What follows belongs to an exercise in optimizing a design on an open flow for small area; a production flow would make more cautious choices.
Where RTL was checked, it was by simulation tests only, not by an equivalence proof against the original.
The series may have gaps, and a smaller design here may also do less where the tests do not look.
No functional check of the RTL was part of run 2.
No activity file was given, so power comes from the tool's default toggle rates.

==> run_1/pdn.png <==
Drawn at 3 px/um. Pins as bars on the die edge. Tap cells in grey.
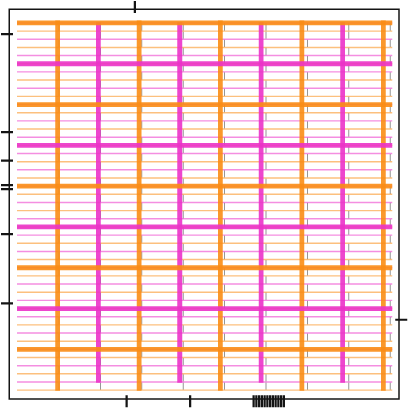
==> run_1/cell_classes.png <==
Drawn at 4 px/um. Fill, decap, tap and diode cells in grey.
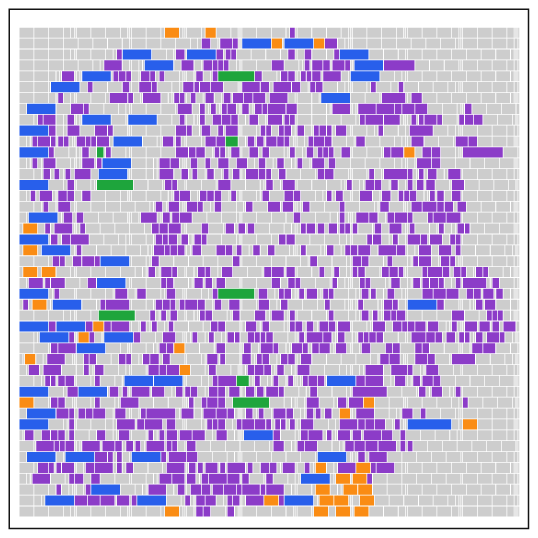
==> run_1/clock_map.png <==
Drawn at 4 px/um.
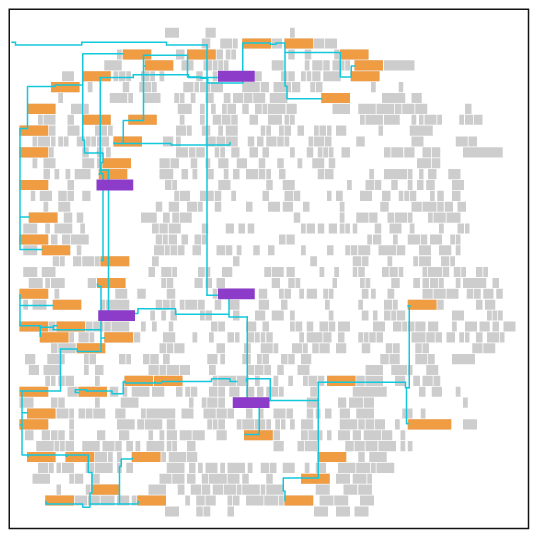
==> design.v <==
module top(
    input clk,
    input rst,
    input jumpButton,
    input duckButton,
    input start,
    output collided,
    output Hsynq,
    output Vsynq,
    output run,
    output dead,
    input resetButton,
    output [3:0] Red,
    output [3:0] Green,
    output [3:0] Blue
    );
    reg [7:0] hq;    
    reg [2:0] hr;    
    reg [6:0] vq;    
    reg [2:0] vr;    
    reg en;          
    wire hr4 = hr[2];                        
    wire hend = hr4 & hq[7] & (&hq[4:0]);    
    always @(posedge clk) begin
        if (rst) begin
            hq <= 0; hr <= 0; en <= 0;
        end else begin
            en <= hend;
            if (hr4) begin
                hr <= 0;
                hq <= hend ? 8'd0 : hq + 8'd1;
            end else
                hr <= hr + 3'd1;
        end
    end
    always @(posedge clk) begin
        if (rst) begin
            vq <= 0; vr <= 0;
        end else if (en) begin
            if (vr[2]) begin
                vr <= 0;
                vq <= (vq[6] & vq[5] & vq[3]) ? 7'd0 : vq + 7'd1;    
            end else
                vr <= vr + 3'd1;
        end
    end
    assign Hsynq = (hq < 19) | ((hq == 19) & (hr == 0));    
    assign Vsynq = (vq == 0) & ~vr[2] & ~vr[1];            
    reg [11:0] ac;
    reg anim;
    wire t10 = hq[0] & hr4;                  
    wire awrap = t10 & (ac == 12'd3124);
    always @(posedge clk) begin
        if (rst) begin
            ac <= 0; anim <= 0;
        end else begin
            if (t10) ac <= awrap ? 12'd0 : ac + 12'd1;
            if (awrap) anim <= ~anim;
        end
    end
    reg menu, run_r, dead_r, col;
    always @(posedge clk) begin
        if (rst) begin
            menu <= 1; run_r <= 0; dead_r <= 0;
        end else begin
            menu <= ~start;
            if (start) begin
                run_r <= ~col;
                dead_r <= col;
            end
        end
    end
    wire gs1 = ~menu & run_r;
    assign run = run_r;
    assign dead = dead_r;
    assign collided = col;
    reg seg;
    reg [6:0] c;
    wire otick = hr4 & (hq == 8'd79) & (vr == 3'd2);
    always @(posedge clk) begin
        if (rst) begin
            seg <= 1; c <= 7'd78; col <= 0;
        end else if (otick) begin
            if (resetButton) begin
                seg <= 1; c <= 7'd78; col <= 0;
            end else if (gs1) begin
                if (seg) begin
                    col <= 0;
                    if (c == 7'd31) seg <= 0;
                    else c <= c - 7'd1;
                end else if (~jumpButton && c >= 7'd12) begin
                    c <= c - 7'd1; col <= 0;
                end else if (jumpButton && c >= 7'd13) begin
                    col <= 1;
                end else begin
                    seg <= 1; c <= 7'd78;
                end
            end
        end
    end
    wire [7:0] e = hq - {c, 1'b0} - {7'd0, seg & (hr < 3)};
  wire cact_px = (e>=0 && e<4 && vq>=60 && vq<70)
      | (e>=1 && e<3 && vq>=59 && vq<70)
      | (e>=0 && e<19 && vq>=67 && vq<70)
      | (e>=6 && e<11 && vq>=57 && vq<77)
      | (e>=7 && e<11 && vq>=56 && vq<77)
      | (e>=8 && e<10 && vq>=55 && vq<77)
      | (e>=15 && e<19 && vq>=60 && vq<70)
      | (e>=16 && e<18 && vq>=59 && vq<70);
    wire hlt783 = (hq < 156) | ((hq == 156) & (hr < 3));
    wire ground = (vq == 77) & (hq >= 29) & hlt783;
    reg o;
    always @(posedge clk) begin
        if (rst) o <= 0;
        else if (gs1) o <= ~((e < 19) & cact_px | ground);
    end
    reg jreg;    
    always @(posedge clk) if (gs1) jreg <= ~jumpButton;
    wire jeff = gs1 ? (duckButton & ~jumpButton) : jreg;
    wire [6:0] db0 = vq + (jeff ? 7'd98 : 7'd74);    
    wire [4:0] db = ((db0 == 7'd21) & (vr == 0)) ? 5'd23 : db0[4:0];
    wire dbok = db0 < 7'd23;
  wire body_blk = (hq>=39 && hq<40 && db>=6 && db<16)
      | (hq>=39 && hq<43 && db>=9 && db<16)
      | (hq>=41 && hq<43 && db>=9 && db<18)
      | (hq>=41 && hq<45 && db>=11 && db<18)
      | (hq>=41 && hq<55 && db>=12 && db<18)
      | (hq>=47 && hq<55 && db>=11 && db<18)
      | (hq>=50 && hq<55 && db>=7 && db<18)
      | (hq>=53 && hq<54 && db>=1 && db<18)
      | (hq>=53 && hq<61 && db>=1 && db<3)
      | (hq>=53 && hq<55 && db>=4 && db<18)
      | (hq>=55 && hq<57 && db>=1 && db<13)
      | (hq>=55 && hq<61 && db>=1 && db<6)
      | (hq>=50 && hq<60 && db>=7 && db<8)
      | (hq>=50 && hq<60 && db>=10 && db<11)
      | (hq>=58 && hq<60 && db>=10 && db<13);
  wire body_hld = (hq>=53 && hq<54 && db>=0 && db<1);
  wire st0_blk = (hq>=45 && hq<47 && db>=18 && db<24)
      | (hq>=45 && hq<51 && db>=18 && db<19)
      | (hq>=45 && hq<48 && db>=21 && db<24)
      | (hq>=50 && hq<51 && db>=18 && db<21)
      | (hq>=50 && hq<53 && db>=19 && db<21)
      | (hq>=51 && hq<53 && db>=23 && db<24);
  wire st0_hld = (hq>=51 && hq<53 && db>=18 && db<19);
  wire st1_blk = (hq>=45 && hq<48 && db>=18 && db<21)
      | (hq>=45 && hq<51 && db>=18 && db<19)
      | (hq>=50 && hq<51 && db>=18 && db<24)
      | (hq>=50 && hq<53 && db>=21 && db<23);
  wire st1_hld = (hq>=45 && hq<47 && db>=23 && db<24)
      | (hq>=51 && hq<53 && db>=18 && db<19);
  wire dd_blk = (hq>=45 && hq<47 && db>=18 && db<24)
      | (hq>=45 && hq<51 && db>=18 && db<19)
      | (hq>=45 && hq<48 && db>=21 && db<24)
      | (hq>=50 && hq<51 && db>=18 && db<24)
      | (hq>=50 && hq<53 && db>=21 && db<24);
  wire dd_hld = 1'b0;
  wire cr_blk = (hq>=39 && hq<40 && db>=8 && db<18)
      | (hq>=40 && hq<41 && db>=9 && db<21)
      | (hq>=40 && hq<42 && db>=9 && db<19)
      | (hq>=40 && hq<42 && db>=20 && db<21)
      | (hq>=40 && hq<47 && db>=11 && db<19)
      | (hq>=44 && hq<45 && db>=10 && db<24)
      | (hq>=44 && hq<47 && db>=10 && db<20)
      | (hq>=44 && hq<47 && db>=22 && db<23)
      | (hq>=44 && hq<49 && db>=10 && db<18)
      | (hq>=44 && hq<52 && db>=10 && db<16)
      | (hq>=51 && hq<52 && db>=10 && db<18)
      | (hq>=51 && hq<53 && db>=11 && db<18)
      | (hq>=39 && hq<54 && db>=11 && db<16)
      | (hq>=51 && hq<54 && db>=17 && db<18)
      | (hq>=39 && hq<61 && db>=11 && db<13)
      | (hq>=56 && hq<61 && db>=10 && db<14)
      | (hq>=57 && hq<58 && db>=8 && db<14)
      | (hq>=57 && hq<66 && db>=8 && db<9)
      | (hq>=59 && hq<61 && db>=8 && db<14)
      | (hq>=59 && hq<66 && db>=8 && db<12)
      | (hq>=56 && hq<65 && db>=13 && db<14);
    wire stand = gs1 & duckButton;
    wire crouch = gs1 & ~duckButton;
    wire legs = db >= 18;
    wire st_blk = legs ? (gs1 ? (anim ? st1_blk : st0_blk) : dd_blk) : body_blk;
    wire st_hld = legs ? (gs1 ? (anim ? st1_hld : st0_hld) : dd_hld) : body_hld;
    wire d_blk = dbok & (crouch ? cr_blk : st_blk);
    wire d_hld = dbok & ~crouch & st_hld;
    reg r;
    always @(posedge clk) begin
        if (menu) r <= 1;
        else if (~d_hld) r <= ~d_blk;
    end
  wire menu_px = (hq>=62 && hq<64 && vq>=44 && vq<60)
      | (hq>=62 && hq<124 && vq>=44 && vq<47)
      | (hq>=62 && hq<72 && vq>=53 && vq<55)
      | (hq>=62 && hq<124 && vq>=57 && vq<60)
      | (hq>=66 && hq<80 && vq>=49 && vq<51)
      | (hq>=74 && hq<76 && vq>=44 && vq<60)
      | (hq>=74 && hq<80 && vq>=49 && vq<60)
      | (hq>=82 && hq<88 && vq>=49 && vq<60)
      | (hq>=86 && hq<88 && vq>=44 && vq<60)
      | (hq>=90 && hq<95 && vq>=49 && vq<51)
      | (hq>=90 && hq<95 && vq>=53 && vq<60)
      | (hq>=97 && hq<99 && vq>=44 && vq<60)
      | (hq>=101 && hq<102 && vq>=44 && vq<49)
      | (hq>=101 && hq<114 && vq>=51 && vq<60)
      | (hq>=101 && hq<103 && vq>=44 && vq<48)
      | (hq>=103 && hq<114 && vq>=50 && vq<60)
      | (hq>=104 && hq<114 && vq>=49 && vq<60)
      | (hq>=108 && hq<110 && vq>=44 && vq<60)
      | (hq>=116 && hq<124 && vq>=49 && vq<60)
      | (hq>=120 && hq<124 && vq>=44 && vq<60);
  wire gover_px = (hq>=44 && hq<49 && vq>=22 && vq<47)
      | (hq>=44 && hq<64 && vq>=22 && vq<27)
      | (hq>=44 && hq<64 && vq>=42 && vq<47)
      | (hq>=49 && hq<54 && vq>=52 && vq<77)
      | (hq>=54 && hq<64 && vq>=32 && vq<37)
      | (hq>=49 && hq<69 && vq>=52 && vq<57)
      | (hq>=49 && hq<69 && vq>=72 && vq<77)
      | (hq>=59 && hq<64 && vq>=32 && vq<47)
      | (hq>=64 && hq<69 && vq>=52 && vq<77)
      | (hq>=69 && hq<74 && vq>=22 && vq<47)
      | (hq>=69 && hq<89 && vq>=22 && vq<27)
      | (hq>=69 && hq<89 && vq>=32 && vq<37)
      | (hq>=74 && hq<79 && vq>=52 && vq<69)
      | (hq>=76 && hq<79 && vq>=52 && vq<71)
      | (hq>=78 && hq<79 && vq>=52 && vq<73)
      | (hq>=79 && hq<81 && vq>=67 && vq<75)
      | (hq>=81 && hq<83 && vq>=69 && vq<77)
      | (hq>=81 && hq<86 && vq>=71 && vq<77)
      | (hq>=84 && hq<89 && vq>=22 && vq<47)
      | (hq>=85 && hq<86 && vq>=69 && vq<77)
      | (hq>=85 && hq<88 && vq>=69 && vq<75)
      | (hq>=87 && hq<88 && vq>=67 && vq<75)
      | (hq>=87 && hq<90 && vq>=67 && vq<73)
      | (hq>=89 && hq<90 && vq>=52 && vq<73)
      | (hq>=89 && hq<92 && vq>=52 && vq<71)
      | (hq>=89 && hq<94 && vq>=52 && vq<69)
      | (hq>=94 && hq<99 && vq>=22 && vq<47)
      | (hq>=94 && hq<119 && vq>=22 && vq<27)
      | (hq>=99 && hq<104 && vq>=52 && vq<77)
      | (hq>=104 && hq<109 && vq>=22 && vq<37)
      | (hq>=99 && hq<119 && vq>=52 && vq<57)
      | (hq>=99 && hq<119 && vq>=62 && vq<67)
      | (hq>=99 && hq<119 && vq>=72 && vq<77)
      | (hq>=114 && hq<119 && vq>=22 && vq<47)
      | (hq>=124 && hq<129 && vq>=22 && vq<47)
      | (hq>=124 && hq<129 && vq>=52 && vq<77)
      | (hq>=124 && hq<144 && vq>=22 && vq<27)
      | (hq>=124 && hq<144 && vq>=32 && vq<37)
      | (hq>=124 && hq<144 && vq>=42 && vq<47)
      | (hq>=124 && hq<144 && vq>=52 && vq<57)
      | (hq>=124 && hq<144 && vq>=62 && vq<67)
      | (hq>=131 && hq<136 && vq>=62 && vq<69)
      | (hq>=133 && hq<136 && vq>=62 && vq<71)
      | (hq>=135 && hq<136 && vq>=62 && vq<73)
      | (hq>=135 && hq<138 && vq>=69 && vq<73)
      | (hq>=137 && hq<138 && vq>=69 && vq<75)
      | (hq>=137 && hq<140 && vq>=71 && vq<75)
      | (hq>=139 && hq<144 && vq>=52 && vq<67)
      | (hq>=139 && hq<140 && vq>=71 && vq<77)
      | (hq>=139 && hq<142 && vq>=73 && vq<77)
      | (hq>=139 && hq<144 && vq>=75 && vq<77);
    reg p;
    always @(posedge clk) p <= start ? gover_px : menu_px;
    wire hge143 = (hq >= 29) | ((hq == 28) & (hr >= 3));
    wire hge144 = (hq >= 29) | ((hq == 28) & hr4);
    wire hlt784 = (hq < 156) | ((hq == 156) & ~hr4);
    wire inF = hge144 & hlt784 & (vq >= 7) & (vq < 103);
    wire R1 = (vq >= 55) & (vq < 77);
    wire R2 = (vq == 77);
    wire R3 = (vq >= 31) & (vq < 53);
    wire [7:0] lim = duckButton ? 8'd61 : 8'd66;
    reg w1;
    always @* begin
        if (R1) begin
            if (~jumpButton) w1 = hge143 & hlt784 & o;
            else if ((hq >= lim) & hlt784) w1 = o;
            else if ((hq >= 39) & (hq < lim)) w1 = r;
            else w1 = inF;
        end else if (R2) begin
            if ((hq >= 29) & hlt784) w1 = o;
            else w1 = inF;
        end else if (R3 & (hq >= 39) & (hq < 61)) w1 = r;
        else w1 = inF;
    end
    wire w = gs1 ? w1 : (inF & p);
    assign Red = {4{w}};
    assign Green = {4{w}};
    assign Blue = {4{w}};
endmodule
==> run.sh <==
#!/bin/bash
# synth_recipe.tcl (not shown) runs the flow's synth.tcl, then flattens the netlist and writes it again
# the make line also repeats each setting of config.mk as NAME=value (left out here)
make -C /OpenROAD-flow-scripts/flow DESIGN_CONFIG=/design/flow/config.mk WORK_HOME=/design/flow/orfs CLKGATE_MAP_FILE= SYNTH_SCRIPT=/design/flow/synth_recipe.tcl finish
==> config.mk <==
export PLATFORM = sky130hd
export DESIGN_NAME = top
export DESIGN_NICKNAME = top
export VERILOG_FILES = /design/flow/design.v
export SDC_FILE = /design/flow/constraint.sdc
export NUM_CORES = 4
export LEC_CHECK = 0
export CAP_MARGIN = 20
export CORE_MARGIN = 2
export CORE_UTILIZATION = 40
export SLEW_MARGIN = 20
==> constraint.sdc <==
create_clock -name core_clock -period 10.0 [get_ports {clk}]
set_input_delay 2.0000 -clock core_clock [delete_from_list [all_inputs] [get_ports {clk}]]
set_output_delay 2.0000 -clock core_clock [all_outputs]
set_load 0.01 [all_outputs]
==> flow_summary.json, run 1 <==
{
  "totalPowerFinal_mw": 0.461,
  "area_growth_pct": 5.90,
  "hold_depth": 1,
  "hp-class": "flip-flop to flip-flop",
  "synth_area_per_cell_um2": 6.87,
  "post_cts_buffers": 0,
  "boundaryPins": 23,
  "path_delay_family": "buffers and inverters",
  "cp_cell_sequence": "clkdlybuf4s50_1 -> inv_1 -> ha_1 -> or2_2 -> a211oi_1 -> a21oi_1 -> a41oi_1 -> o21ai_0 -> o21ai_1 -> a22o_1 -> clkdlybuf4s50_1",
  "slew_headroom": 0.265,
  "finalMaxSlewViolations": 0,
  "reg2reg_depth": 13,
  "cp_common_cell": "clkdlybuf4s50_1",
  "critPathKind": "primary input to output pin",
  "ant_nets": 0,
  "hold-path-endpoint": "hr[0]$_SDFF_PP0_",
  "drtPass1Iterations": 6,
  "worstPathMaxFanout": 12,
  "synth_ff_type": "dfxtp_1",
  "dieArea_mm2": 0.0168,
  "dr.max_layer_used": "met4",
  "fin_crit_sh": 0.712,
  "m1WireLength_um": 10200,
  "gr-usage-met3": 0.0355,
  "synthCells": 916,
  "clk_path_buf_depth": 2,
  "std_cell_rows": 45,
  "netlist_area_mm2": 0.00629,
  "r2r-end": "r$_SDFFE_PP1N_",
  "place_inst": 1096,
  "crit_buf_inv": 3,
  "synth_seq_cells": 51,
  "synth-edff-count": 1,
  "fin_cells": 1104,
  "ys_seq_area_frac": 0.164,
  "grt_overflow": 0,
  "status": "no timing/DRC/antenna violations",
  "reg.largest.list": "ac (12), hq (8)",
  "wl_um": 23200,
  "ir_drop_v": 0.0000711,
  "post-route-util": 0.435,
  "dpl.hpwl_um": 17500,
  "ctsResizeCount": 0,
  "grt_use_met1": 0.388,
  "leakage_nw": 2.42,
  "gp_congestion": 1.02,
  "vias": 6907,
  "worst_setup_path_start_kind": "primary input",
  "yosys.area.top_type": "dfxtp_1",
  "drive_above_1_share": 0.0571,
  "portBuffers": 22,
  "synth_area_leaders": "dfxtp_1 16%, ha_1 8.9%, nor2_1 7.0%",
  "antenna_found_initial": 0,
  "setup_tns_ns": 0,
  "report.final.hold_viol_count": 0,
  "slowest_delay_ns": 0.61,
  "grt_most_used_layer": "met2",
  "cts_hold_buf": 0,
  "drv_cap": 0,
  "power.density_mw_per_mm2": 69.1,
  "rsz0062_at_grt": "false",
  "cp_slowest_cell": "clkdlybuf4s50_1",
  "rr_startpoint": "menu$_SDFF_PP1_",
  "worstPathArrival_ns": 5.12,
  "worst_pin_slew_ns": 1.09,
  "grt_pass1_wl_um": 36000,
  "hold_start": "hr[0]$_SDFF_PP0_",
  "wl_per_cell_um": 21.0,
  "clkTransAtPathRegs_ns": 0.08,
  "crit_path_end_kind": "output pin",
  "cp_data_required_time_ns": 8.00,
  "largest-register": "ac",
  "fin_crit_ns": 7.12,
  "grt_max_degree": 39,
  "drcViolationCount": 0,
  "cts_sinks": 51,
  "largest_reg_flops": 12,
  "yosys.cell_types.count": 88,
  "initial_core_util": 0.411,
  "avgViaCountPerCell": 6.26
}
Notes on pdn.png above:
Key: magenta = VDD; orange = VSS
9 straps on met5. 9 straps on met4. 46 met1 rails follow the rows. 23 signal pins sit on the boundary.
Core ar.: 0.0153 mm2
Die W: 129 um
Die Span Y: 129 um

Notes on cell_classes.png above:
Key: green = clock drivers and dummy loads [cells 8, share of their area 2.3%]; purple = all other logic [cells 800, share of their area 77%]; blue = flip-flops [cells 51, share of their area 16%]; orange = other buffers and delay cells [cells 34, share of their area 4.8%]

Notes on clock_map.png above:
Key: purple = cells driving clock nets [count 5]; cyan = clock wires [length 954 um]; orange = flip-flops [count 51]
There are 6 routed clock nets.
clk pwr: 0.189 mW
Clk pwr share: 0.409
worst skew pair latency: 0.31 ns
Final Skew: 0.0105 ns

==> run 1: power breakdown <==
| part | internal, mW | switching, mW |
|---|---|---|
| combinational | 0.0218 | 0.0405 |
| clock | 0.0947 | 0.0939 |
| sequential | 0.207 | 0.00339 |
| total | 0.323 | 0.138 |
==> run 1: cell type report <==
cell class	instances	area (um2)
fillers	1690	8650
multi-input cells	758	4750
well taps	211	264
clock inverters	3	22.5
flip-flops and latches	51	1030
repair buffers	34	310
inverters	42	158
clock buffers	5	125
==> run 1: cell usage after synthesis (all sizes together) (7+ instances only) <==
| library cell | number |
|---|---|
| inv | 42 |
| a31oi | 14 |
| a22oi | 7 |
| nand2 | 98 |
| buf | 42 |
| clkbuf | 23 |
| and2 | 7 |
| or3 | 9 |
| dfxtp | 50 |
| nand4 | 12 |
| o21bai | 9 |
| nand3 | 40 |
| and3 | 8 |
| nor2 | 118 |
| nor3 | 34 |
| xnor2 | 23 |
| a21o | 8 |
| ha | 45 |
| o211ai | 8 |
| xor2 | 16 |
| a21oi | 77 |
| nor2b | 8 |
| o21ai | 66 |
| o22ai | 18 |
| nand2b | 17 |
| nor4 | 8 |
==> run 1: cells by family after synthesis <==
family          Yosys count  synth area share
simple gates            394             0.312
compound gates          275             0.284
buf+inv                 107            0.0807
flops                    51             0.164
fa+ha+maj                46            0.0926
xor+xnor                 39            0.0608
mux                       4           0.00636
==> run 1: cell usage in the layout, fill, tap and decap left out, types with 18 or more instances in the layout <==
cell type	n
dfxtp_1	50
o22ai_1	18
nand3_1	40
ha_1	45
a21oi_1	75
nor2_1	118
nand2_1	95
xnor2_1	21
nor3_1	31
inv_1	38
clkdlybuf4s50_1	22
o21ai_0	56
==> run 1: worst max path at each step <==
stage / cells after the start / end / startpoint / slack, ns
3_3_place_gp: 11 / Green[1] / duckButton / 2.97
5_1_grt: 11 / Green[2] / duckButton / 2.64
3_5_place_dp: 11 / Green[2] / duckButton / 2.86
6_report: 11 / Green[2] / duckButton / 2.88
2_1_floorplan: 11 / Blue[0] / duckButton / 4.19
4_1_cts: 11 / Green[2] / duckButton / 2.86
==> run 1: stage by stage <==
step           worst slack, ns  instance area, um2
3_5_place_dp              2.86                6520
3_3_place_gp              2.97                6520
2_1_floorplan             4.19                6290
4_1_cts                   2.86                6670
6_report                  2.88                6670
5_1_grt                   2.64                6670
==> run_1/metal_stack.png <==
Drawn at 4 px/um. Only two layers are drawn.
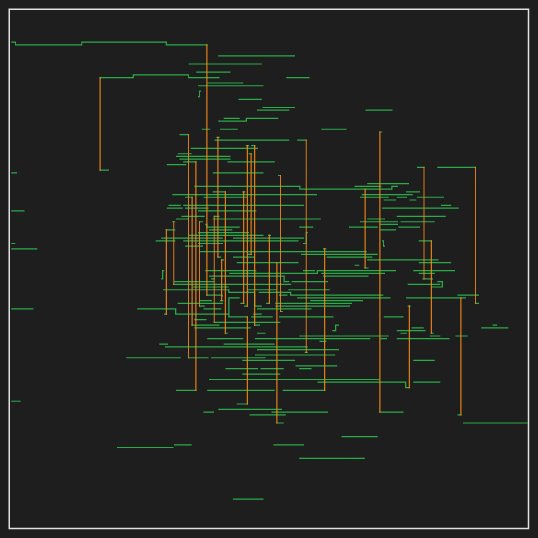

--- run 2 (changed files replaced; the others as in run 1) ---
==> design.v <==
module clock_divider #(parameter div_val=1)(
    input clk,
    input rst,
    output reg clk_div,
    output rise
    );
    integer counter_val;
    assign rise = (counter_val==div_val) && !clk_div;
    always @(posedge clk) 
    begin
    if (rst)
    counter_val<=0;
    else if (counter_val==div_val)
    counter_val<=0;
    else 
    counter_val<=counter_val+1;
    end
    always @(posedge clk) begin
    if (rst)
    clk_div<=1'b0;
    else if(counter_val==div_val) 
    clk_div<=~clk_div;
    else
    clk_div<=clk_div;
    end
endmodule
`timescale 1ns / 1ps
module Horizontal_counter(
    input clk_25MHz,
    input rst,
    output reg enable_V_Counter,
    output reg [15:0] H_count_value
);
    always @(posedge clk_25MHz) begin
        if(rst) begin
            H_count_value<=0;
            enable_V_Counter<=0;
        end
        else if(H_count_value<799) begin
            H_count_value<=H_count_value+1;
            enable_V_Counter<=0;
        end
        else begin
            H_count_value<=0;
            enable_V_Counter<=1;
        end
       end
endmodule
module Vertical_counter(
input clk_25MHz,
input rst,
input enable_V_Counter,
output reg [15:0] V_count_value
);
always @(posedge clk_25MHz) begin
if (rst)
    V_count_value<=0;
else if (enable_V_Counter==1'b1) begin
    if(V_count_value<524 && enable_V_Counter==1'b1) begin
        V_count_value<=V_count_value+1;
    end
    else
        V_count_value<=0;
    end
end
endmodule
`timescale 1ns / 1ps
module dino(
    input clk,
    input rst,
    input clk_animate,  
    input jump,
    input duck,
    input [2:0] gameState,
    input [15:0] Hcount,
    input [15:0] Vcount,
    output reg [3:0] r_red,
    output reg [3:0] r_blue,
    output reg [3:0] r_green
    );
    wire clk_jump;
    integer ox;
    always @(posedge clk) begin
        if(rst) begin
            ox=0;
            r_red <= 4'h0;
            r_green <= 4'h0;
            r_blue <=4'h0;
        end
        else
        if(gameState==3'b001) begin
        case (jump)
        1'b0: ox=120;
        1'b1: ox=0;
        endcase
        case(duck)
        1'b1: 
        if(Hcount>=195 && Hcount<200 && Vcount>=275-ox && Vcount<385-ox) begin
            if(Vcount>=275-ox && Vcount<300-ox) begin
                r_red <= 4'hF;
                r_green <= 4'hF;
                r_blue <=4'hF;
            end
            else if(Vcount>=300-ox && Vcount<350-ox) begin
                r_red <= 4'h0;
                r_green <= 4'h0;
                r_blue <=4'h0;
            end
            else if(Vcount>=350-ox && Vcount <385-ox) begin
                r_red <= 4'hF;
                r_green <= 4'hF;
                r_blue <=4'hF;
            end
        end
        else if(Hcount>=200 && Hcount<205 && Vcount>=275-ox && Vcount<385-ox) begin
            if(Vcount>=275-ox && Vcount<315-ox) begin
                r_red <= 4'hF;
                r_green <= 4'hF;
                r_blue <=4'hF;
            end
            else if(Vcount>=315-ox && Vcount<350-ox) begin
                r_red <= 4'h0;
                r_green <= 4'h0;
                r_blue <=4'h0;
            end
            else if(Vcount>=350-ox && Vcount <385-ox) begin
                r_red <= 4'hF;
                r_green <= 4'hF;
                r_blue <=4'hF;
            end
        end
        else if(Hcount>=205 && Hcount<215 && Vcount>=275-ox && Vcount<385-ox) begin
            if(Vcount>=275-ox && Vcount<315-ox) begin
                r_red <= 4'hF;
                r_green <= 4'hF;
                r_blue <=4'hF;
            end
            else if(Vcount>=315-ox && Vcount<360-ox) begin
                r_red <= 4'h0;
                r_green <= 4'h0;
                r_blue <=4'h0;
            end
            else if(Vcount>=360-ox && Vcount <385-ox) begin
                r_red <= 4'hF;
                r_green <= 4'hF;
                r_blue <=4'hF;
            end
        end
        else if(Hcount>=215 && Hcount<225 && Vcount>=275-ox && Vcount<385-ox) begin
            if(Vcount>=275-ox && Vcount<325-ox) begin
                r_red <= 4'hF;
                r_green <= 4'hF;
                r_blue <=4'hF;
            end
            else if(Vcount>=325-ox && Vcount<360-ox) begin
                r_red <= 4'h0;
                r_green <= 4'h0;
                r_blue <=4'h0;
            end
            else if(Vcount>=360-ox && Vcount <385-ox) begin
                r_red <= 4'hF;
                r_green <= 4'hF;
                r_blue <=4'hF;
            end
        end
        else if(Hcount>=225 && Hcount<235 && Vcount>=275-ox && Vcount<365-ox) begin
            if(Vcount>=275-ox && Vcount<330-ox) begin
                r_red <= 4'hF;
                r_green <= 4'hF;
                r_blue <=4'hF;
            end
            else if(Vcount>=330-ox && Vcount<365-ox) begin
                r_red <= 4'h0;
                r_green <= 4'h0;
                r_blue <=4'h0;
            end
        end
        else if(Hcount>=235 && Hcount<240 && Vcount>=275-ox && Vcount<365-ox) begin
            if(Vcount>=275-ox && Vcount<325-ox) begin
                r_red <= 4'hF;
                r_green <= 4'hF;
                r_blue <=4'hF;
            end
            else if(Vcount>=325-ox && Vcount<365-ox) begin
                r_red <= 4'h0;
                r_green <= 4'h0;
                r_blue <=4'h0;
            end
        end
        else if (Hcount>=225 && Hcount<235 && Vcount>=365-ox && Vcount<385-ox) begin
            if(clk_animate) begin
                if(Vcount>=365-ox && Vcount <375-ox) begin
                    r_red <= 4'h0;
                    r_green <= 4'h0;
                    r_blue <=4'h0;
                end 
                else if(Vcount >=376-ox && Vcount < 385-ox) begin
                    r_red <= 4'hF;
                    r_green <= 4'hF;
                    r_blue <=4'hF;
                end
            end
            else begin
                if(Vcount>=365-ox && Vcount <375-ox) begin
                    r_red <= 4'h0;
                    r_green <= 4'h0;
                    r_blue <=4'h0;
                end 
                else if(Vcount >=375-ox && Vcount < 385-ox) begin
                    r_red <= 4'h0;
                    r_green <= 4'h0;
                    r_blue <=4'h0;
                end
            end
        end
        else if (Hcount>=235 && Hcount<240 && Vcount>=365-ox && Vcount<385-ox) begin
            if(clk_animate) begin
                if(Vcount >=365-ox && Vcount <375-ox) begin
                    r_red <= 4'h0;
                    r_green <= 4'h0;
                    r_blue <=4'h0;
                end
                else if (Vcount >=375-ox && Vcount<385-ox) begin
                    r_red <= 4'hF;
                    r_green <= 4'hF;
                    r_blue <=4'hF;
                end
            end
            else begin
                if(Vcount >=365-ox && Vcount <375-ox) begin
                    r_red <= 4'hF;
                    r_green <= 4'hF;
                    r_blue <=4'hF;
                end
                else if (Vcount >=375-ox && Vcount<385-ox) begin
                    r_red <= 4'h0;
                    r_green <= 4'h0;
                    r_blue <=4'h0;
                end
            end
        end
        else if(Hcount>=240 && Hcount<250 && Vcount>=275-ox && Vcount<385-ox) begin
            if(Vcount>=275-ox && Vcount<325-ox) begin
                r_red <= 4'hF;
                r_green <= 4'hF;
                r_blue <=4'hF;
            end
            else if(Vcount>=325-ox && Vcount<365-ox) begin
                r_red <= 4'h0;
                r_green <= 4'h0;
                r_blue <=4'h0;
            end
            else if(Vcount>=365-ox && Vcount <385-ox) begin
                r_red <= 4'hF;
                r_green <= 4'hF;
                r_blue <=4'hF;
            end
        end
        else if(Hcount>=250 && Hcount<255 && Vcount>=275-ox && Vcount<365-ox) begin
            if(Vcount>=275-ox && Vcount<305-ox) begin
                r_red <= 4'hF;
                r_green <= 4'hF;
                r_blue <=4'hF;
            end
            else if(Vcount>=305-ox && Vcount<365-ox) begin
                r_red <= 4'h0;
                r_green <= 4'h0;
                r_blue <=4'h0;
            end
        end
        else if(Hcount>=255 && Hcount<265 && Vcount>=275-ox && Vcount<365-ox) begin
            if(Vcount>=275-ox && Vcount<305-ox) begin
                r_red <= 4'hF;
                r_green <= 4'hF;
                r_blue <=4'hF;
            end
            else if(Vcount>=305-ox && Vcount<360-ox) begin
                r_red <= 4'h0;
                r_green <= 4'h0;
                r_blue <=4'h0;
            end
        end
        else if (Hcount>=250 && Hcount<255 && Vcount>=365-ox && Vcount<385-ox) begin
            if (clk_animate) begin
                if(Vcount>=365-ox && Vcount<375-ox) begin
                    r_red <= 4'h0;
                    r_green <= 4'h0;
                    r_blue <=4'h0;
                end
                else if (Vcount>= 375-ox && Vcount<385-ox) begin
                    r_red <= 4'h0;
                    r_green <= 4'h0;
                    r_blue <=4'h0;
                end  
            end
            else begin
                if(Vcount>=365-ox && Vcount<375-ox) begin
                    r_red <= 4'h0;
                    r_green <= 4'h0;
                    r_blue <=4'h0;
                end
                else if (Vcount>= 375-ox && Vcount<385-ox) begin
                    r_red <= 4'hF;
                    r_green <= 4'hF;
                    r_blue <=4'hF;
                end  
            end
        end
        else if(Hcount>=255 && Hcount<265 && Vcount>=365-ox && Vcount<385-ox) begin
            if(clk_animate) begin
                if(Vcount>=365-ox && Vcount<=375-ox) begin
                    r_red <= 4'hF;
                    r_green <= 4'hF;
                    r_blue <=4'hF;
                end
                else if(Vcount>=375-ox && Vcount<385-ox) begin
                    r_red <= 4'h0;
                    r_green <= 4'h0;
                    r_blue <=4'h0;
                end
            end
            else begin
                if(Vcount>=365-ox && Vcount<=375-ox) begin
                    r_red <= 4'h0;
                    r_green <= 4'h0;
                    r_blue <=4'h0;
                end
                else if(Vcount>=375-ox && Vcount<385-ox) begin
                    r_red <= 4'hF;
                    r_green <= 4'hF;
                    r_blue <=4'hF;
                end
            end
        end
        else if(Hcount>=265 && Hcount<270 && Vcount>=270-ox && Vcount<385-ox) begin
            if(Vcount>=275-ox && Vcount<360-ox) begin
                r_red <= 4'h0;
                r_green <= 4'h0;
                r_blue <=4'h0;
            end
            else if(Vcount>=360-ox && Vcount<385-ox) begin
                r_red <= 4'hF;
                r_green <= 4'hF;
                r_blue <=4'hF;
            end
        end
        else if(Hcount>=270 && Hcount<275 && Vcount>=275-ox && Vcount<385-ox) begin
            if(Vcount>=275-ox && Vcount<285-ox) begin
                r_red <= 4'h0;
                r_green <= 4'h0;
                r_blue <=4'h0;
            end
            else if(Vcount>=285-ox && Vcount<290-ox) begin
                r_red <= 4'hF;
                r_green <= 4'hF;
                r_blue <=4'hF;
            end
            else if(Vcount>=290-ox && Vcount <360-ox) begin
                r_red <= 4'h0;
                r_green <= 4'h0;
                r_blue <=4'h0;
            end
             else if(Vcount>=360-ox && Vcount<385-ox) begin
                r_red <= 4'hF;
                r_green <= 4'hF;
                r_blue <=4'hF;
            end
        end
        else if(Hcount>=275 && Hcount<285 && Vcount>=275-ox && Vcount<385-ox) begin
            if(Vcount>=275-ox && Vcount<335-ox) begin
                r_red <= 4'h0;
                r_green <= 4'h0;
                r_blue <=4'h0;
            end
            else if(Vcount>=335-ox && Vcount <385-ox) begin
                r_red <= 4'hF;
                r_green <= 4'hF;
                r_blue <=4'hF;
            end
        end
        else if(Hcount>=285 && Hcount<290 && Vcount>=275-ox && Vcount<385-ox) begin
            if(Vcount>=275-ox && Vcount<300-ox) begin
                r_red <= 4'h0;
                r_green <= 4'h0;
                r_blue <=4'h0;
            end
            else if(Vcount>=300-ox && Vcount<305-ox) begin
                r_red <= 4'hF;
                r_green <= 4'hF;
                r_blue <=4'hF;
            end
            else if(Vcount>=305-ox && Vcount <310-ox) begin
                r_red <= 4'h0;
                r_green <= 4'h0;
                r_blue <=4'h0;
            end
            else if(Vcount>=310-ox && Vcount<320-ox) begin
                r_red <= 4'hF;
                r_green <= 4'hF;
                r_blue <=4'hF;
            end
            else if(Vcount>=320-ox && Vcount <325-ox) begin
                r_red <= 4'h0;
                r_green <= 4'h0;
                r_blue <=4'h0;
            end
            else if(Vcount>=325-ox && Vcount<385-ox) begin
                r_red <= 4'hF;
                r_green <= 4'hF;
                r_blue <=4'hF;
            end
        end
        else if(Hcount>=290 && Hcount<300 && Vcount>=275-ox && Vcount<385-ox) begin
            if(Vcount>=275-ox && Vcount<300-ox) begin
                r_red <= 4'h0;
                r_green <= 4'h0;
                r_blue <=4'h0;
            end
            else if(Vcount>=300-ox && Vcount<305-ox) begin
                r_red <= 4'hF;
                r_green <= 4'hF;
                r_blue <=4'hF;
            end
            else if(Vcount>=305-ox && Vcount <310-ox) begin
                r_red <= 4'h0;
                r_green <= 4'h0;
                r_blue <=4'h0;
            end
            else if(Vcount>=310-ox && Vcount<320-ox) begin
                r_red <= 4'hF;
                r_green <= 4'hF;
                r_blue <=4'hF;
            end
            else if(Vcount>=320-ox && Vcount <335-ox) begin
                r_red <= 4'h0;
                r_green <= 4'h0;
                r_blue <=4'h0;
            end
            else if(Vcount>=335-ox && Vcount<385-ox) begin
                r_red <= 4'hF;
                r_green <= 4'hF;
                r_blue <=4'hF;
            end
        end
        else if(Hcount>=300 && Hcount<305 && Vcount>=275-ox && Vcount<385-ox) begin
            if(Vcount>=275-ox && Vcount<300-ox) begin
                r_red <= 4'h0;
                r_green <= 4'h0;
                r_blue <=4'h0;
            end
            else if(Vcount>=300-ox && Vcount<385-ox) begin
                r_red <= 4'hF;
                r_green <= 4'hF;
                r_blue <=4'hF;
            end
        end
        else begin
            r_red <= 4'hF;
            r_green <= 4'hF;
            r_blue <=4'hF;
        end
        1'b0:
        if (Hcount>=285 && Hcount<305 && Vcount>=330 && Vcount<340) begin
            r_red <= 4'h0;
            r_green <= 4'h0;
            r_blue <=4'h0;
        end
        else if(Hcount>=285 && Hcount<330 && Vcount>=310 && Vcount<330) begin
            if(Hcount>=290 && Hcount<295 && Vcount >= 315 && Vcount<320) begin
                r_red <= 4'hF;
                r_green <= 4'hF;
                r_blue <=4'hF;
            end
            else begin
                r_red <= 4'h0;
                r_green <= 4'h0;
                r_blue <=4'h0;
            end
        end
        else if (Hcount>=305 && Hcount<325 && Vcount>=335 && Vcount<340) begin
            r_red <= 4'h0;
            r_green <= 4'h0;
            r_blue <=4'h0;
        end
        else if (Hcount>=280 && Hcount<285 && Vcount>=320 && Vcount<340) begin
            r_red <= 4'h0;
            r_green <= 4'h0;
            r_blue <=4'h0;
        end
        else if (Hcount>=270 && Hcount<280 && Vcount>=325 && Vcount<335) begin
            r_red <= 4'h0;
            r_green <= 4'h0;
            r_blue <=4'h0;
        end
        else if (Hcount>=260 && Hcount<270 && Vcount>=325 && Vcount<350) begin
            r_red <= 4'h0;
            r_green <= 4'h0;
            r_blue <=4'h0;
        end
         else if (Hcount>=245 && Hcount<260 && Vcount>=320 && Vcount<350) begin
            r_red <= 4'h0;
            r_green <= 4'h0;
            r_blue <=4'h0;
        end
         else if (Hcount>=220 && Hcount<245 && Vcount>=320 && Vcount<360) begin
            r_red <= 4'h0;
            r_green <= 4'h0;
            r_blue <=4'h0;
        end
          else if (Hcount>=265 && Hcount<270 && Vcount>=355 && Vcount<360) begin
            r_red <= 4'h0;
            r_green <= 4'h0;
            r_blue <=4'h0;
        end
         else if (Hcount>=255 && Hcount<265 && Vcount>=350 && Vcount<360) begin
            r_red <= 4'h0;
            r_green <= 4'h0;
            r_blue <=4'h0;
        end
        else if (Hcount>=210 && Hcount<225 && Vcount>=325 && Vcount<360) begin
            r_red <= 4'h0;
            r_green <= 4'h0;
            r_blue <=4'h0;
        end
        else if (Hcount>=200 && Hcount<210 && Vcount>=315 && Vcount<360) begin
            r_red <= 4'h0;
            r_green <= 4'h0;
            r_blue <=4'h0;
        end
         else if (Hcount>=200 && Hcount<235 && Vcount>=360 && Vcount<365) begin
            r_red <= 4'h0;
            r_green <= 4'h0;
            r_blue <=4'h0;
        end
         else if (Hcount>=200 && Hcount<205 && Vcount>=365 && Vcount<370) begin
            r_red <= 4'h0;
            r_green <= 4'h0;
            r_blue <=4'h0;
        end
         else if (Hcount>=200 && Hcount<210 && Vcount>=370 && Vcount<375) begin
            r_red <= 4'h0;
            r_green <= 4'h0;
            r_blue <=4'h0;
        end
         else if (Hcount>=220 && Hcount<235 && Vcount>=365 && Vcount<370) begin
            r_red <= 4'h0;
            r_green <= 4'h0;
            r_blue <=4'h0;
        end
         else if (Hcount>=220 && Hcount<225 && Vcount>=370 && Vcount<385) begin
            r_red <= 4'h0;
            r_green <= 4'h0;
            r_blue <=4'h0;
        end
         else if (Hcount>=225 && Hcount<235 && Vcount>=380 && Vcount<385) begin
            r_red <= 4'h0;
            r_green <= 4'h0;
            r_blue <=4'h0;
        end
         else if (Hcount>=195 && Hcount<200 && Vcount>=310 && Vcount<360) begin
            r_red <= 4'h0;
            r_green <= 4'h0;
            r_blue <=4'h0;
        end
        else begin
            r_red <= 4'hF;
            r_green <= 4'hF;
            r_blue <=4'hF;
        end
    endcase
    end
    else if(gameState==3'b100) begin
            if(Hcount>=195 && Hcount<200 && Vcount>=275-ox && Vcount<385-ox) begin
            if(Vcount>=275-ox && Vcount<300-ox) begin
                r_red <= 4'hF;
                r_green <= 4'hF;
                r_blue <=4'hF;
            end
            else if(Vcount>=300-ox && Vcount<350-ox) begin
                r_red <= 4'h0;
                r_green <= 4'h0;
                r_blue <=4'h0;
            end
            else if(Vcount>=350-ox && Vcount <385-ox) begin
                r_red <= 4'hF;
                r_green <= 4'hF;
                r_blue <=4'hF;
            end
        end
        else if(Hcount>=200 && Hcount<205 && Vcount>=275-ox && Vcount<385-ox) begin
            if(Vcount>=275-ox && Vcount<315-ox) begin
                r_red <= 4'hF;
                r_green <= 4'hF;
                r_blue <=4'hF;
            end
            else if(Vcount>=315-ox && Vcount<350-ox) begin
                r_red <= 4'h0;
                r_green <= 4'h0;
                r_blue <=4'h0;
            end
            else if(Vcount>=350-ox && Vcount <385-ox) begin
                r_red <= 4'hF;
                r_green <= 4'hF;
                r_blue <=4'hF;
            end
        end
        else if(Hcount>=205 && Hcount<215 && Vcount>=275-ox && Vcount<385-ox) begin
            if(Vcount>=275-ox && Vcount<315-ox) begin
                r_red <= 4'hF;
                r_green <= 4'hF;
                r_blue <=4'hF;
            end
            else if(Vcount>=315-ox && Vcount<360-ox) begin
                r_red <= 4'h0;
                r_green <= 4'h0;
                r_blue <=4'h0;
            end
            else if(Vcount>=360-ox && Vcount <385-ox) begin
                r_red <= 4'hF;
                r_green <= 4'hF;
                r_blue <=4'hF;
            end
        end
        else if(Hcount>=215 && Hcount<225 && Vcount>=275-ox && Vcount<385-ox) begin
            if(Vcount>=275-ox && Vcount<325-ox) begin
                r_red <= 4'hF;
                r_green <= 4'hF;
                r_blue <=4'hF;
            end
            else if(Vcount>=325-ox && Vcount<360-ox) begin
                r_red <= 4'h0;
                r_green <= 4'h0;
                r_blue <=4'h0;
            end
            else if(Vcount>=360-ox && Vcount <385-ox) begin
                r_red <= 4'hF;
                r_green <= 4'hF;
                r_blue <=4'hF;
            end
        end
        else if(Hcount>=225 && Hcount<235 && Vcount>=275-ox && Vcount<385-ox) begin
            if(Vcount>=275-ox && Vcount<330-ox) begin
                r_red <= 4'hF;
                r_green <= 4'hF;
                r_blue <=4'hF;
            end
            else if(Vcount>=330-ox && Vcount<385-ox) begin
                r_red <= 4'h0;
                r_green <= 4'h0;
                r_blue <=4'h0;
            end
        end
        else if(Hcount>=235 && Hcount<240 && Vcount>=275-ox && Vcount<385-ox) begin
            if(Vcount>=275-ox && Vcount<325-ox) begin
                r_red <= 4'hF;
                r_green <= 4'hF;
                r_blue <=4'hF;
            end
            else if(Vcount>=325-ox && Vcount<365-ox) begin
                r_red <= 4'h0;
                r_green <= 4'h0;
                r_blue <=4'h0;
            end
            else if(Vcount>=365-ox && Vcount <375-ox) begin
                r_red <= 4'hF;
                r_green <= 4'hF;
                r_blue <=4'hF;
            end
             else if(Vcount>=375-ox && Vcount<385-ox) begin
                r_red <= 4'h0;
                r_green <= 4'h0;
                r_blue <=4'h0;
            end
        end
        else if(Hcount>=240 && Hcount<250 && Vcount>=275-ox && Vcount<385-ox) begin
            if(Vcount>=275-ox && Vcount<325-ox) begin
                r_red <= 4'hF;
                r_green <= 4'hF;
                r_blue <=4'hF;
            end
            else if(Vcount>=325-ox && Vcount<365-ox) begin
                r_red <= 4'h0;
                r_green <= 4'h0;
                r_blue <=4'h0;
            end
            else if(Vcount>=365-ox && Vcount <385-ox) begin
                r_red <= 4'hF;
                r_green <= 4'hF;
                r_blue <=4'hF;
            end
        end
        else if(Hcount>=250 && Hcount<255 && Vcount>=275-ox && Vcount<385-ox) begin
            if(Vcount>=275-ox && Vcount<305-ox) begin
                r_red <= 4'hF;
                r_green <= 4'hF;
                r_blue <=4'hF;
            end
            else if(Vcount>=305-ox && Vcount<385-ox) begin
                r_red <= 4'h0;
                r_green <= 4'h0;
                r_blue <=4'h0;
            end
        end
        else if(Hcount>=255 && Hcount<265 && Vcount>=275-ox && Vcount<385-ox) begin
            if(Vcount>=275-ox && Vcount<305-ox) begin
                r_red <= 4'hF;
                r_green <= 4'hF;
                r_blue <=4'hF;
            end
            else if(Vcount>=305-ox && Vcount<360-ox) begin
                r_red <= 4'h0;
                r_green <= 4'h0;
                r_blue <=4'h0;
            end
            else if(Vcount>=360-ox && Vcount <375-ox) begin
                r_red <= 4'hF;
                r_green <= 4'hF;
                r_blue <=4'hF;
            end
             else if(Vcount>=375-ox && Vcount<385-ox) begin
                r_red <= 4'h0;
                r_green <= 4'h0;
                r_blue <=4'h0;
            end
        end
        else if(Hcount>=265 && Hcount<270 && Vcount>=270-ox && Vcount<385-ox) begin
            if(Vcount>=275-ox && Vcount<360-ox) begin
                r_red <= 4'h0;
                r_green <= 4'h0;
                r_blue <=4'h0;
            end
            else if(Vcount>=360-ox && Vcount<385-ox) begin
                r_red <= 4'hF;
                r_green <= 4'hF;
                r_blue <=4'hF;
            end
        end
        else if(Hcount>=270 && Hcount<275 && Vcount>=275-ox && Vcount<385-ox) begin
            if(Vcount>=275-ox && Vcount<285-ox) begin
                r_red <= 4'h0;
                r_green <= 4'h0;
                r_blue <=4'h0;
            end
            else if(Vcount>=285-ox && Vcount<290-ox) begin
                r_red <= 4'hF;
                r_green <= 4'hF;
                r_blue <=4'hF;
            end
            else if(Vcount>=290-ox && Vcount <360-ox) begin
                r_red <= 4'h0;
                r_green <= 4'h0;
                r_blue <=4'h0;
            end
             else if(Vcount>=360-ox && Vcount<385-ox) begin
                r_red <= 4'hF;
                r_green <= 4'hF;
                r_blue <=4'hF;
            end
        end
        else if(Hcount>=275 && Hcount<285 && Vcount>=275-ox && Vcount<385-ox) begin
            if(Vcount>=275-ox && Vcount<335-ox) begin
                r_red <= 4'h0;
                r_green <= 4'h0;
                r_blue <=4'h0;
            end
            else if(Vcount>=335-ox && Vcount <385-ox) begin
                r_red <= 4'hF;
                r_green <= 4'hF;
                r_blue <=4'hF;
            end
        end
        else if(Hcount>=285 && Hcount<290 && Vcount>=275-ox && Vcount<385-ox) begin
            if(Vcount>=275-ox && Vcount<300-ox) begin
                r_red <= 4'h0;
                r_green <= 4'h0;
                r_blue <=4'h0;
            end
            else if(Vcount>=300-ox && Vcount<305-ox) begin
                r_red <= 4'hF;
                r_green <= 4'hF;
                r_blue <=4'hF;
            end
            else if(Vcount>=305-ox && Vcount <310-ox) begin
                r_red <= 4'h0;
                r_green <= 4'h0;
                r_blue <=4'h0;
            end
            else if(Vcount>=310-ox && Vcount<320-ox) begin
                r_red <= 4'hF;
                r_green <= 4'hF;
                r_blue <=4'hF;
            end
            else if(Vcount>=320-ox && Vcount <325-ox) begin
                r_red <= 4'h0;
                r_green <= 4'h0;
                r_blue <=4'h0;
            end
            else if(Vcount>=325-ox && Vcount<385-ox) begin
                r_red <= 4'hF;
                r_green <= 4'hF;
                r_blue <=4'hF;
            end
        end
        else if(Hcount>=290 && Hcount<300 && Vcount>=275-ox && Vcount<385-ox) begin
            if(Vcount>=275-ox && Vcount<300-ox) begin
                r_red <= 4'h0;
                r_green <= 4'h0;
                r_blue <=4'h0;
            end
            else if(Vcount>=300-ox && Vcount<305-ox) begin
                r_red <= 4'hF;
                r_green <= 4'hF;
                r_blue <=4'hF;
            end
            else if(Vcount>=305-ox && Vcount <310-ox) begin
                r_red <= 4'h0;
                r_green <= 4'h0;
                r_blue <=4'h0;
            end
            else if(Vcount>=310-ox && Vcount<320-ox) begin
                r_red <= 4'hF;
                r_green <= 4'hF;
                r_blue <=4'hF;
            end
            else if(Vcount>=320-ox && Vcount <335-ox) begin
                r_red <= 4'h0;
                r_green <= 4'h0;
                r_blue <=4'h0;
            end
            else if(Vcount>=335-ox && Vcount<385-ox) begin
                r_red <= 4'hF;
                r_green <= 4'hF;
                r_blue <=4'hF;
            end
        end
        else if(Hcount>=300 && Hcount<305 && Vcount>=275-ox && Vcount<385-ox) begin
            if(Vcount>=275-ox && Vcount<300-ox) begin
                r_red <= 4'h0;
                r_green <= 4'h0;
                r_blue <=4'h0;
            end
            else if(Vcount>=300-ox && Vcount<385-ox) begin
                r_red <= 4'hF;
                r_green <= 4'hF;
                r_blue <=4'hF;
            end
        end
        else begin
            r_red <= 4'hF;
            r_green <= 4'hF;
            r_blue <=4'hF;
        end
    end
    else begin
        r_red <= 4'hF;
        r_green <= 4'hF;
        r_blue <=4'hF;
    end
    end
endmodule
`timescale 1ns / 1ps
module obstacle(
    input clk,
    input rst,
    input jump,
    input reset,
    input [2:0] gameState,
    input [15:0] Hcount,
    input [15:0] Vcount,
    output reg collision,
    output reg [3:0] r_red,
    output reg [3:0] r_blue,
    output reg [3:0] r_green
    );
    wire clk_obstacle;
    wire obstacle_tick;
    integer ox;
    clock_divider #(.div_val(1999)) obs(clk, rst, clk_obstacle, obstacle_tick);  
    always @(posedge clk) begin
    if(rst) begin
        collision<=1'b0;
        ox<=0;
    end
    else if(obstacle_tick) begin
    if(reset==1'b1) begin   
        collision<=1'b0;  
        ox<=0;   
    end
    else begin
    if(gameState == 3'b001) begin  
        if(ox<470) begin
            ox<=ox+10;
            collision<=1'b0;
        end
        else if(ox>=470 && ox<473) begin
            ox<=ox+3;
            collision<=1'b0;
        end
        else if(jump==1'b0 && ox>=473 && ox<670) begin
            ox<=ox+10;
            collision<=1'b0;  
        end
        else if(jump==1'b1 && ox>=473 && ox<660) begin
            collision<=1'b1;     
        end
        else begin
            ox<=0;    
        end
    end
    end
    end
    end
    always @(posedge clk) begin
    if(rst) begin
        r_red <= 4'h0;
        r_green <= 4'h0;
        r_blue <=4'h0;
    end
    else if(gameState==3'b001) begin   
        if(Hcount>=783-ox && Hcount<788-ox && Vcount>=300 && Vcount<350) begin
            r_red <= 4'h0;
            r_green <= 4'h0;
            r_blue <=4'h0;
        end
        else if (Hcount>=788-ox && Hcount<798-ox && Vcount>=295 && Vcount<350) begin
            r_red <= 4'h0;
            r_green <= 4'h0;
            r_blue <=4'h0;
        end
         else if (Hcount>=798-ox && Hcount<803-ox && Vcount>=300 && Vcount<350) begin
            r_red <= 4'h0;
            r_green <= 4'h0;
            r_blue <=4'h0;
        end
          else if (Hcount>=803-ox && Hcount<813-ox && Vcount>=335 && Vcount<350) begin
            r_red <= 4'h0;
            r_green <= 4'h0;
            r_blue <=4'h0;
        end
        else if (Hcount>=813-ox && Hcount<818-ox && Vcount>=285 && Vcount<385) begin
            r_red <= 4'h0;
            r_green <= 4'h0;
            r_blue <=4'h0;
        end
        else if (Hcount>=818-ox && Hcount<823-ox && Vcount>=280 && Vcount<385) begin
            r_red <= 4'h0;
            r_green <= 4'h0;
            r_blue <=4'h0;
        end
        else if (Hcount>=823-ox && Hcount<838-ox && Vcount>=280 && Vcount<385) begin
            r_red <= 4'h0;
            r_green <= 4'h0;
            r_blue <=4'h0;
        end
        else if (Hcount>=823-ox && Hcount<833-ox && Vcount>=275 && Vcount<385) begin
            r_red <= 4'h0;
            r_green <= 4'h0;
            r_blue <=4'h0;
        end
        else if (Hcount>=838-ox && Hcount<858-ox && Vcount>=335 && Vcount<350) begin
            r_red <= 4'h0;
            r_green <= 4'h0;
            r_blue <=4'h0;
        end
         else if (Hcount>=858-ox && Hcount<863-ox && Vcount>=300 && Vcount<350) begin
            r_red <= 4'h0;
            r_green <= 4'h0;
            r_blue <=4'h0;
        end
         else if (Hcount>=863-ox && Hcount<873-ox && Vcount>=295 && Vcount<350) begin
            r_red <= 4'h0;
            r_green <= 4'h0;
            r_blue <=4'h0;
        end
         else if (Hcount>=873-ox && Hcount<878-ox && Vcount>=300 && Vcount<350) begin
            r_red <= 4'h0;
            r_green <= 4'h0;
            r_blue <=4'h0;
        end
         else if (Hcount>=145 && Hcount<783 && Vcount>=385 && Vcount<390) begin
            r_red <= 4'h0;
            r_green <= 4'h0;
            r_blue <=4'h0;
        end
        else begin
            r_red <= 4'hF;
            r_green <= 4'hF;
            r_blue <=4'hF;
        end
    end
    end
endmodule
`timescale 1ns / 1ps
module gameFSM(
    input clk,  
    input start,   
    input collided,
    input reset,
    input rst,
    output reg [2:0]state,  
    output reg run,
    output reg dead
    );
    always @(posedge clk) begin
        if(rst) begin
            state<=3'b000;
            run<=1'b0;
            dead<=1'b0;
        end
        else if(start==1'b0) begin
            state<=000;
        end
        else if(collided) begin
            state <= 3'b100;  
            run<=1'b0;
            dead<=1'b1;
        end
        else begin 
            state<= 3'b001;
            run<= 1'b1;
            dead<=1'b0;
        end
    end
endmodule
`timescale 1ns / 1ps
module gameoverscreen(
    input clk,
    input [15:0] Hcount,
    input [15:0] Vcount,
    output reg [3:0] r_red,
    output reg [3:0] r_blue,
    output reg [3:0] r_green
    );
    always @(posedge clk) begin
        if(Hcount>=220 && Hcount<320 && Vcount>=110 && Vcount<135) begin
            r_red<=4'hF;
            r_blue<=4'hF;
            r_green<=4'hF;
        end
        else if(Hcount>=220 && Hcount<245 && Vcount>=135 && Vcount<235) begin
            r_red<=4'hF;
            r_blue<=4'hF;
            r_green<=4'hF;
        end
        else if(Hcount>=245 && Hcount<320 && Vcount>=210 && Vcount<235) begin
            r_red<=4'hF;
            r_blue<=4'hF;
            r_green<=4'hF;
        end
        else if(Hcount>=295 && Hcount<320 && Vcount>=160 && Vcount<210) begin
            r_red<=4'hF;
            r_blue<=4'hF;
            r_green<=4'hF;
        end
        else if(Hcount>=270 && Hcount<295 && Vcount>=160 && Vcount<185) begin
            r_red<=4'hF;
            r_blue<=4'hF;
            r_green<=4'hF;
        end
        else if(Hcount>=345 && Hcount<370 && Vcount>=110 && Vcount<235) begin
            r_red<=4'hF;
            r_blue<=4'hF;
            r_green<=4'hF;
        end
        else if(Hcount>=370 && Hcount<420 && Vcount>=110 && Vcount<135) begin
            r_red<=4'hF;
            r_blue<=4'hF;
            r_green<=4'hF;
        end
        else if(Hcount>=370 && Hcount<420 && Vcount>=160 && Vcount<185) begin
            r_red<=4'hF;
            r_blue<=4'hF;
            r_green<=4'hF;
        end
        else if(Hcount>=420 && Hcount<445 && Vcount>=110 && Vcount<235) begin
            r_red<=4'hF;
            r_blue<=4'hF;
            r_green<=4'hF;
        end
        else if(Hcount>=470 && Hcount<495 && Vcount>=110 && Vcount<235) begin
            r_red<=4'hF;
            r_blue<=4'hF;
            r_green<=4'hF;
        end
        else if(Hcount>=495 && Hcount<570 && Vcount>=110 && Vcount<135) begin
            r_red<=4'hF;
            r_blue<=4'hF;
            r_green<=4'hF;
        end
        else if(Hcount>=520 && Hcount<545 && Vcount>=135 && Vcount<185) begin
            r_red<=4'hF;
            r_blue<=4'hF;
            r_green<=4'hF;
        end
        else if(Hcount>=570 && Hcount<595 && Vcount>=110 && Vcount<235) begin
            r_red<=4'hF;
            r_blue<=4'hF;
            r_green<=4'hF;
        end
        else if(Hcount>=620 && Hcount<645 && Vcount>=110 && Vcount<235) begin
            r_red<=4'hF;
            r_blue<=4'hF;
            r_green<=4'hF;
        end
        else if(Hcount>=645 && Hcount<720 && Vcount>=110 && Vcount<135) begin
            r_red<=4'hF;
            r_blue<=4'hF;
            r_green<=4'hF;
        end
        else if(Hcount>=645 && Hcount<720 && Vcount>=160 && Vcount<185) begin
            r_red<=4'hF;
            r_blue<=4'hF;
            r_green<=4'hF;
        end
        else if(Hcount>=645 && Hcount<720 && Vcount>=210 && Vcount<235) begin
            r_red<=4'hF;
            r_blue<=4'hF;
            r_green<=4'hF;
        end
        else if(Hcount>=245 && Hcount<270 && Vcount>=260 && Vcount<385) begin
            r_red<=4'hF;
            r_blue<=4'hF;
            r_green<=4'hF;
        end
        else if(Hcount>=270 && Hcount<320 && Vcount>=260 && Vcount<285) begin
            r_red<=4'hF;
            r_blue<=4'hF;
            r_green<=4'hF;
        end
        else if(Hcount>=270 && Hcount<320 && Vcount>=360 && Vcount<385) begin
            r_red<=4'hF;
            r_blue<=4'hF;
            r_green<=4'hF;
        end
        else if(Hcount>=320 && Hcount<345 && Vcount>=260 && Vcount<385) begin
            r_red<=4'hF;
            r_blue<=4'hF;
            r_green<=4'hF;
        end 
        else if(Hcount>=370 && Hcount<395 && Vcount>=260 && Vcount<335) begin
            r_red<=4'hF;
            r_blue<=4'hF;
            r_green<=4'hF;
        end
        else if(Hcount>=370 && Hcount<405 && Vcount>=335 && Vcount<345) begin
            r_red<=4'hF;
            r_blue<=4'hF;
            r_green<=4'hF;
        end
        else if(Hcount>=380 && Hcount<415 && Vcount>=345 && Vcount<355) begin
            r_red<=4'hF;
            r_blue<=4'hF;
            r_green<=4'hF;
        end
        else if(Hcount>=390 && Hcount<450 && Vcount>=355 && Vcount<365) begin
            r_red<=4'hF;
            r_blue<=4'hF;
            r_green<=4'hF;
        end
        else if(Hcount>=395 && Hcount<440 && Vcount>=365 && Vcount<375) begin
            r_red<=4'hF;
            r_blue<=4'hF;
            r_green<=4'hF;
        end
        else if(Hcount>=405 && Hcount<430 && Vcount>=375 && Vcount<385) begin
            r_red<=4'hF;
            r_blue<=4'hF;
            r_green<=4'hF;
        end
        else if(Hcount>=425 && Hcount<460 && Vcount>=345 && Vcount<355) begin
            r_red<=4'hF;
            r_blue<=4'hF;
            r_green<=4'hF;
        end
        else if(Hcount>=435 && Hcount<470 && Vcount>=335 && Vcount<345) begin
            r_red<=4'hF;
            r_blue<=4'hF;
            r_green<=4'hF;
        end
        else if(Hcount>=445 && Hcount<470 && Vcount>=260 && Vcount<335) begin
            r_red<=4'hF;
            r_blue<=4'hF;
            r_green<=4'hF;
        end
        else if(Hcount>=495 && Hcount<520 && Vcount>=260 && Vcount<385) begin
            r_red<=4'hF;
            r_blue<=4'hF;
            r_green<=4'hF;
        end
        else if(Hcount>=520 && Hcount<595 && Vcount>=260 && Vcount<285) begin
            r_red<=4'hF;
            r_blue<=4'hF;
            r_green<=4'hF;
        end
        else if(Hcount>=520 && Hcount<595 && Vcount>=310 && Vcount<335) begin
            r_red<=4'hF;
            r_blue<=4'hF;
            r_green<=4'hF;
        end
        else if(Hcount>=520 && Hcount<595 && Vcount>=360 && Vcount<385) begin
            r_red<=4'hF;
            r_blue<=4'hF;
            r_green<=4'hF;
        end
        else if(Hcount>=620 && Hcount<645 && Vcount>=260 && Vcount<385) begin
            r_red<=4'hF;
            r_blue<=4'hF;
            r_green<=4'hF;
        end
        else if(Hcount>=645 && Hcount<720 && Vcount>=260 && Vcount<285) begin
            r_red<=4'hF;
            r_blue<=4'hF;
            r_green<=4'hF;
        end
        else if(Hcount>=695 && Hcount<720 && Vcount>=285 && Vcount<335) begin
            r_red<=4'hF;
            r_blue<=4'hF;
            r_green<=4'hF;
        end
        else if(Hcount>=645 && Hcount<695 && Vcount>=310 && Vcount<335) begin
            r_red<=4'hF;
            r_blue<=4'hF;
            r_green<=4'hF;
        end
        else if(Hcount>=655 && Hcount<680 && Vcount>=335 && Vcount<345) begin
            r_red<=4'hF;
            r_blue<=4'hF;
            r_green<=4'hF;
        end
        else if(Hcount>=665 && Hcount<690 && Vcount>=345 && Vcount<355) begin
            r_red<=4'hF;
            r_blue<=4'hF;
            r_green<=4'hF;
        end
        else if(Hcount>=675 && Hcount<700 && Vcount>=355 && Vcount<365) begin
            r_red<=4'hF;
            r_blue<=4'hF;
            r_green<=4'hF;
        end
        else if(Hcount>=685 && Hcount<710 && Vcount>=365 && Vcount<375) begin
            r_red<=4'hF;
            r_blue<=4'hF;
            r_green<=4'hF;
        end
        else if(Hcount>=695 && Hcount<720 && Vcount>=375 && Vcount<385) begin
            r_red<=4'hF;
            r_blue<=4'hF;
            r_green<=4'hF;
        end
        else begin
            r_red<=4'h0;
            r_blue<=4'h0;
            r_green<=4'h0;
        end
    end
endmodule
`timescale 1ns / 1ps
module mainmenu(
    input clk,
    input [15:0] Hcount,
    input [15:0] Vcount,
    output reg [3:0] r_red,
    output reg [3:0] r_blue,
    output reg [3:0] r_green
    );
    always @(posedge clk) begin
        if(Hcount>=310 && Hcount<620 && Vcount>=220 && Vcount<300) begin
            if(Hcount>=320 && Hcount<370 && Vcount>=235 && Vcount<245) begin
                r_red<=4'h0;
                r_blue<=4'h0;
                r_green<=4'h0;
            end
            else if(Hcount>=320 && Hcount<330 && Vcount>=245 && Vcount<265) begin
                r_red<=4'h0;
                r_blue<=4'h0;
                r_green<=4'h0;
            end
            else if(Hcount>=330 && Hcount<370 && Vcount>=255 && Vcount<265) begin
                r_red<=4'h0;
                r_blue<=4'h0;
                r_green<=4'h0;
            end
            else if(Hcount>=360 && Hcount<370 && Vcount>=265 && Vcount<285) begin
                r_red<=4'h0;
                r_blue<=4'h0;
                r_green<=4'h0;
            end
            else if(Hcount>=320 && Hcount<370 && Vcount>=275 && Vcount<285) begin
                r_red<=4'h0;
                r_blue<=4'h0;
                r_green<=4'h0;
            end
            else if(Hcount>=380 && Hcount<430 && Vcount>=235 && Vcount<245) begin
                r_red<=4'h0;
                r_blue<=4'h0;
                r_green<=4'h0;
            end
            else if(Hcount>=400 && Hcount<410 && Vcount>=245 && Vcount<285) begin
                r_red<=4'h0;
                r_blue<=4'h0;
                r_green<=4'h0;
            end
            else if(Hcount>=440 && Hcount<450 && Vcount>=235 && Vcount<285) begin
                r_red<=4'h0;
                r_blue<=4'h0;
                r_green<=4'h0;
            end
            else if(Hcount>=450 && Hcount<485 && Vcount>=235 && Vcount<245) begin
                r_red<=4'h0;
                r_blue<=4'h0;
                r_green<=4'h0;
            end
            else if(Hcount>=475 && Hcount<485 && Vcount>=245 && Vcount<285) begin
                r_red<=4'h0;
                r_blue<=4'h0;
                r_green<=4'h0;
            end
            else if(Hcount>=450 && Hcount<475 && Vcount>=255 && Vcount<265) begin
                r_red<=4'h0;
                r_blue<=4'h0;
                r_green<=4'h0;
            end
            else if(Hcount>=495 && Hcount<505 && Vcount>=235 && Vcount<285) begin
                r_red<=4'h0;
                r_blue<=4'h0;
                r_green<=4'h0;
            end
            else if(Hcount>=505 && Hcount<515 && Vcount>=245 && Vcount<255) begin
                r_red<=4'h0;
                r_blue<=4'h0;
                r_green<=4'h0;
            end
            else if(Hcount>=510 && Hcount<520 && Vcount>=240 && Vcount<250) begin
                r_red<=4'h0;
                r_blue<=4'h0;
                r_green<=4'h0;
            end
            else if(Hcount>=515 && Hcount<540 && Vcount>=235 && Vcount<245) begin
                r_red<=4'h0;
                r_blue<=4'h0;
                r_green<=4'h0;
            end
            else if(Hcount>=550 && Hcount<600 && Vcount>=235 && Vcount<245) begin
                r_red<=4'h0;
                r_blue<=4'h0;
                r_green<=4'h0;
            end
            else if(Hcount>=570 && Hcount<580 && Vcount>=245 && Vcount<285) begin
                r_red<=4'h0;
                r_blue<=4'h0;
                r_green<=4'h0;
            end
            else begin
                r_red<=4'hF;
                r_blue<=4'hF;
                r_green<=4'hF;
            end
        end
        else begin
            r_red<=4'h0;
            r_blue<=4'h0;
            r_green<=4'h0;
        end
    end
endmodule
`timescale 1ns / 1ps
module top(
    input clk,
    input rst,
    input jumpButton,
    input duckButton,
    input start,
    output collided,
    output Hsynq,
    output Vsynq,
    output run,
    output dead,
    input resetButton,
    output [3:0] Red,
    output [3:0] Green,
    output [3:0] Blue
    );
    wire clk_animate;  
    wire enable_V_Counter;
    wire [15:0] Hcount;
    wire [15:0] Vcount;
    wire [3:0] r_red;
    wire [3:0] r_green;
    wire [3:0] r_blue;
    wire [3:0] o_red;
    wire [3:0] o_green;
    wire [3:0] o_blue;
    wire [3:0] g_red;
    wire [3:0] g_green;
    wire [3:0] g_blue;
    wire [3:0] m_red;
    wire [3:0] m_green;
    wire [3:0] m_blue;
    wire [3:0] c_red;
    wire [3:0] c_green;
    wire [3:0] c_blue;
    wire [2:0] gameState;
    wire collision;
    reg reset;
    integer ox;
    wire clk_score;
    wire animate_tick;
    clock_divider #(.div_val(31249)) animate(clk, rst, clk_animate, animate_tick);
    Horizontal_counter VGAHoriz(clk, rst, enable_V_Counter, Hcount);
    Vertical_counter VGAVerti(clk, rst, enable_V_Counter, Vcount);
    assign Hsynq = (Hcount<96)? 1'b1:1'b0;
    assign Vsynq = (Vcount<2)? 1'b1:1'b0;
    dino Trexstate(clk, rst, clk_animate, jumpButton, duckButton, gameState, Hcount, Vcount, r_red, r_blue, r_green);
    obstacle cactusState(clk, rst, jumpButton, resetButton, gameState, Hcount, Vcount, collided, o_red, o_blue, o_green);
    gameFSM gamestate(clk, start, collided, resetButton, rst, gameState, run, dead);
    gameoverscreen deadstatescreen(clk, Hcount, Vcount, g_red, g_blue, g_green);
    mainmenu mainscreen(clk, Hcount, Vcount, m_red, m_blue, m_green);
    assign Red = (Hcount < 784 && Hcount > 143 && Vcount <515 && Vcount > 34 && gameState==3'b000)?m_red
    :(Hcount < 784 && Hcount > 143 && Vcount <515 && Vcount > 34 && gameState==3'b100)? g_red
    :(Hcount>=330 && Hcount<784 && Vcount>=275 && Vcount<385 && jumpButton==1'b1 && duckButton==1'b0 && gameState==3'b001)?o_red
    :(Hcount>=305 && Hcount<784 && Vcount>=275 && Vcount<385 && jumpButton==1'b1 && duckButton==1'b1 && gameState==3'b001)?o_red
    :(Hcount>=143 && Hcount<784 && Vcount>=275 && Vcount<385 && jumpButton==1'b0 && gameState==3'b001)?o_red
    :(Hcount >= 195 && Hcount < 330 && Vcount >=275 && Vcount < 385 && gameState==3'b001)? r_red
    : ((Hcount>=145 && Hcount<784 && Vcount>=385 && Vcount<390 && gameState==3'b001)? o_red
    :(Hcount >= 195 && Hcount < 305 && Vcount >=155 && Vcount < 265 && gameState ==3'b001)?r_red
    :(Hcount < 784 && Hcount > 143 && Vcount <515 && Vcount > 34)? 4'hF:4'h0);
    assign Green = (Hcount < 784 && Hcount > 143 && Vcount <515 && Vcount > 34 && gameState==3'b000)?m_green
    :(Hcount < 784 && Hcount > 143 && Vcount <515 && Vcount > 34 && gameState==3'b100)? g_green
    :(Hcount>=330 && Hcount<784 && Vcount>=275 && Vcount<385 && jumpButton==1'b1 && duckButton==1'b0 && gameState==3'b001)?o_green
    :(Hcount>=305 && Hcount<784 && Vcount>=275 && Vcount<385 && jumpButton==1'b1 && duckButton==1'b1 && gameState==3'b001)?o_green
    :(Hcount>=143 && Hcount<784 && Vcount>=275 && Vcount<385 && jumpButton==1'b0 && gameState==3'b001)?o_green
    :(Hcount >= 195 && Hcount < 330 && Vcount >=275 && Vcount < 385 && gameState==3'b001)? r_green
    : ((Hcount>=145 && Hcount<784 && Vcount>=385 && Vcount<390 && gameState==3'b001)? o_green
    :(Hcount >= 195 && Hcount < 305 && Vcount >=155 && Vcount < 265 && gameState ==3'b001)?r_green
    :(Hcount < 784 && Hcount > 143 && Vcount <515 && Vcount > 34)? 4'hF:4'h0);
    assign Blue = (Hcount < 784 && Hcount > 143 && Vcount <515 && Vcount > 34 && gameState==3'b000)?m_blue
    :(Hcount < 784 && Hcount > 143 && Vcount <515 && Vcount > 34 && gameState==3'b100)?g_blue  
    :(Hcount>=330 && Hcount<784 && Vcount>=275 && Vcount<385 && jumpButton==1'b1 && duckButton==1'b0 && gameState==3'b001)?o_blue  
    :(Hcount>=305 && Hcount<784 && Vcount>=275 && Vcount<385 && jumpButton==1'b1 && duckButton==1'b1 && gameState==3'b001)?o_blue  
    :(Hcount>=143 && Hcount<784 && Vcount>=275 && Vcount<385 && jumpButton==1'b0 && gameState==3'b001)?o_blue  
    :(Hcount >= 195 && Hcount < 330 && Vcount >=275 && Vcount < 385 && gameState==3'b001)? r_blue  
    : ((Hcount>=145 && Hcount<784 && Vcount>=385 && Vcount<390 && gameState==3'b001)?o_blue  
    :(Hcount >= 195 && Hcount < 305 && Vcount >=155 && Vcount < 265 && gameState==3'b001)?r_blue  
    :(Hcount < 784 && Hcount > 143 && Vcount <515 && Vcount > 34)? 4'hF:4'h0);  
endmodule
==> run_2/metal_stack.png <==
Drawn at 2 px/um. Only two layers are drawn.
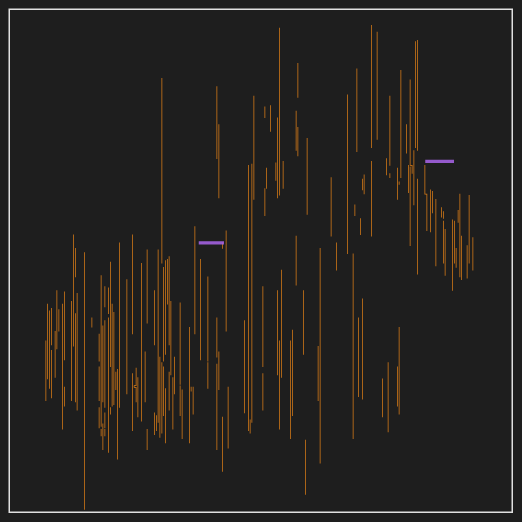
Key: orange = met4 [wire length 5,360 um]; purple = met5 [wire length 23.9 um]
Total Routing Usage GR: 0.347
DR WL/cell: 26.9 um
final wirelength: 113,000 um

==> run_2/final_congestion.png <==
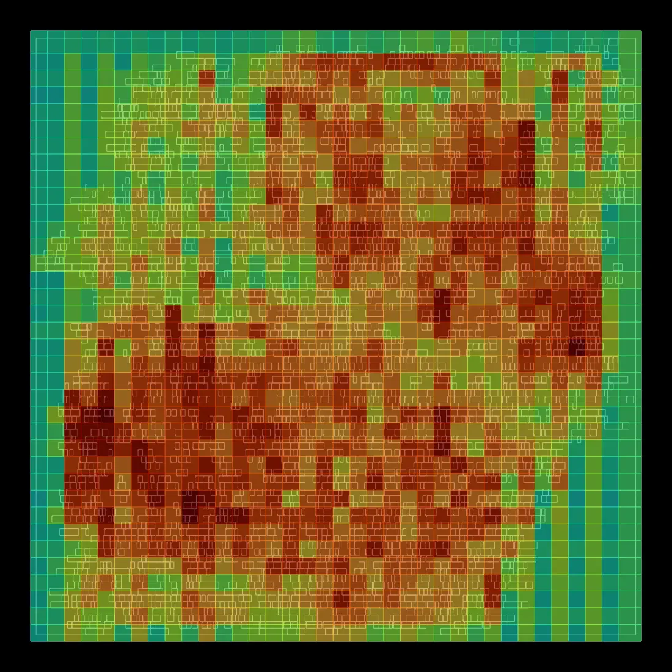
routing usage on met3: 0.0843
M1 GR Usage: 0.492
Finished Core Util: 0.429

==> run 2 against run 1 <==
Compared with the run above: still clean; combinational power rose by 140%; final cell count rose to 3.8 times the previous value; via count rose to 4.1 times the previous value; non-clock buffer count rose by 69; synthesized cell count rose to 3.8 times the previous value; critical path type unchanged; critical endpoint unchanged.
==> flow_summary.json, run 2 <==
{
  "portBuffers": 22,
  "drive_above_1_share": 0.0657,
  "synth_common_cells": "357 x nor2_1, 315 x nand2_1, 280 x a21oi_1",
  "drtPass1Iterations": 8,
  "cp_data_required_time_ns": 8.00,
  "crit_path_end_kind": "output pin",
  "leakage_nw": 10.1,
  "slowest_delay_ns": 0.86,
  "grt_pass1_vias": 25600,
  "grt_pass1_wl_um": 167000,
  "grt_most_used_layer": "met1",
  "yosys.area.top_type": "dfxtp_1",
  "synth.most_common_cell": "nor2_1",
  "synth-edff-count": 0,
  "drt_iter0_markers": 4045,
  "yosys.cell_types.count": 108,
  "critPathKind": "primary input to output pin",
  "setup_tns_ns": 0,
  "synthCells": 3509,
  "area_growth_pct": 6.03,
  "synth_top_family_by_area": "simple AND/OR/NAND/NOR gates",
  "worst_setup_path_start_kind": "primary input",
  "synth_ff_type": "dfxtp_1",
  "finalMaxSlewViolations": 0,
  "synth.area.mux_share": 0.00991,
  "cts_sinks": 152,
  "synth-simple-area-share": 0.315,
  "path_delay_family": "buffers and inverters",
  "synth_area_per_cell_um2": 6.94,
  "vias": 28500,
  "worstPathMaxFanout": 12,
  "grt_max_degree": 59,
  "report.final.hold_viol_count": 0,
  "crit_buf_inv": 3,
  "synthAdderAreaFrac": 0.123,
  "fin_crit_sh": 0.736,
  "initial_core_util": 0.404,
  "fin_crit_ns": 7.36,
  "std_cell_rows": 90,
  "ctsResizeCount": 0,
  "mostFrequentLayoutCell": "nor2_1",
  "synth_compound_area_frac": 0.285,
  "rsz0062_at_grt": "false",
  "ant_nets": 0,
  "hp-class": "flip-flop to flip-flop",
  "drcViolationCount": 0,
  "clkTransAtPathRegs_ns": 0.06,
  "cp_common_cell": "clkdlybuf4s50_1",
  "boundaryPins": 23,
  "antenna_found_initial": 3,
  "worstPathArrival_ns": 5.36,
  "clk_path_buf_depth": 2,
  "synth_area_leaders": "dfxtp_1 12%, ha_1 12%, xnor2_1 5.9%",
  "dpl.hpwl_um": 83000,
  "netlist_area_mm2": 0.0244,
  "avgViaCountPerCell": 6.82,
  "dieArea_mm2": 0.0629,
  "synth_seq_cells": 152,
  "synth_xor_area_frac": 0.0881,
  "mostFrequentLayoutCells": "357 x nor2_1, 315 x nand2_1, 280 x a21oi_1, 252 x o21ai_0, 240 x ha_1",
  "grt_overflow": 0,
  "status": "no timing/DRC/antenna violations",
  "cp_slowest_cell": "clkdlybuf4s50_1",
  "cts_hold_buf": 0
}
==> run_2/clock_map.png <==
Drawn at 2 px/um.
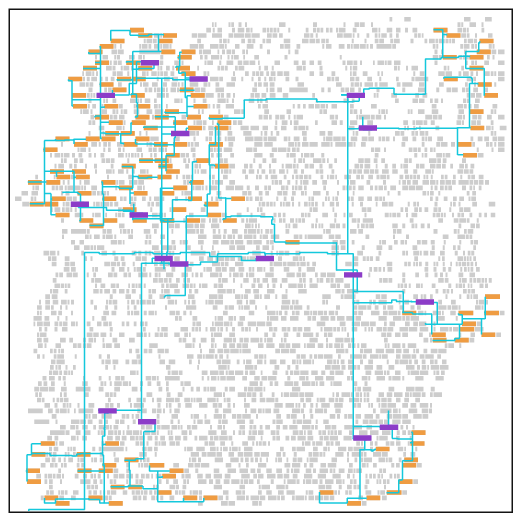
worst skew pair latency: 0.50 ns
clk pwr: 0.721 mW
Final Skew: 0.0220 ns
Clk pwr share: 0.482

==> run_2/pdn.png <==
Drawn at 1.5 px/um. Pins as bars on the die edge. Tap cells in grey.
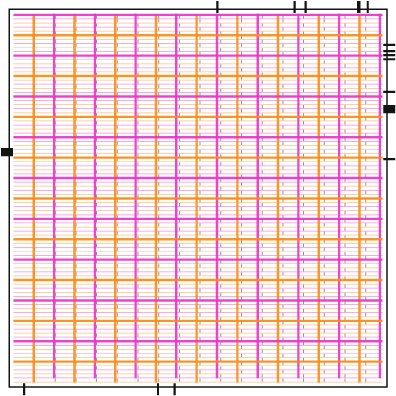
Core ar.: 0.0602 mm2
worst vdd ir: 0.000138 V
Die W: 251 um

run 2: cell families (layout without fill, tap and decap cells):
logic type | Yosys count | after routing
AND/OR/NAND/NOR | 1457 | 1457
AO/OA/AOI/OAI | 1066 | 1066
buffers and inverters | 325 | 207
XOR/XNOR | 245 | 245
adder cells (fa/ha/maj) | 240 | 240
flip-flops | 152 | 152
multiplexers | 23 | 23
other | 1 | 6
run 2: worst paths after layout:
kind	startpoint	end	slack [ns]	cells past startpoint
setup / recovery	jumpButton	Green[2]	2.64	8
hold / removal	VGAVerti.V_count_value[15]$_SDFFE_PP0P_	VGAVerti.V_count_value[15]$_SDFFE_PP0P_	0.44	2
setup reg to reg	cactusState.ox[5]$_SDFFE_PP0P_	cactusState.r_red[2]$_SDFFE_PP0P_	3.83	18
hold reg to reg	VGAVerti.V_count_value[15]$_SDFFE_PP0P_	VGAVerti.V_count_value[15]$_SDFFE_PP0P_	0.44	2
run 2: worst register-to-register path: cells and delay by family (launching register included):
kind                       cells  cell delay [ns]
AOI/OAI and AO/OA              9             2.35
and+or+nand+nor                4             1.77
adders and majority gates      2             0.94
buffers and inverters          2             0.59
DFF                            1             0.30
xor gates and xnor gates       1             0.17
run 2: per-stage QoR:
step	area, um2	std cells	total power [mW]	hold WS, ns	worst slack [ns]
2_1_floorplan	24400	3514	0.732	0.418	4.84
3_3_place_gp	25200	4146	0.784	0.434	2.77
3_5_place_dp	25200	4146	0.784	0.437	2.68
4_1_cts	25800	4178	1.51	0.447	2.67
5_1_grt	25800	4178	1.55	0.480	2.49
6_report	25800	4178	1.50	0.444	2.64
run 2: final cells by class:
type / count / area (um2)
fillers: 6274 / 34400
well taps: 782 / 978
repair buffers: 103 / 823
multi-input cells: 3037 / 20100
inverters: 72 / 270
clock inverters: 14 / 204
clock buffers: 18 / 429
flip-flops and latches: 152 / 3050
run 2: power breakdown:
part | internal, mW | total (mW) | leakage [nW] | switching, mW
clock network | 0.383 | 0.721 | 0.302 | 0.339
registers | 0.613 | 0.625 | 1.24 | 0.0114
logic | 0.0512 | 0.151 | 8.59 | 0.0993
total | 1.05 | 1.50 | 10.1 | 0.449
run 2: layer usage:
metal  share of wire  vias to the layer above
li1                -                    12800
met1            0.43                    13400
met2            0.40                     1883
met3            0.12                      363
met4           0.048                        4
met5         0.00020                        -
==> run_2/cell_classes.png <==
Drawn at 2 px/um. Fill, decap, tap and diode cells in grey.
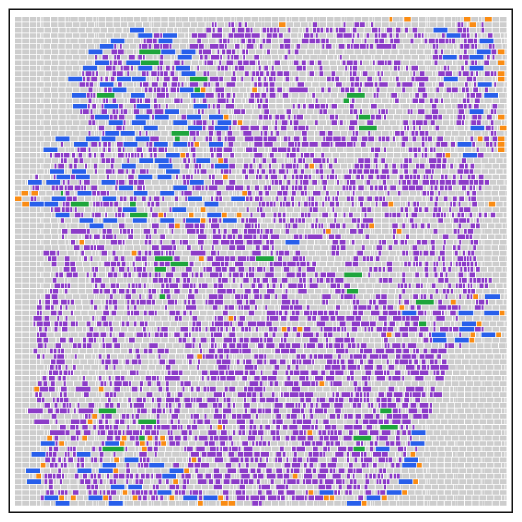

==> run 3: too many edits to list; what changed since run 2 <==
design.v: 1445 -> 1535 lines; modules unchanged: 0
  top: edited, 79 -> 1535 lines
  removed: clock_divider, Horizontal_counter, Vertical_counter, dino, obstacle, gameFSM, gameoverscreen, mainmenu
==> flow/run.sh (new file) <==
#!/bin/bash
# Standard ORFS layout, with two changes:
#  - port buffers are sky130_fd_sc_hd__buf_1 (every input and output still gets one);
#  - clock tree synthesis adds no dummy loads.
set -euo pipefail
export BUFFER_PORTS_ARGS="-buffer_cell sky130_fd_sc_hd__buf_1"
export CTS_ARGS="-sink_clustering_enable -repair_clock_nets -dont_use_dummy_load"
bash standard.sh > standard_flow.log 2>&1
==> standard.sh (new file) <==
#!/bin/bash
# synth_recipe.tcl (not shown) runs the flow's synth.tcl, then flattens the netlist and writes it again
# the make line also repeats each setting of config.mk as NAME=value (left out here)
make -C /OpenROAD-flow-scripts/flow DESIGN_CONFIG=/design/flow/config.mk WORK_HOME=/design/flow/orfs CLKGATE_MAP_FILE= SYNTH_SCRIPT=/design/flow/synth_recipe.tcl "${@:-finish}"
--- a/config.mk
+++ b/config.mk
@@ -6,4 +6,5 @@
 export NUM_CORES = 4
 export LEC_CHECK = 0
+export ABC_AREA = 1
 export CAP_MARGIN = 20
 export CORE_MARGIN = 2
removed: run.sh
==> run_3/cell_classes.png <==
Drawn at 4 px/um. Fill, decap, tap and diode cells in grey.
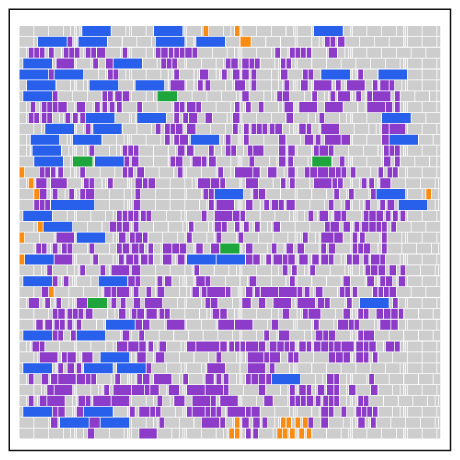
Key: blue = flip-flops [cells 54, share of their area 24%]; green = cells driving clock nets [cells 5, share of their area 1.5%]; purple = all other logic [cells 643, share of their area 72%]; orange = other buffers and delay cells [cells 23, share of their area 2.0%]

==> run_3/pdn.png <==
Drawn at 3 px/um. Pins as bars on the die edge. Tap cells in grey.
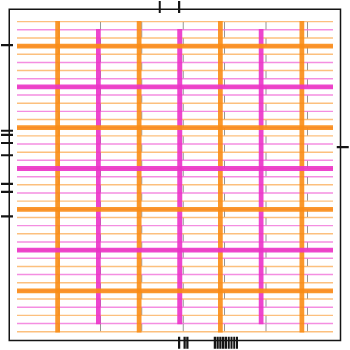
Die Span Y: 110 um
Core ar.: 0.0109 mm2
worst vdd ir: 0.0000918 V
Die W: 110 um

==> run_3/final_congestion.png <==
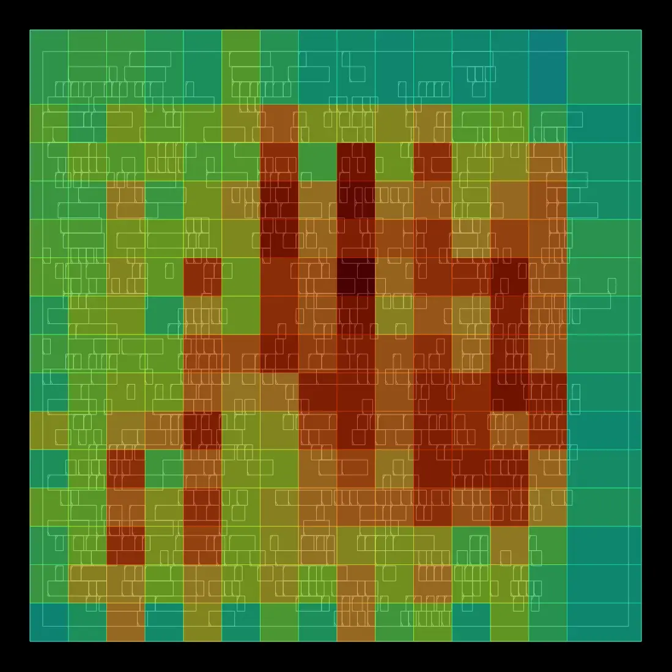
Finished Core Util: 0.429
DR WL/cell: 19.2 um
M2 GR Usage: 0.449
Total Routing Usage GR: 0.290
routing usage on met3: 0.0516

==> run_3/clock_map.png <==
Drawn at 4 px/um.
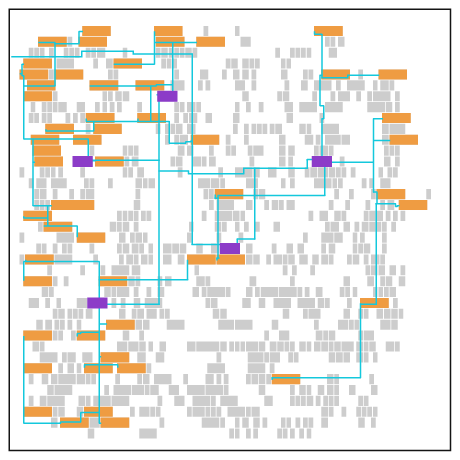
Key: purple = cells driving clock nets [count 5]; orange = flip-flops [count 54]; cyan = clock wires [length 887 um]
Position of the flops: widely spread. There are 6 routed clock nets.

==> run 3 against run 2 <==
Compared with the run above: still clean; die area fell by 81%; wire length is 85% lower; combinational power is 74% lower; area after synthesis down 82%.
==> flow_summary.json, run 3 <==
{
  "status": "no timing/DRC/antenna violations",
  "synth-simple-area-share": 0.331,
  "report.final.hold_viol_count": 0,
  "largest-register": "ac",
  "root_buffer": "clkbuf_8",
  "reg.largest.list": "ac (15), hq (8), c (7)",
  "cp-startpoint": "n1323$_SDFFE_PP0P_",
  "synth_area_per_cell_um2": 6.25,
  "synth_xor_area_frac": 0.00585,
  "cp_data_required_time_ns": 8.00,
  "fin_crit_ns": 5.34,
  "fin_crit_sh": 0.534,
  "boundaryPins": 23,
  "endpoint": "Blue[2]",
  "drcViolationCount": 0,
  "power.density_mw_per_mm2": 82.3,
  "vias": 4922,
  "synthAdderAreaFrac": 0.111,
  "grt_max_degree": 18,
  "reg2reg_depth": 14,
  "drtPass1Iterations": 5,
  "cp_slowest_cell": "o21ai_0",
  "ys_seq_area_frac": 0.243,
  "dieArea_mm2": 0.0121,
  "grt_pass1_vias": 4585,
  "synth.area.mux_share": 0,
  "worstPathMaxFanout": 12,
  "ctsResizeCount": 0,
  "yosys.cell_types.count": 47,
  "mostFrequentLayoutCell": "nand2_1",
  "setup_tns_ns": 0,
  "synth_ff_type": "dfxtp_1",
  "crit_buf_inv": 3,
  "hold_depth": 2,
  "leakage_nw": 2.18,
  "grt_pass1_wl_um": 25900,
  "cts_hold_buf": 0,
  "synth_compound_area_frac": 0.176,
  "gp_congestion": 1.02,
  "critPathKind": "flip-flop to output pin",
  "hp-class": "flip-flop to flip-flop",
  "largest_reg_flops": 15,
  "mostFrequentLayoutCells": "168 x nand2_1, 109 x inv_1, 79 x nor2_1, 58 x o21ai_0, 53 x dfxtp_1",
  "drt_iter0_markers": 459,
  "synth_top_family_by_area": "simple AND/OR/NAND/NOR gates",
  "synth.most_common_cell": "nand2_1",
  "initial_core_util": 0.412,
  "cp_cell_sequence": "ha_1 -> ha_1 -> nor2_1 -> inv_1 -> o21ai_0 -> inv_1 -> a21oi_1 -> o21ai_0 -> nand2_1 -> nand2_1 -> o21ai_1 -> buf_1",
  "setup_slack_ns": 4.66,
  "portBuffers": 22,
  "drv_cap": 0,
  "cp.depth": 12,
  "path_delay_family": "compound AO/OA/AOI/OAI gates",
  "grt_overflow": 0,
  "dpl.hpwl_um": 13200,
  "drive_above_1_share": 0.0441,
  "yosys.area.top_type_share": 0.236,
  "clk_path_buf_depth": 2,
  "rsz0062_at_grt": "false",
  "clkTransAtPathRegs_ns": 0.11,
  "async_flop_share": 0,
  "place_worst_setup_slack_ns": 4.38,
  "avgViaCountPerCell": 5.69,
  "netlist_area_mm2": 0.00449,
  "fill_cells": 1213,
  "rr_startpoint": "hq[3]$_SDFFE_PP0P_",
  "reg2reg_slack_ns": 6.94,
  "antenna_found_initial": 0,
  "slew_headroom": 0.457,
  "worstPathArrival_ns": 3.34,
  "whs_ns": 0.421,
  "cts_sinks": 54,
  "post_cts_buffers": 0,
  "cts_buffers": 5,
  "synth_area_leaders": "dfxtp_1 24%, nand2_1 14%, ha_1 11%",
  "wl_um": 16600,
  "synth-edff-count": 1,
  "synthCells": 718,
  "r2r-end": "r$_SDFFE_PP1N_",
  "skew_ns": 0.0272,
  "finalMaxSlewViolations": 0,
  "worst_setup_path_start_kind": "flip-flop",
  "synth_common_cells": "168 x nand2_1, 109 x inv_1, 79 x nor2_1",
  "crit_path_end_kind": "output pin",
  "synth_seq_cells": 54,
  "worst_pin_slew_ns": 0.810,
  "area_growth_pct": 4.12,
  "insertion_delay_ns": 0.34,
  "slowest_delay_ns": 0.52,
  "std_cell_rows": 38,
  "ant_nets": 0,
  "yosys.area.top_type": "dfxtp_1"
}
## run 3: cell count changes after synthesis, sizes merged, moves of 98 or more
cell,previous run,this run
a21oi,282,37
clkbuf,199,3
dfxtp,152,53
ha,240,40
nand2,316,174
nor2,358,83
nor3,123,25
o21ai,266,65
xnor2,163,0
## run 3: tightest hold or removal path, cell delays in order (launching register included)
cell and delay, ns:
dfxtp_1 0.31, inv_1 0.05, nor2_1 0.04
## run 3: final cells by class
type,instances,area (um2),share of cell area
multi-input combinational,525,2800,0.600
sequential,54,1090,0.233
inverter,118,447,0.0955
tap,140,175,0.0375
timing repair buffer,23,90.1,0.0193
clock buffer,5,68.8,0.0147
## run 3: report_power, final
part	internal [mW]	leakage [nW]	switching [mW]	total (mW)
combinational	0.0109	1.70	0.0291	0.0400
sequential	0.220	0.439	0.00338	0.223
clock	0.0456	0.0359	0.0765	0.122
total	0.276	2.18	0.109	0.385
## run 3: how the worst min path moves through the flow
stage	start	slack, ns	endpoint
after floorplan	ac[1]$_SDFF_PP0_	0.41	ac[2]$_SDFF_PP0_
after global placement	ac[5]$_SDFF_PP0_	0.42	ac[6]$_SDFF_PP0_
after detailed placement	ac[4]$_SDFF_PP0_	0.42	ac[5]$_SDFF_PP0_
after CTS	ac[5]$_SDFF_PP0_	0.41	ac[6]$_SDFF_PP0_
after global routing	ac[5]$_SDFF_PP0_	0.44	ac[6]$_SDFF_PP0_
final	ac[5]$_SDFF_PP0_	0.42	ac[6]$_SDFF_PP0_
## run 3: metrics by stage
| stage | util | std cells | area, um2 | total power, mW |
|---|---|---|---|---|
| after floorplan | - | 718 | 4490 | 0.252 |
| after global placement | 0.423 | 860 | 4610 | 0.267 |
| after detailed placement | 0.423 | 860 | 4610 | 0.267 |
| after CTS | 0.429 | 865 | 4680 | 0.389 |
| after global routing | 0.429 | 865 | 4680 | 0.400 |
| final | 0.429 | 865 | 4680 | 0.385 |
## run 3: cells by family after synthesis
group / Yosys count
XOR/XNOR: 3
adder cells (fa/ha/maj): 40
buffers and inverters: 139
AO/OA/AOI/OAI: 139
AND/OR/NAND/NOR: 343
flip-flops: 54
## run 3: metal layers
layer / vias to the layer above / global-route usage / wire [um]
li1: 2355 / - / -
met1: 2290 / 0.397 / 7430
met2: 221 / 0.449 / 7180
met3: 56 / 0.0516 / 1230
met4: 0 / 0.118 / 738
met5: - / 0 / 0
==> run_3/metal_stack.png <==
Drawn at 4 px/um. Only two layers are drawn.
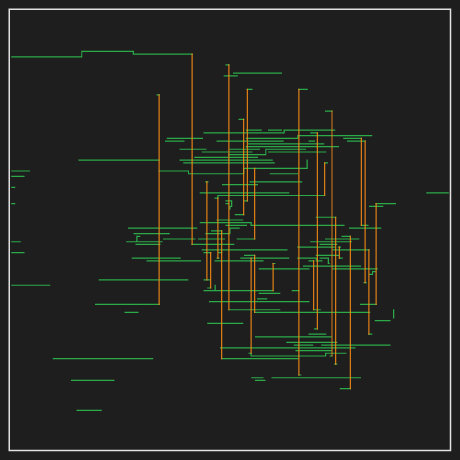

==> run 3 -> run 4 <==
==> run.sh (new file) <==
#!/bin/bash
# synth_recipe.tcl (not shown) runs the flow's synth.tcl, then flattens the netlist and writes it again
# the make line also repeats each setting of config.mk as NAME=value (left out here)
make -C /OpenROAD-flow-scripts/flow DESIGN_CONFIG=/design/flow/config.mk WORK_HOME=/design/flow/orfs CLKGATE_MAP_FILE= SYNTH_SCRIPT=/design/flow/synth_recipe.tcl finish
removed: flow/run.sh
removed: standard.sh
==> run_4/metal_stack.png <==
Drawn at 4 px/um. Only two layers are drawn.
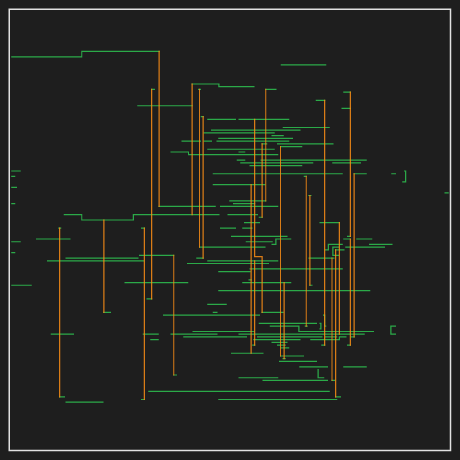
Key: orange = met4 [wire length 887 um]; green = met3 [wire length 1,160 um]

==> run_4/clock_map.png <==
Drawn at 4 px/um.
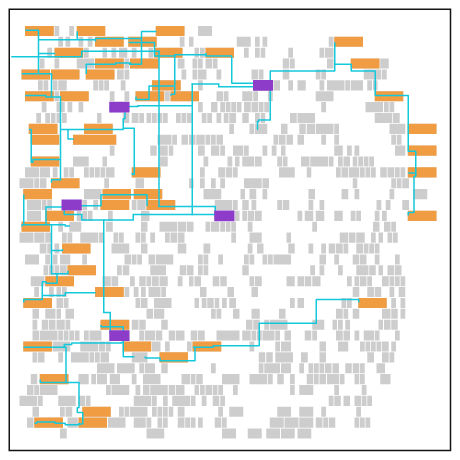
Key: orange = flip-flops [count 54]; purple = cells driving clock nets [count 5]; cyan = clock wires [length 859 um]
Position of the flops: widely spread.

==> run 4 against run 3 <==
Compared with the run above: highest routed layer unchanged; sequential share of layout area is 0.77 points lower; critical path depth decreased by 3; total power grew 5.6%; still clean on timing, DRC and antenna.
==> flow_summary.json, run 4 <==
{
  "insertion_delay_ns": 0.34,
  "largest_reg_flops": 15,
  "fill_cells": 1195,
  "fp.dieH_um": 110,
  "avgViaCountPerCell": 5.69,
  "fin_crit_sh": 0.614,
  "cts_tree": "done",
  "largest-register": "ac",
  "power.density_mw_per_mm2": 84.1,
  "place_inst": 859,
  "synth_common_cells": "168 x nand2_1, 109 x inv_1, 79 x nor2_1",
  "area_growth_pct": 7.66,
  "worst_pin_slew_ns": 0.857,
  "grt_max_degree": 20,
  "cp_data_required_time_ns": 8.00,
  "insertedDiodeCount": 0,
  "reg.largest.list": "ac (15), hq (8), c (7)",
  "slew_headroom": 0.424,
  "cts_hold_buf": 0,
  "async_flop_share": 0,
  "synth_ff_type": "dfxtp_1",
  "cp_cell_sequence": "clkdlybuf4s50_1 -> nand3_1 -> nand3_1 -> a21oi_1 -> o21ai_0 -> nand2_1 -> nand2_1 -> o21ai_1 -> clkdlybuf4s50_1",
  "cts_buffers": 5,
  "drtPass1Iterations": 5,
  "fmax_mhz": 163,
  "initial_core_util": 0.412,
  "worst_setup_path_start_kind": "primary input",
  "gr-usage-met3": 0.0533,
  "ant_nets": 0,
  "synth_area_per_cell_um2": 6.25,
  "yosys.area.top_type_share": 0.236,
  "dieArea_mm2": 0.0121,
  "drcViolationCount": 0,
  "wl_um": 16900,
  "vias": 4931,
  "nets": 772,
  "cp_slowest_cell": "clkdlybuf4s50_1",
  "skew_ns": 0.0163,
  "clkTransAtPathRegs_ns": 0.11,
  "synth-edff-count": 1,
  "cts_sinks": 54,
  "totalPowerFinal_mw": 0.406,
  "grt_pass1_vias": 4740,
  "mostFrequentLayoutCells": "168 x nand2_1, 109 x inv_1, 79 x nor2_1, 58 x o21ai_0, 53 x dfxtp_1",
  "crit_path_end_kind": "output pin",
  "worstPathMaxFanout": 12,
  "ctsResizeCount": 0,
  "gp_congestion": 1.01,
  "worstPathArrival_ns": 4.14,
  "yosys_warnings": 1,
  "grt_pass1_wl_um": 26700,
  "slowest_delay_ns": 0.68,
  "root_buffer": "clkbuf_8",
  "drv_cap": 0,
  "ir_drop_v": 0.000117,
  "report.final.hold_viol_count": 0,
  "portBuffers": 22,
  "netlist_area_mm2": 0.00449,
  "critPathKind": "primary input to output pin",
  "mostFrequentLayoutCell": "nand2_1",
  "ys_seq_area_frac": 0.243,
  "synth.most_common_cell": "nand2_1",
  "setup_tns_ns": 0,
  "htree_levels": 2,
  "die_w_um": 110,
  "synth_seq_cells": 54,
  "status": "no timing/DRC/antenna violations",
  "drive_above_1_share": 0.0468,
  "synthCells": 718,
  "setup_viol": 0,
  "synth_area_leaders": "dfxtp_1 24%, nand2_1 14%, ha_1 11%",
  "hp-class": "flip-flop to flip-flop",
  "whs_ns": 0.435,
  "fin_crit_ns": 6.14,
  "leakage_nw": 2.24,
  "rsz0062_at_grt": "false",
  "dpl.hpwl_um": 13300,
  "yosys.area.top_type": "dfxtp_1",
  "antenna_found_initial": 0,
  "coreArea_mm2": 0.0109,
  "drt_iter0_markers": 497,
  "crit_buf_inv": 2,
  "grt_overflow": 0,
  "clk_path_buf_depth": 2,
  "finalMaxSlewViolations": 0,
  "boundaryPins": 23,
  "fin_cells": 867,
  "yosys.cell_types.count": 47,
  "path_delay_family": "buffers and inverters",
  "post_cts_buffers": 0
}
==> run_4/final_congestion.png <==
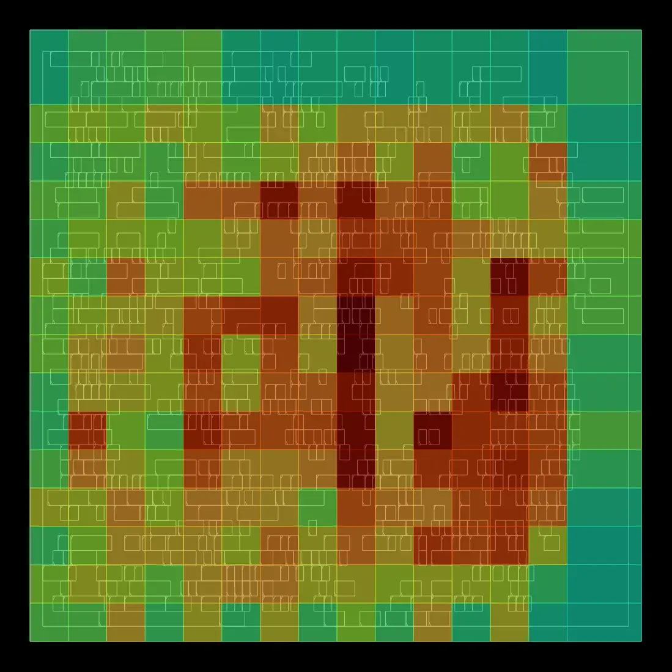
busiest grt layer: met2
M1 GR Usage: 0.397
M2 GR Usage: 0.460
DR WL/cell: 19.5 um
Total Routing Usage GR: 0.300

==> run_4/cell_classes.png <==
Drawn at 4 px/um. Fill, decap, tap and diode cells in grey.
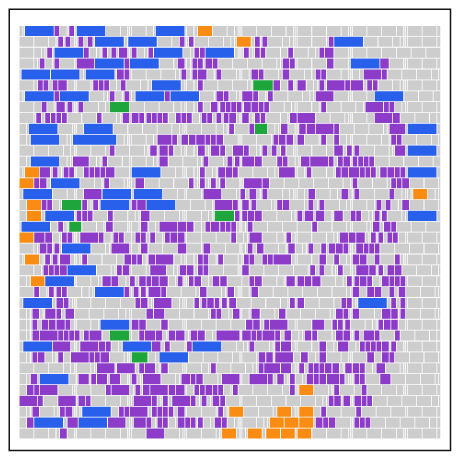
row count: 38
Design Area, Final: 0.00483 mm2
Finished Core Util: 0.444
sequential fraction of total cell area: 0.226

-- run 4: cell count changes in the layout (fill, tap and decap cells not counted), sizes merged --
cell           before  now
inv               117  119
buf                23    0
clkdlybuf4s50       0   22
clkinv              1    2
-- run 4: worst reg2reg max path, cell delays in order, from the launching register on --
cell and delay (ns):
dfxtp_1 0.70, clkinv_2 0.39, ha_1 0.38, inv_1 0.16, nor2_1 0.08, nor2_1 0.10
nand3_1 0.15, a21oi_2 0.23, o21ai_0 0.25, a21oi_1 0.23, o21ai_1 0.08, nand2_1 0.08
nand2_1 0.05, a21oi_1 0.18, nand2_1 0.07
-- run 4: layout make-up --
cell class	count	area (um2)	area share
multi-input combinational	525	2800	0.580
sequential	54	1090	0.226
timing repair buffer	22	220	0.0455
tap	140	175	0.0362
clock buffer	5	68.8	0.0142
inverter	118	447	0.0924
clock inverter	3	28.8	0.00595
-- run 4: kinds of logic (layout without fill, tap and decap cells) --
group / Yosys count / count (layout) / synth area share
compound gates: 139 / 139 / 0.176
fa+ha+maj: 40 / 40 / 0.111
xor+xnor: 3 / 3 / 0.00585
flops: 54 / 54 / 0.243
simple gates: 343 / 343 / 0.331
buf+inv: 139 / 148 / 0.133
-- run 4: worst paths after layout --
path,start,to,slack [ns],depth (start not counted)
worst max register to register,hq[3]$_SDFFE_PP0P_,r$_SDFFE_PP1N_,6.81,14
worst max-delay path,duckButton,Green[3],3.86,9
worst min-delay path,ac[1]$_SDFF_PP0_,ac[2]$_SDFF_PP0_,0.44,2
worst min register to register,ac[1]$_SDFF_PP0_,ac[2]$_SDFF_PP0_,0.44,2
-- run 4: metrics by stage --
step | instance area (um2) | setup WS [ns]
after floorplan | 4490 | 4.84
after CTS | 4830 | 3.50
after global routing | 4830 | 3.71
final | 4830 | 3.86
after global placement | 4740 | 3.62
after detailed placement | 4740 | 3.50
-- run 4: report_power, final --
group,switching [mW],internal [mW]
Clock,0.0900,0.0527
Sequential,0.00350,0.220
Combinational,0.0283,0.0122
-- run 4: routing by layer --
metal	part of all wire	vias up
met3	0.069	54
li1	-	2358
met5	0	-
met1	0.45	2294
met4	0.053	0
met2	0.43	225
## Run 5: large edit since run 4, in outline
design.v: 1535 -> 1561 lines; modules unchanged: 0
  top: edited, 1535 -> 1561 lines
==> flow/run.sh (new file) <==
#!/bin/bash
# Standard ORFS layout, with two changes:
#  - port buffers are sky130_fd_sc_hd__buf_1 (every input and output still gets one);
#  - clock tree synthesis adds no dummy loads.
set -euo pipefail
export BUFFER_PORTS_ARGS="-buffer_cell sky130_fd_sc_hd__buf_1"
export CTS_ARGS="-sink_clustering_enable -repair_clock_nets -dont_use_dummy_load"
bash standard.sh > standard_flow.log 2>&1
==> standard.sh (new file) <==
#!/bin/bash
# synth_recipe.tcl (not shown) runs the flow's synth.tcl, then flattens the netlist and writes it again
# the make line also repeats each setting of config.mk as NAME=value (left out here)
make -C /OpenROAD-flow-scripts/flow DESIGN_CONFIG=/design/flow/config.mk WORK_HOME=/design/flow/orfs CLKGATE_MAP_FILE= SYNTH_SCRIPT=/design/flow/synth_recipe.tcl "${@:-finish}"
removed: run.sh
==> run_5/final_congestion.png <==
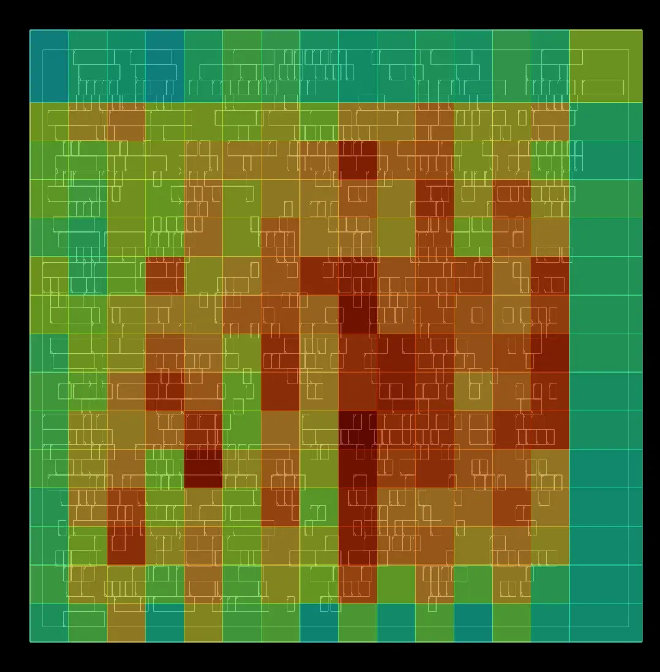
routing usage on met3: 0.0397
M2 GR Usage: 0.495
Finished Core Util: 0.426

==> run_5/cell_classes.png <==
Drawn at 4 px/um. Fill, decap, tap and diode cells in grey.
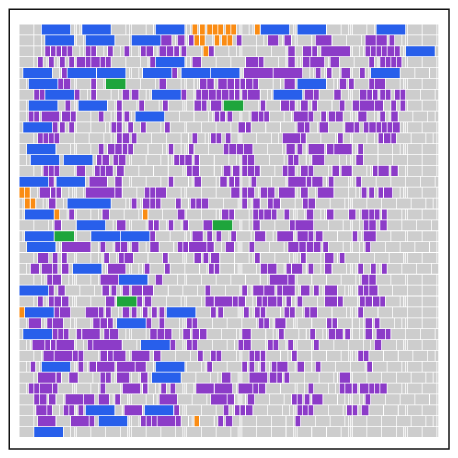
Key: orange = other buffers and delay cells [cells 22, share of their area 1.9%]; blue = flip-flops [cells 54, share of their area 25%]; green = cells driving clock nets [cells 5, share of their area 1.5%]; purple = all other logic [cells 620, share of their area 72%]
Design Area, Final: 0.00462 mm2
sequential fraction of total cell area: 0.236
Core ar.: 0.0108 mm2

==> run 5 against run 4 <==
Compared with the run above: critical path depth shrank 1; clock-buffer cell count did not move; utilization down 1.8 points; largest cell class unchanged; register-to-register slack gained 0.15 ns; sequential power about the same; non-clock buffer count is the same; setup slack improved by 0.71 ns; largest power group unchanged; area after synthesis shrank 0.70%; first-iteration DRC count down 33%.
==> flow_summary.json, run 5 <==
{
  "nets": 740,
  "yosys_warnings": 1,
  "clkTransAtPathRegs_ns": 0.10,
  "hold_depth": 2,
  "gp_congestion": 1.02,
  "portBuffers": 22,
  "wl_um": 16400,
  "insertion_delay_ns": 0.33,
  "critPathKind": "primary input to output pin",
  "grt_overflow": 0,
  "initial_core_util": 0.411,
  "cts_sinks": 54,
  "fill_cells": 1206,
  "power.density_mw_per_mm2": 82.4,
  "cts_buffers": 5,
  "p_switching_mw": 0.103,
  "die_w_um": 110,
  "yosys.area.top_type_share": 0.238,
  "pwr-share-seq": 0.584,
  "rsz0062_at_grt": "false",
  "report.final.hold_viol_count": 0,
  "root_buffer": "clkbuf_8",
  "fp.dieH_um": 110,
  "crit_path_end_kind": "output pin",
  "reg.largest.list": "ac (15), hq (8), c (7)",
  "mostFrequentLayoutCell": "nand2_1",
  "worstPathMaxFanout": 12,
  "fmax_mhz": 184,
  "largest_reg_flops": 15,
  "reg2reg_depth": 19,
  "hp-class": "flip-flop to flip-flop",
  "finalMaxSlewViolations": 0,
  "area_growth_pct": 3.68,
  "status": "no timing/DRC/antenna violations",
  "ctsResizeCount": 0,
  "drive_above_1_share": 0.0742,
  "avgViaCountPerCell": 5.58,
  "boundaryPins": 23,
  "leakage_nw": 2.06,
  "dpl.hpwl_um": 13400,
  "netlist_area_mm2": 0.00446,
  "yosys.cell_types.count": 50,
  "fin_crit_ns": 5.43,
  "p_sw_frac": 0.271,
  "worstPathArrival_ns": 3.43,
  "synth_area_per_cell_um2": 6.38,
  "setup_viol": 0,
  "mostFrequentLayoutCells": "174 x nand2_1, 86 x inv_1, 73 x nor2_1, 53 x dfxtp_1, 47 x nand3_1",
  "setup_tns_ns": 0,
  "p_comb_frac": 0.113,
  "setup_slack_ns": 4.57,
  "pwr-share-clk": 0.303,
  "insertedDiodeCount": 0,
  "antenna_found_initial": 0,
  "std_cell_rows": 38,
  "worst_pin_slew_ns": 0.796,
  "synth_seq_cells": 54,
  "grt_max_degree": 22,
  "synth-edff-count": 1,
  "worst_setup_path_start_kind": "primary input",
  "cp_data_required_time_ns": 8.00,
  "ir_drop_v": 0.000105,
  "dieArea_mm2": 0.0120,
  "place_worst_setup_slack_ns": 4.56,
  "drtPass1Iterations": 5,
  "slew_headroom": 0.469,
  "rr_startpoint": "run$_SDFFE_PP0P_",
  "fin_crit_sh": 0.543,
  "largest-register": "ac",
  "async_flop_share": 0,
  "clk_path_buf_depth": 2,
  "htree_levels": 2
}
==> run_5/metal_stack.png <==
Drawn at 4 px/um. Only two layers are drawn.
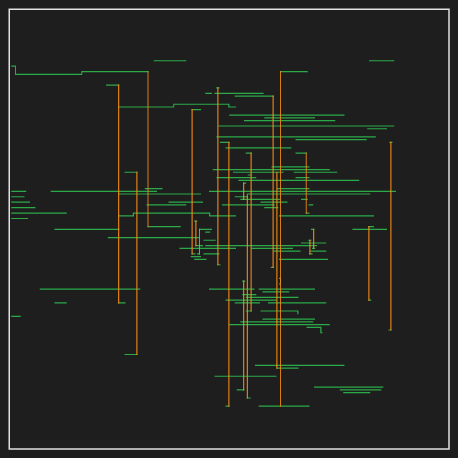
Key: green = met3 [wire length 1,130 um]; orange = met4 [wire length 682 um]
DR WL/cell: 19.5 um
vias: 4,692

==> run_5/pdn.png <==
Drawn at 3 px/um. Pins as bars on the die edge. Tap cells in grey.
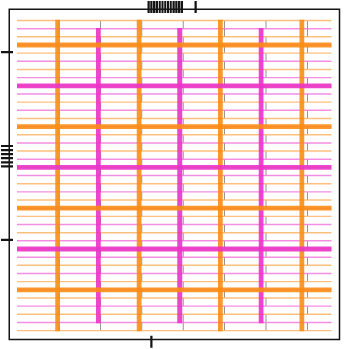
Key: magenta = VDD; orange = VSS
7 straps on met5. 140 tap cells. 23 signal pins sit on the boundary. 39 met1 rails follow the rows. The core has 38 rows.

[run 5: cell types whose count changed after synthesis, sizes merged, moves of 7 or more]
cell / change
nand3: +10
a21oi: +7
nor3: -18
nand2: +11
ha: -12
o21ai: -19
inv: -13
o211ai: +9
[run 5: power groups by stage]
stage                     logic [mW]  registers [mW]  clock network, mW
final                         0.0429           0.223              0.115
after global routing          0.0487           0.223              0.125
after CTS                     0.0428           0.223              0.119
after detailed placement      0.0427           0.228                  0
after global placement        0.0426           0.228                  0
after floorplan               0.0291           0.227                  0
[run 5: worst max-delay path, cell delays in order]
cell	delay (ns)
buf_1	0.13
o211ai_1	0.11
nand4_1	0.14
nand2_1	0.10
o22ai_1	0.13
nand3_1	0.08
a21oi_1	0.52
buf_1	0.22
[run 5: metrics by stage]
stage / instance area [um2] / power, mW / hold WS [ns] / cells
after floorplan: 4460 / 0.256 / 0.408 / 699
after global placement: 4550 / 0.270 / 0.418 / 836
after detailed placement: 4550 / 0.270 / 0.424 / 836
after CTS: 4620 / 0.384 / 0.440 / 841
after global routing: 4620 / 0.397 / 0.454 / 841
final: 4620 / 0.381 / 0.435 / 841
[run 5: cells by family after synthesis]
logic type                 Yosys count  synth area share
and+or+nand+nor                    341             0.342
AOI/OAI and AO/OA                  137             0.184
buffers and inverters              131             0.127
DFF                                 54             0.245
adders and majority gates           31            0.0920
xor gates and xnor gates             5           0.00982
[run 5: cell type report]
type,count,area [um2],area share
Multi-Input combinational cell,514,2800,0.606
Clock buffer,5,68.8,0.0149
Sequential cell,54,1090,0.236
Tap cell,140,175,0.0379
Inverter,106,405,0.0877
Timing Repair Buffer,22,82.6,0.0179
[run 5: routing by layer]
layer / part of all wire / vias to the layer above / global-route usage
li1: - / 2287 / -
met1: 0.41 / 2166 / 0.365
met2: 0.48 / 195 / 0.495
met3: 0.069 / 44 / 0.0397
met4: 0.042 / 0 / 0.111
met5: 0 / - / 0
[run 5: how the worst max path moves through the flow]
stage,start,to,slack [ns],cells past startpoint
detailed placement,duckButton,Red[1],4.56,8
finish,duckButton,Red[1],4.57,8
CTS,duckButton,Red[1],4.56,8
floorplan,duckButton,Blue[0],4.86,7
global placement,duckButton,Blue[1],4.64,8
global route,hq[3]$_SDFFE_PP0P_,Red[3],4.24,10
==> run_5/clock_map.png <==
Drawn at 4 px/um.
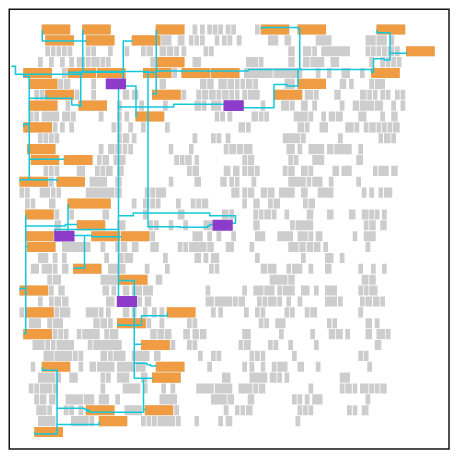

==> run 5 -> run 6 <==
--- a/flow/run.sh
+++ b/flow/run.sh
@@ -1,3 +1,5 @@
 #!/bin/bash
-# Standard ORFS layout, with two changes:
+# Standard ORFS layout (standard.sh), with three changes:
+#  - synthesis does not extract half/full adder cells (ADDER_MAP_FILE empty):
+#    the logic is mapped by ABC like any other logic; registers are unchanged;
 #  - port buffers are sky130_fd_sc_hd__buf_1 (every input and output still gets one);
@@ -5,2 +7,3 @@
 set -euo pipefail
+export ADDER_MAP_FILE=
 export BUFFER_PORTS_ARGS="-buffer_cell sky130_fd_sc_hd__buf_1"
==> run_6/clock_map.png <==
Drawn at 4 px/um.
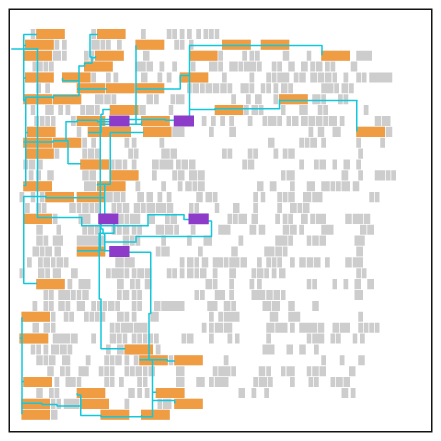
Final Skew: 0.0204 ns
clk pwr: 0.114 mW
Clk pwr share: 0.318
worst skew pair latency: 0.32 ns

==> run_6/metal_stack.png <==
Drawn at 4 px/um. Only two layers are drawn.
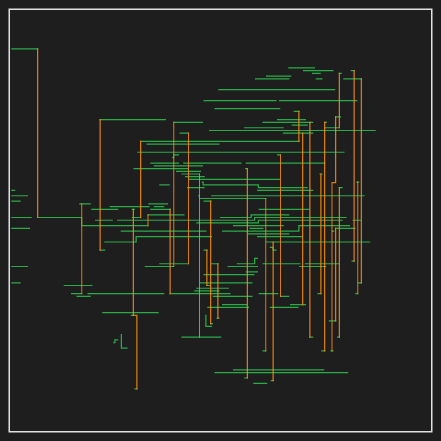
Key: orange = met4 [wire length 960 um]; green = met3 [wire length 1,220 um]

==> run 6 against run 5 <==
Compared with the run above: still clean on timing, DRC and antenna; utilization up 0.49 points; synthesized cell count shrank 2.3%; sequential power about the same; die area shrank 7.7%; register-to-register slack gained 0.24 ns; non-clock buffer count is the same; global-route usage down 0.25 points; first-iteration DRC count increased by 1.5%; largest cell class unchanged; highest routed layer unchanged.
==> flow_summary.json, run 6 <==
{
  "nets": 692,
  "cts_tree": "done",
  "die_w_um": 105,
  "drcViolationCount": 0,
  "placed_area_mm2": 0.00419,
  "grt_max_degree": 20,
  "synth_ff_type": "dfxtp_1",
  "clkTransAtPathRegs_ns": 0.10,
  "fill_cells": 1092,
  "clk_path_buf_depth": 2,
  "yosys.cell_types.count": 53,
  "grt_overflow": 0,
  "worstPathArrival_ns": 3.39,
  "cts_hold_buf": 0,
  "yosys_warnings": 1,
  "antenna_found_initial": 0,
  "ir_drop_v": 0.0000860,
  "rr_startpoint": "n1344$_SDFFE_PP0P_",
  "synth.most_common_cell": "nand2_1",
  "synth_area_leaders": "dfxtp_1 26%, nand2_1 14%, inv_1 9.2%",
  "multi_input_area_mm2": 0.00244,
  "drtPass1Iterations": 5,
  "area_growth_pct": 3.75,
  "drv_cap": 0,
  "yosys.area.top_type_share": 0.259,
  "reg.largest.list": "ac (15), hq (8), c (7)",
  "initial_core_util": 0.416,
  "gp_congestion": 1.07,
  "report.final.hold_viol_count": 0,
  "insertedDiodeCount": 0,
  "vias": 4764,
  "worst_pin_slew_ns": 0.614,
  "area.sequential_mm2": 0.00109,
  "power.density_mw_per_mm2": 84.6,
  "netlist_area_mm2": 0.00410,
  "yosys.area.top_type": "dfxtp_1",
  "ctsResizeCount": 0,
  "grtUsageTotal": 0.286,
  "cp-startpoint": "duckButton",
  "wl_per_cell_um": 19.3,
  "portBuffers": 22,
  "avgViaCountPerCell": 5.83,
  "async_flop_share": 0,
  "status": "no timing/DRC/antenna violations",
  "ys_seq_area_frac": 0.266,
  "synth_seq_cells": 54,
  "hold_start": "ac[9]$_SDFF_PP0_",
  "fmax_mhz": 186,
  "totalPowerFinal_mw": 0.360,
  "grt_pass1_vias": 4578,
  "dpl.hpwl_um": 12600,
  "drive_above_1_share": 0.0541,
  "cp_data_required_time_ns": 8.00,
  "critPathKind": "primary input to output pin",
  "slew_headroom": 0.587,
  "finalMaxSlewViolations": 0,
  "rsz0062_at_grt": "false",
  "setup_tns_ns": 0,
  "synth-edff-count": 1,
  "dieArea_mm2": 0.0111,
  "root_buffer": "clkbuf_8",
  "whs_ns": 0.435,
  "synth_area_per_cell_um2": 6.01,
  "htree_levels": 2,
  "ant_nets": 0,
  "wl_um": 15800,
  "largest-register": "ac",
  "fin_crit_sh": 0.539,
  "cts_buffers": 5,
  "mostFrequentLayoutCells": "148 x nand2_1, 100 x inv_1, 95 x nor2_1, 53 x a21oi_1, 53 x dfxtp_1",
  "leakage_nw": 1.91,
  "fin_crit_ns": 5.39,
  "largest_reg_flops": 15,
  "cts_sinks": 54,
  "synth_common_cells": "148 x nand2_1, 100 x inv_1, 95 x nor2_1",
  "mostFrequentLayoutCell": "nand2_1",
  "crit_path_end_kind": "output pin",
  "grt_pass1_wl_um": 24500,
  "worstPathMaxFanout": 12,
  "drt_iter0_markers": 336,
  "synthCells": 683,
  "setup_viol": 0,
  "worst_setup_path_start_kind": "primary input",
  "boundaryPins": 23,
  "post_cts_buffers": 0,
  "hp-class": "flip-flop to flip-flop"
}
==> run_6/pdn.png <==
Drawn at 4 px/um. Pins as bars on the die edge. Tap cells in grey.
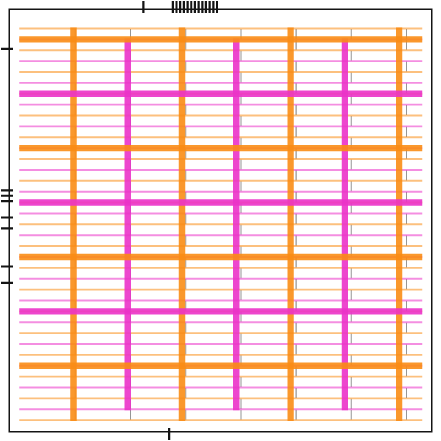
Key: orange = VSS; magenta = VDD
7 straps on met4. 7 straps on met5.
Core ar.: 0.00986 mm2
Die Span Y: 105 um

==> run_6/cell_classes.png <==
Drawn at 4 px/um. Fill, decap, tap and diode cells in grey.
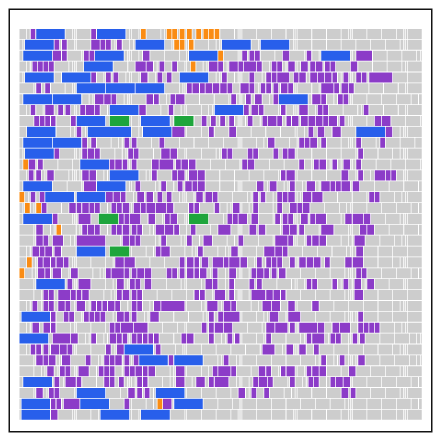
Finished Core Util: 0.431
row count: 36
sequential fraction of total cell area: 0.256
Design Area, Final: 0.00426 mm2

-- run 6: power breakdown --
part	switching (mW)	internal, mW	total (mW)
Sequential	0.00186	0.219	0.220
Combinational	0.0185	0.00667	0.0251
Clock	0.0688	0.0455	0.114
Total	0.0892	0.271	0.360
-- run 6: metrics by stage --
stage,std cells,setup slack (ns)
6_report,817,4.61
5_1_grt,817,4.42
4_1_cts,817,4.60
3_5_place_dp,812,4.61
3_3_place_gp,812,4.68
2_1_floorplan,683,4.94
-- run 6: final cells by class --
class                   instances  share of cell area
flip-flops and latches         54               0.256
well taps                     133              0.0391
clock buffers                   5              0.0162
multi-input cells             496               0.573
repair buffers                 22              0.0194
inverters                     107              0.0956
-- run 6: path summary, 6_finish.rpt --
path	end	slack, ns	cells after the start
min reg2reg	ac[10]$_SDFF_PP0_	0.43	2
max reg2reg	r$_SDFFE_PP1N_	7.20	15
min	ac[10]$_SDFF_PP0_	0.43	2
max	Red[0]	4.61	9
-- run 6: critical path: stages --
cell	delay, ns
buf_1	0.12
inv_1	0.07
a21oi_1	0.10
o21ai_0	0.09
nand4_1	0.10
nand2_1	0.09
o32ai_1	0.25
o211a_1	0.37
buf_1	0.20
-- run 6: kinds of logic (layout without fill, tap and decap cells) --
logic type,after synthesis,count (layout),share of synthesized area
simple gates,340,340,0.363
flops,54,54,0.266
xor+xnor,3,3,0.00824
buf+inv,133,134,0.139
compound gates,153,153,0.224
-- run 6: metal layers --
layer,routed length [um],global-route usage,vias to the layer above,part of all wire
met5,0,0,-,0
met4,959,0.165,0,0.061
met3,1220,0.0532,62,0.078
met2,7260,0.471,222,0.46
met1,6310,0.347,2219,0.40
li1,-,-,2261,-
==> run_6/final_congestion.png <==
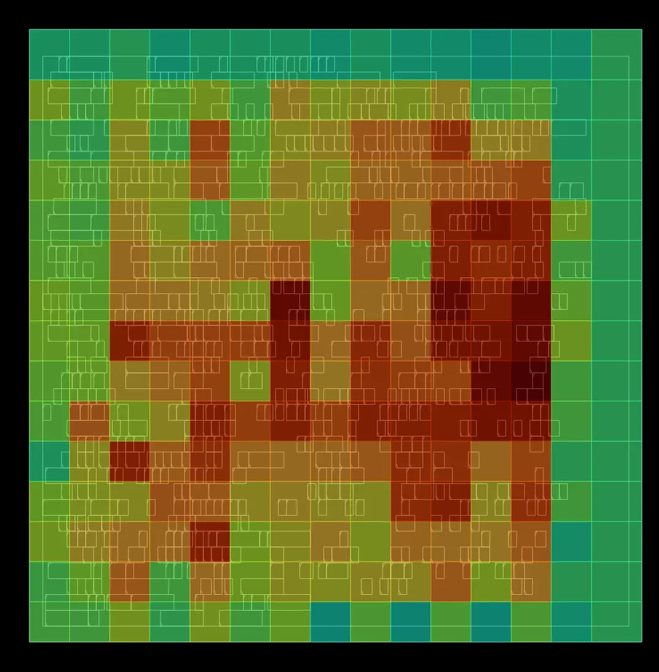

==> run 6 -> run 7 <==
--- a/flow/run.sh
+++ b/flow/run.sh
@@ -9,3 +9,3 @@
 export BUFFER_PORTS_ARGS="-buffer_cell sky130_fd_sc_hd__buf_1"
-export CTS_ARGS="-sink_clustering_enable -repair_clock_nets -dont_use_dummy_load"
+export CTS_ARGS="-sink_clustering_enable -repair_clock_nets -dont_use_dummy_load -sink_clustering_size 30 -sink_clustering_max_diameter 300 -buf_list sky130_fd_sc_hd__clkbuf_16"
 bash standard.sh > standard_flow.log 2>&1
==> run_7/final_congestion.png <==
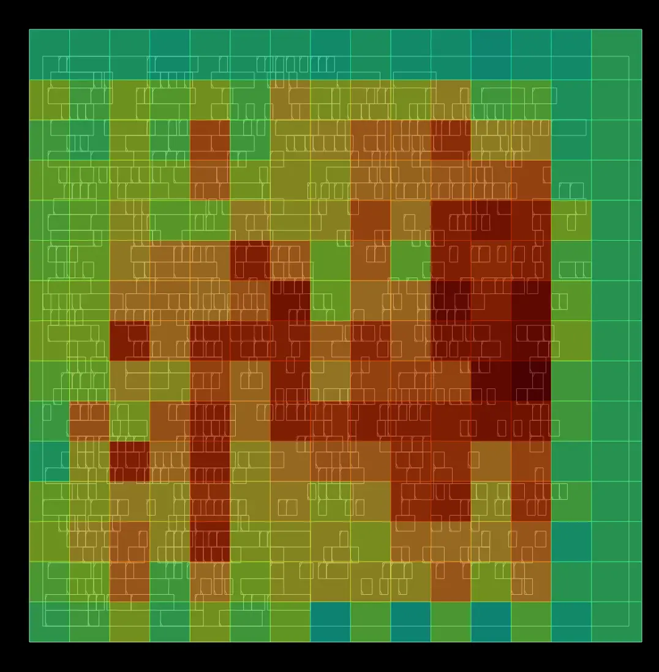
DR WL/cell: 19.4 um
M2 GR Usage: 0.472
Total Routing Usage GR: 0.287
M1 GR Usage: 0.351

==> run_7/clock_map.png <==
Drawn at 4 px/um.
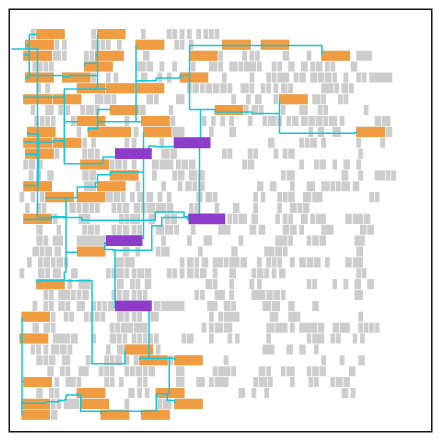
Key: orange = flip-flops [count 54]; cyan = clock wires [length 764 um]; purple = cells driving clock nets [count 5]
There are 6 routed clock nets.
clk pwr: 0.165 mW
Clk pwr share: 0.402
worst skew pair latency: 0.30 ns

==> run 7 against run 6 <==
Compared with the run above: still clean on timing, DRC and antenna; setup slack worse by 0.054 ns; final cell count unchanged; via count up 0.25%; critical path depth unchanged; critical path type unchanged.
==> flow_summary.json, run 7 <==
{
  "status": "no timing/DRC/antenna violations",
  "worst_setup_path_start_kind": "primary input",
  "setup_tns_ns": 0,
  "drcViolationCount": 0,
  "ant_nets": 0,
  "clk_path_buf_depth": 2,
  "crit_path_end_kind": "output pin",
  "dieArea_mm2": 0.0111,
  "htree_levels": 2,
  "nets": 692,
  "cts_buffers": 5,
  "worstPathArrival_ns": 3.44,
  "async_flop_share": 0,
  "hold_start": "ac[9]$_SDFF_PP0_",
  "rsz0062_at_grt": "false",
  "post_cts_buffers": 0,
  "die_w_um": 105,
  "fin_crit_sh": 0.544,
  "setup_viol": 0,
  "fp.dieH_um": 105,
  "insertedDiodeCount": 0,
  "hold_depth": 2,
  "hold-path-endpoint": "ac[10]$_SDFF_PP0_",
  "slew_headroom": 0.598,
  "synth_ff_type": "dfxtp_1",
  "avgViaCountPerCell": 5.85,
  "synth_area_per_cell_um2": 6.01,
  "synth_common_cells": "148 x nand2_1, 100 x inv_1, 95 x nor2_1",
  "finalMaxSlewViolations": 0,
  "root_buffer": "clkbuf_16",
  "std_cell_rows": 36,
  "wl_um": 15800,
  "pwr-share-seq": 0.537,
  "area.sequential_mm2": 0.00109,
  "initial_core_util": 0.416,
  "hp-class": "flip-flop to flip-flop",
  "reg2reg_slack_ns": 7.23,
  "yosys_warnings": 1,
  "report.final.hold_viol_count": 0,
  "vias": 4776,
  "cts_hold_buf": 0,
  "worst_pin_slew_ns": 0.597,
  "p_switching_mw": 0.0965,
  "drv_cap": 0,
  "fmax_mhz": 184,
  "ctsResizeCount": 0,
  "multi_input_area_mm2": 0.00244,
  "ir_drop_v": 0.0000986,
  "synth_seq_cells": 54,
  "grt_pass1_vias": 4553,
  "mostFrequentLayoutCells": "148 x nand2_1, 100 x inv_1, 95 x nor2_1, 53 x a21oi_1, 53 x dfxtp_1",
  "ys_seq_area_frac": 0.266,
  "r2r-end": "r$_SDFFE_PP1N_",
  "cts_sinks": 54,
  "dpl.hpwl_um": 12600,
  "clkTransAtPathRegs_ns": 0.08,
  "fin_crit_ns": 5.44,
  "yosys.cell_types.count": 53,
  "portBuffers": 22,
  "netlist_area_mm2": 0.00410,
  "drtPass1Iterations": 5,
  "drt_iter0_markers": 330,
  "internal-power_mw": 0.314,
  "synth_area_leaders": "dfxtp_1 26%, nand2_1 14%, inv_1 9.2%",
  "placed_area_mm2": 0.00419,
  "gp_congestion": 1.07,
  "yosys.area.top_type": "dfxtp_1",
  "yosys.area.top_type_share": 0.259,
  "whs_ns": 0.432,
  "power.density_mw_per_mm2": 95.2,
  "critPathKind": "primary input to output pin",
  "largest_reg_flops": 15,
  "coreArea_mm2": 0.00986,
  "leakage_nw": 1.94
}
==> run_7/cell_classes.png <==
Drawn at 4 px/um. Fill, decap, tap and diode cells in grey.
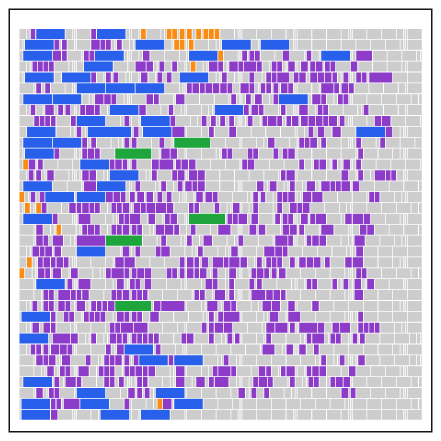
sequential fraction of total cell area: 0.253
Finished Core Util: 0.437
Design Area, Final: 0.00431 mm2

==> run_7/metal_stack.png <==
Drawn at 4 px/um. Only two layers are drawn.
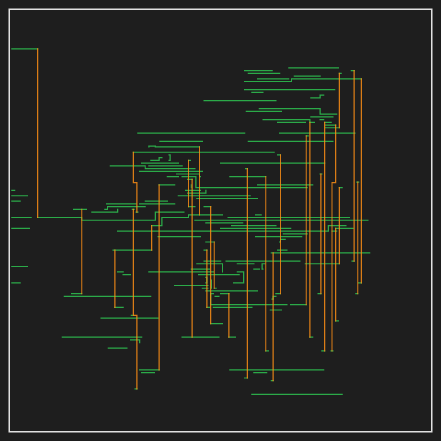
Key: green = met3 [wire length 1,200 um]; orange = met4 [wire length 911 um]

==> run 7: cell counts after synthesis <==
No cell type changed its count.
==> run 7: metal layers <==
layer | track usage | up-vias | routed length (um) | share of wire
met1 | 0.351 | 2209 | 6380 | 0.40
met4 | 0.164 | 0 | 910 | 0.058
li1 | - | 2258 | - | -
met2 | 0.472 | 248 | 7320 | 0.46
met3 | 0.0519 | 61 | 1200 | 0.076
met5 | 0 | - | 0 | 0
==> run 7: worst max-delay path by stage <==
stage | end | cells after the start | slack, ns | startpoint
final | Red[0] | 9 | 4.56 | duckButton
after global routing | Green[3] | 9 | 4.42 | duckButton
after CTS | Red[0] | 9 | 4.60 | duckButton
after detailed placement | Red[0] | 9 | 4.61 | duckButton
after global placement | Blue[0] | 9 | 4.68 | duckButton
after floorplan | Blue[0] | 8 | 4.94 | duckButton
==> run 7: through the flow <==
stage	std cells	worst slack (ns)	utilization
6_report	817	4.56	0.437
3_3_place_gp	812	4.68	0.424
2_1_floorplan	683	4.94	-
4_1_cts	817	4.60	0.437
3_5_place_dp	812	4.61	0.424
5_1_grt	817	4.42	0.437
==> run 7: power by group through the flow <==
stage / sequential [mW] / clock, mW / combinational (mW)
6_report: 0.220 / 0.165 / 0.0253
3_5_place_dp: 0.225 / 0 / 0.0243
4_1_cts: 0.220 / 0.168 / 0.0247
2_1_floorplan: 0.225 / 0 / 0.0165
5_1_grt: 0.221 / 0.175 / 0.0281
3_3_place_gp: 0.225 / 0 / 0.0239
==> run 7: cells by family (layout without fill, tap and decap cells) <==
kind of cell | count (synthesis) | after routing | synth area share
compound gates | 153 | 153 | 0.224
buf+inv | 133 | 134 | 0.139
xor+xnor | 3 | 3 | 0.00824
flops | 54 | 54 | 0.266
simple gates | 340 | 340 | 0.363
==> run 7: worst max-delay path, stage by stage <==
cell and delay (ns):
buf_1 0.12, inv_1 0.07, a21oi_1 0.10, o21ai_0 0.09
nand4_1 0.10, nand2_1 0.09, o32ai_1 0.28, o211a_1 0.39
buf_1 0.20
==> run 7: final cells by class <==
cell class / count / area share
Multi-Input combinational cell: 496 / 0.566
Sequential cell: 54 / 0.253
Inverter: 107 / 0.0943
Tap cell: 133 / 0.0386
Clock buffer: 5 / 0.0290
Timing Repair Buffer: 22 / 0.0192

==> afterwards: timing with drivers on the ports <==
In the flow no input, the clock included, has a driving cell. The finished layouts below were timed again as built, in two steps.
Step 1 assumes that a clkbuf_16 drives the clock port and a buf_2 every other input.
Step 2 adds t to the input delays and takes it off the output delays; t is the mean of the earliest and latest rising clock arrival at the registers after step 1. Input paths then give back, and output paths get back, about the clock's delay inside the block.
Slacks: ideal ports / drivers / drivers and shift; pairs: ideal ports / drivers.
run | t (ns) | setup slack, ns | hold slack, ns | pins driven straight from the clock port
run 1 | 0.350 | 2.877 / 2.848 / 2.848 | 0.486 / 0.486 / 0.486 | 1
run 2 | 0.557 | 2.643 / 2.621 / 2.621 | 0.444 / 0.444 / 0.444 | 1
run 3 | 0.367 | 4.665 / 4.626 / 4.671 | 0.421 / 0.421 / 0.421 | 1
run 4 | 0.368 | 3.863 / 3.842 / 3.842 | 0.435 / 0.435 / 0.435 | 1
run 5 | 0.351 | 4.569 / 4.526 / 4.526 | 0.435 / 0.435 / 0.435 | 1
run 6 | 0.341 | 4.614 / 4.579 / 4.579 | 0.435 / 0.435 / 0.435 | 1
run 7 | 0.332 | 4.560 / 4.527 / 4.527 | 0.432 / 0.432 / 0.432 | 1
After both steps every run listed still meets setup and hold. The setup slack of run 5, which loses most, moves by -0.043 ns with the drivers and by -0.043 ns with both steps.
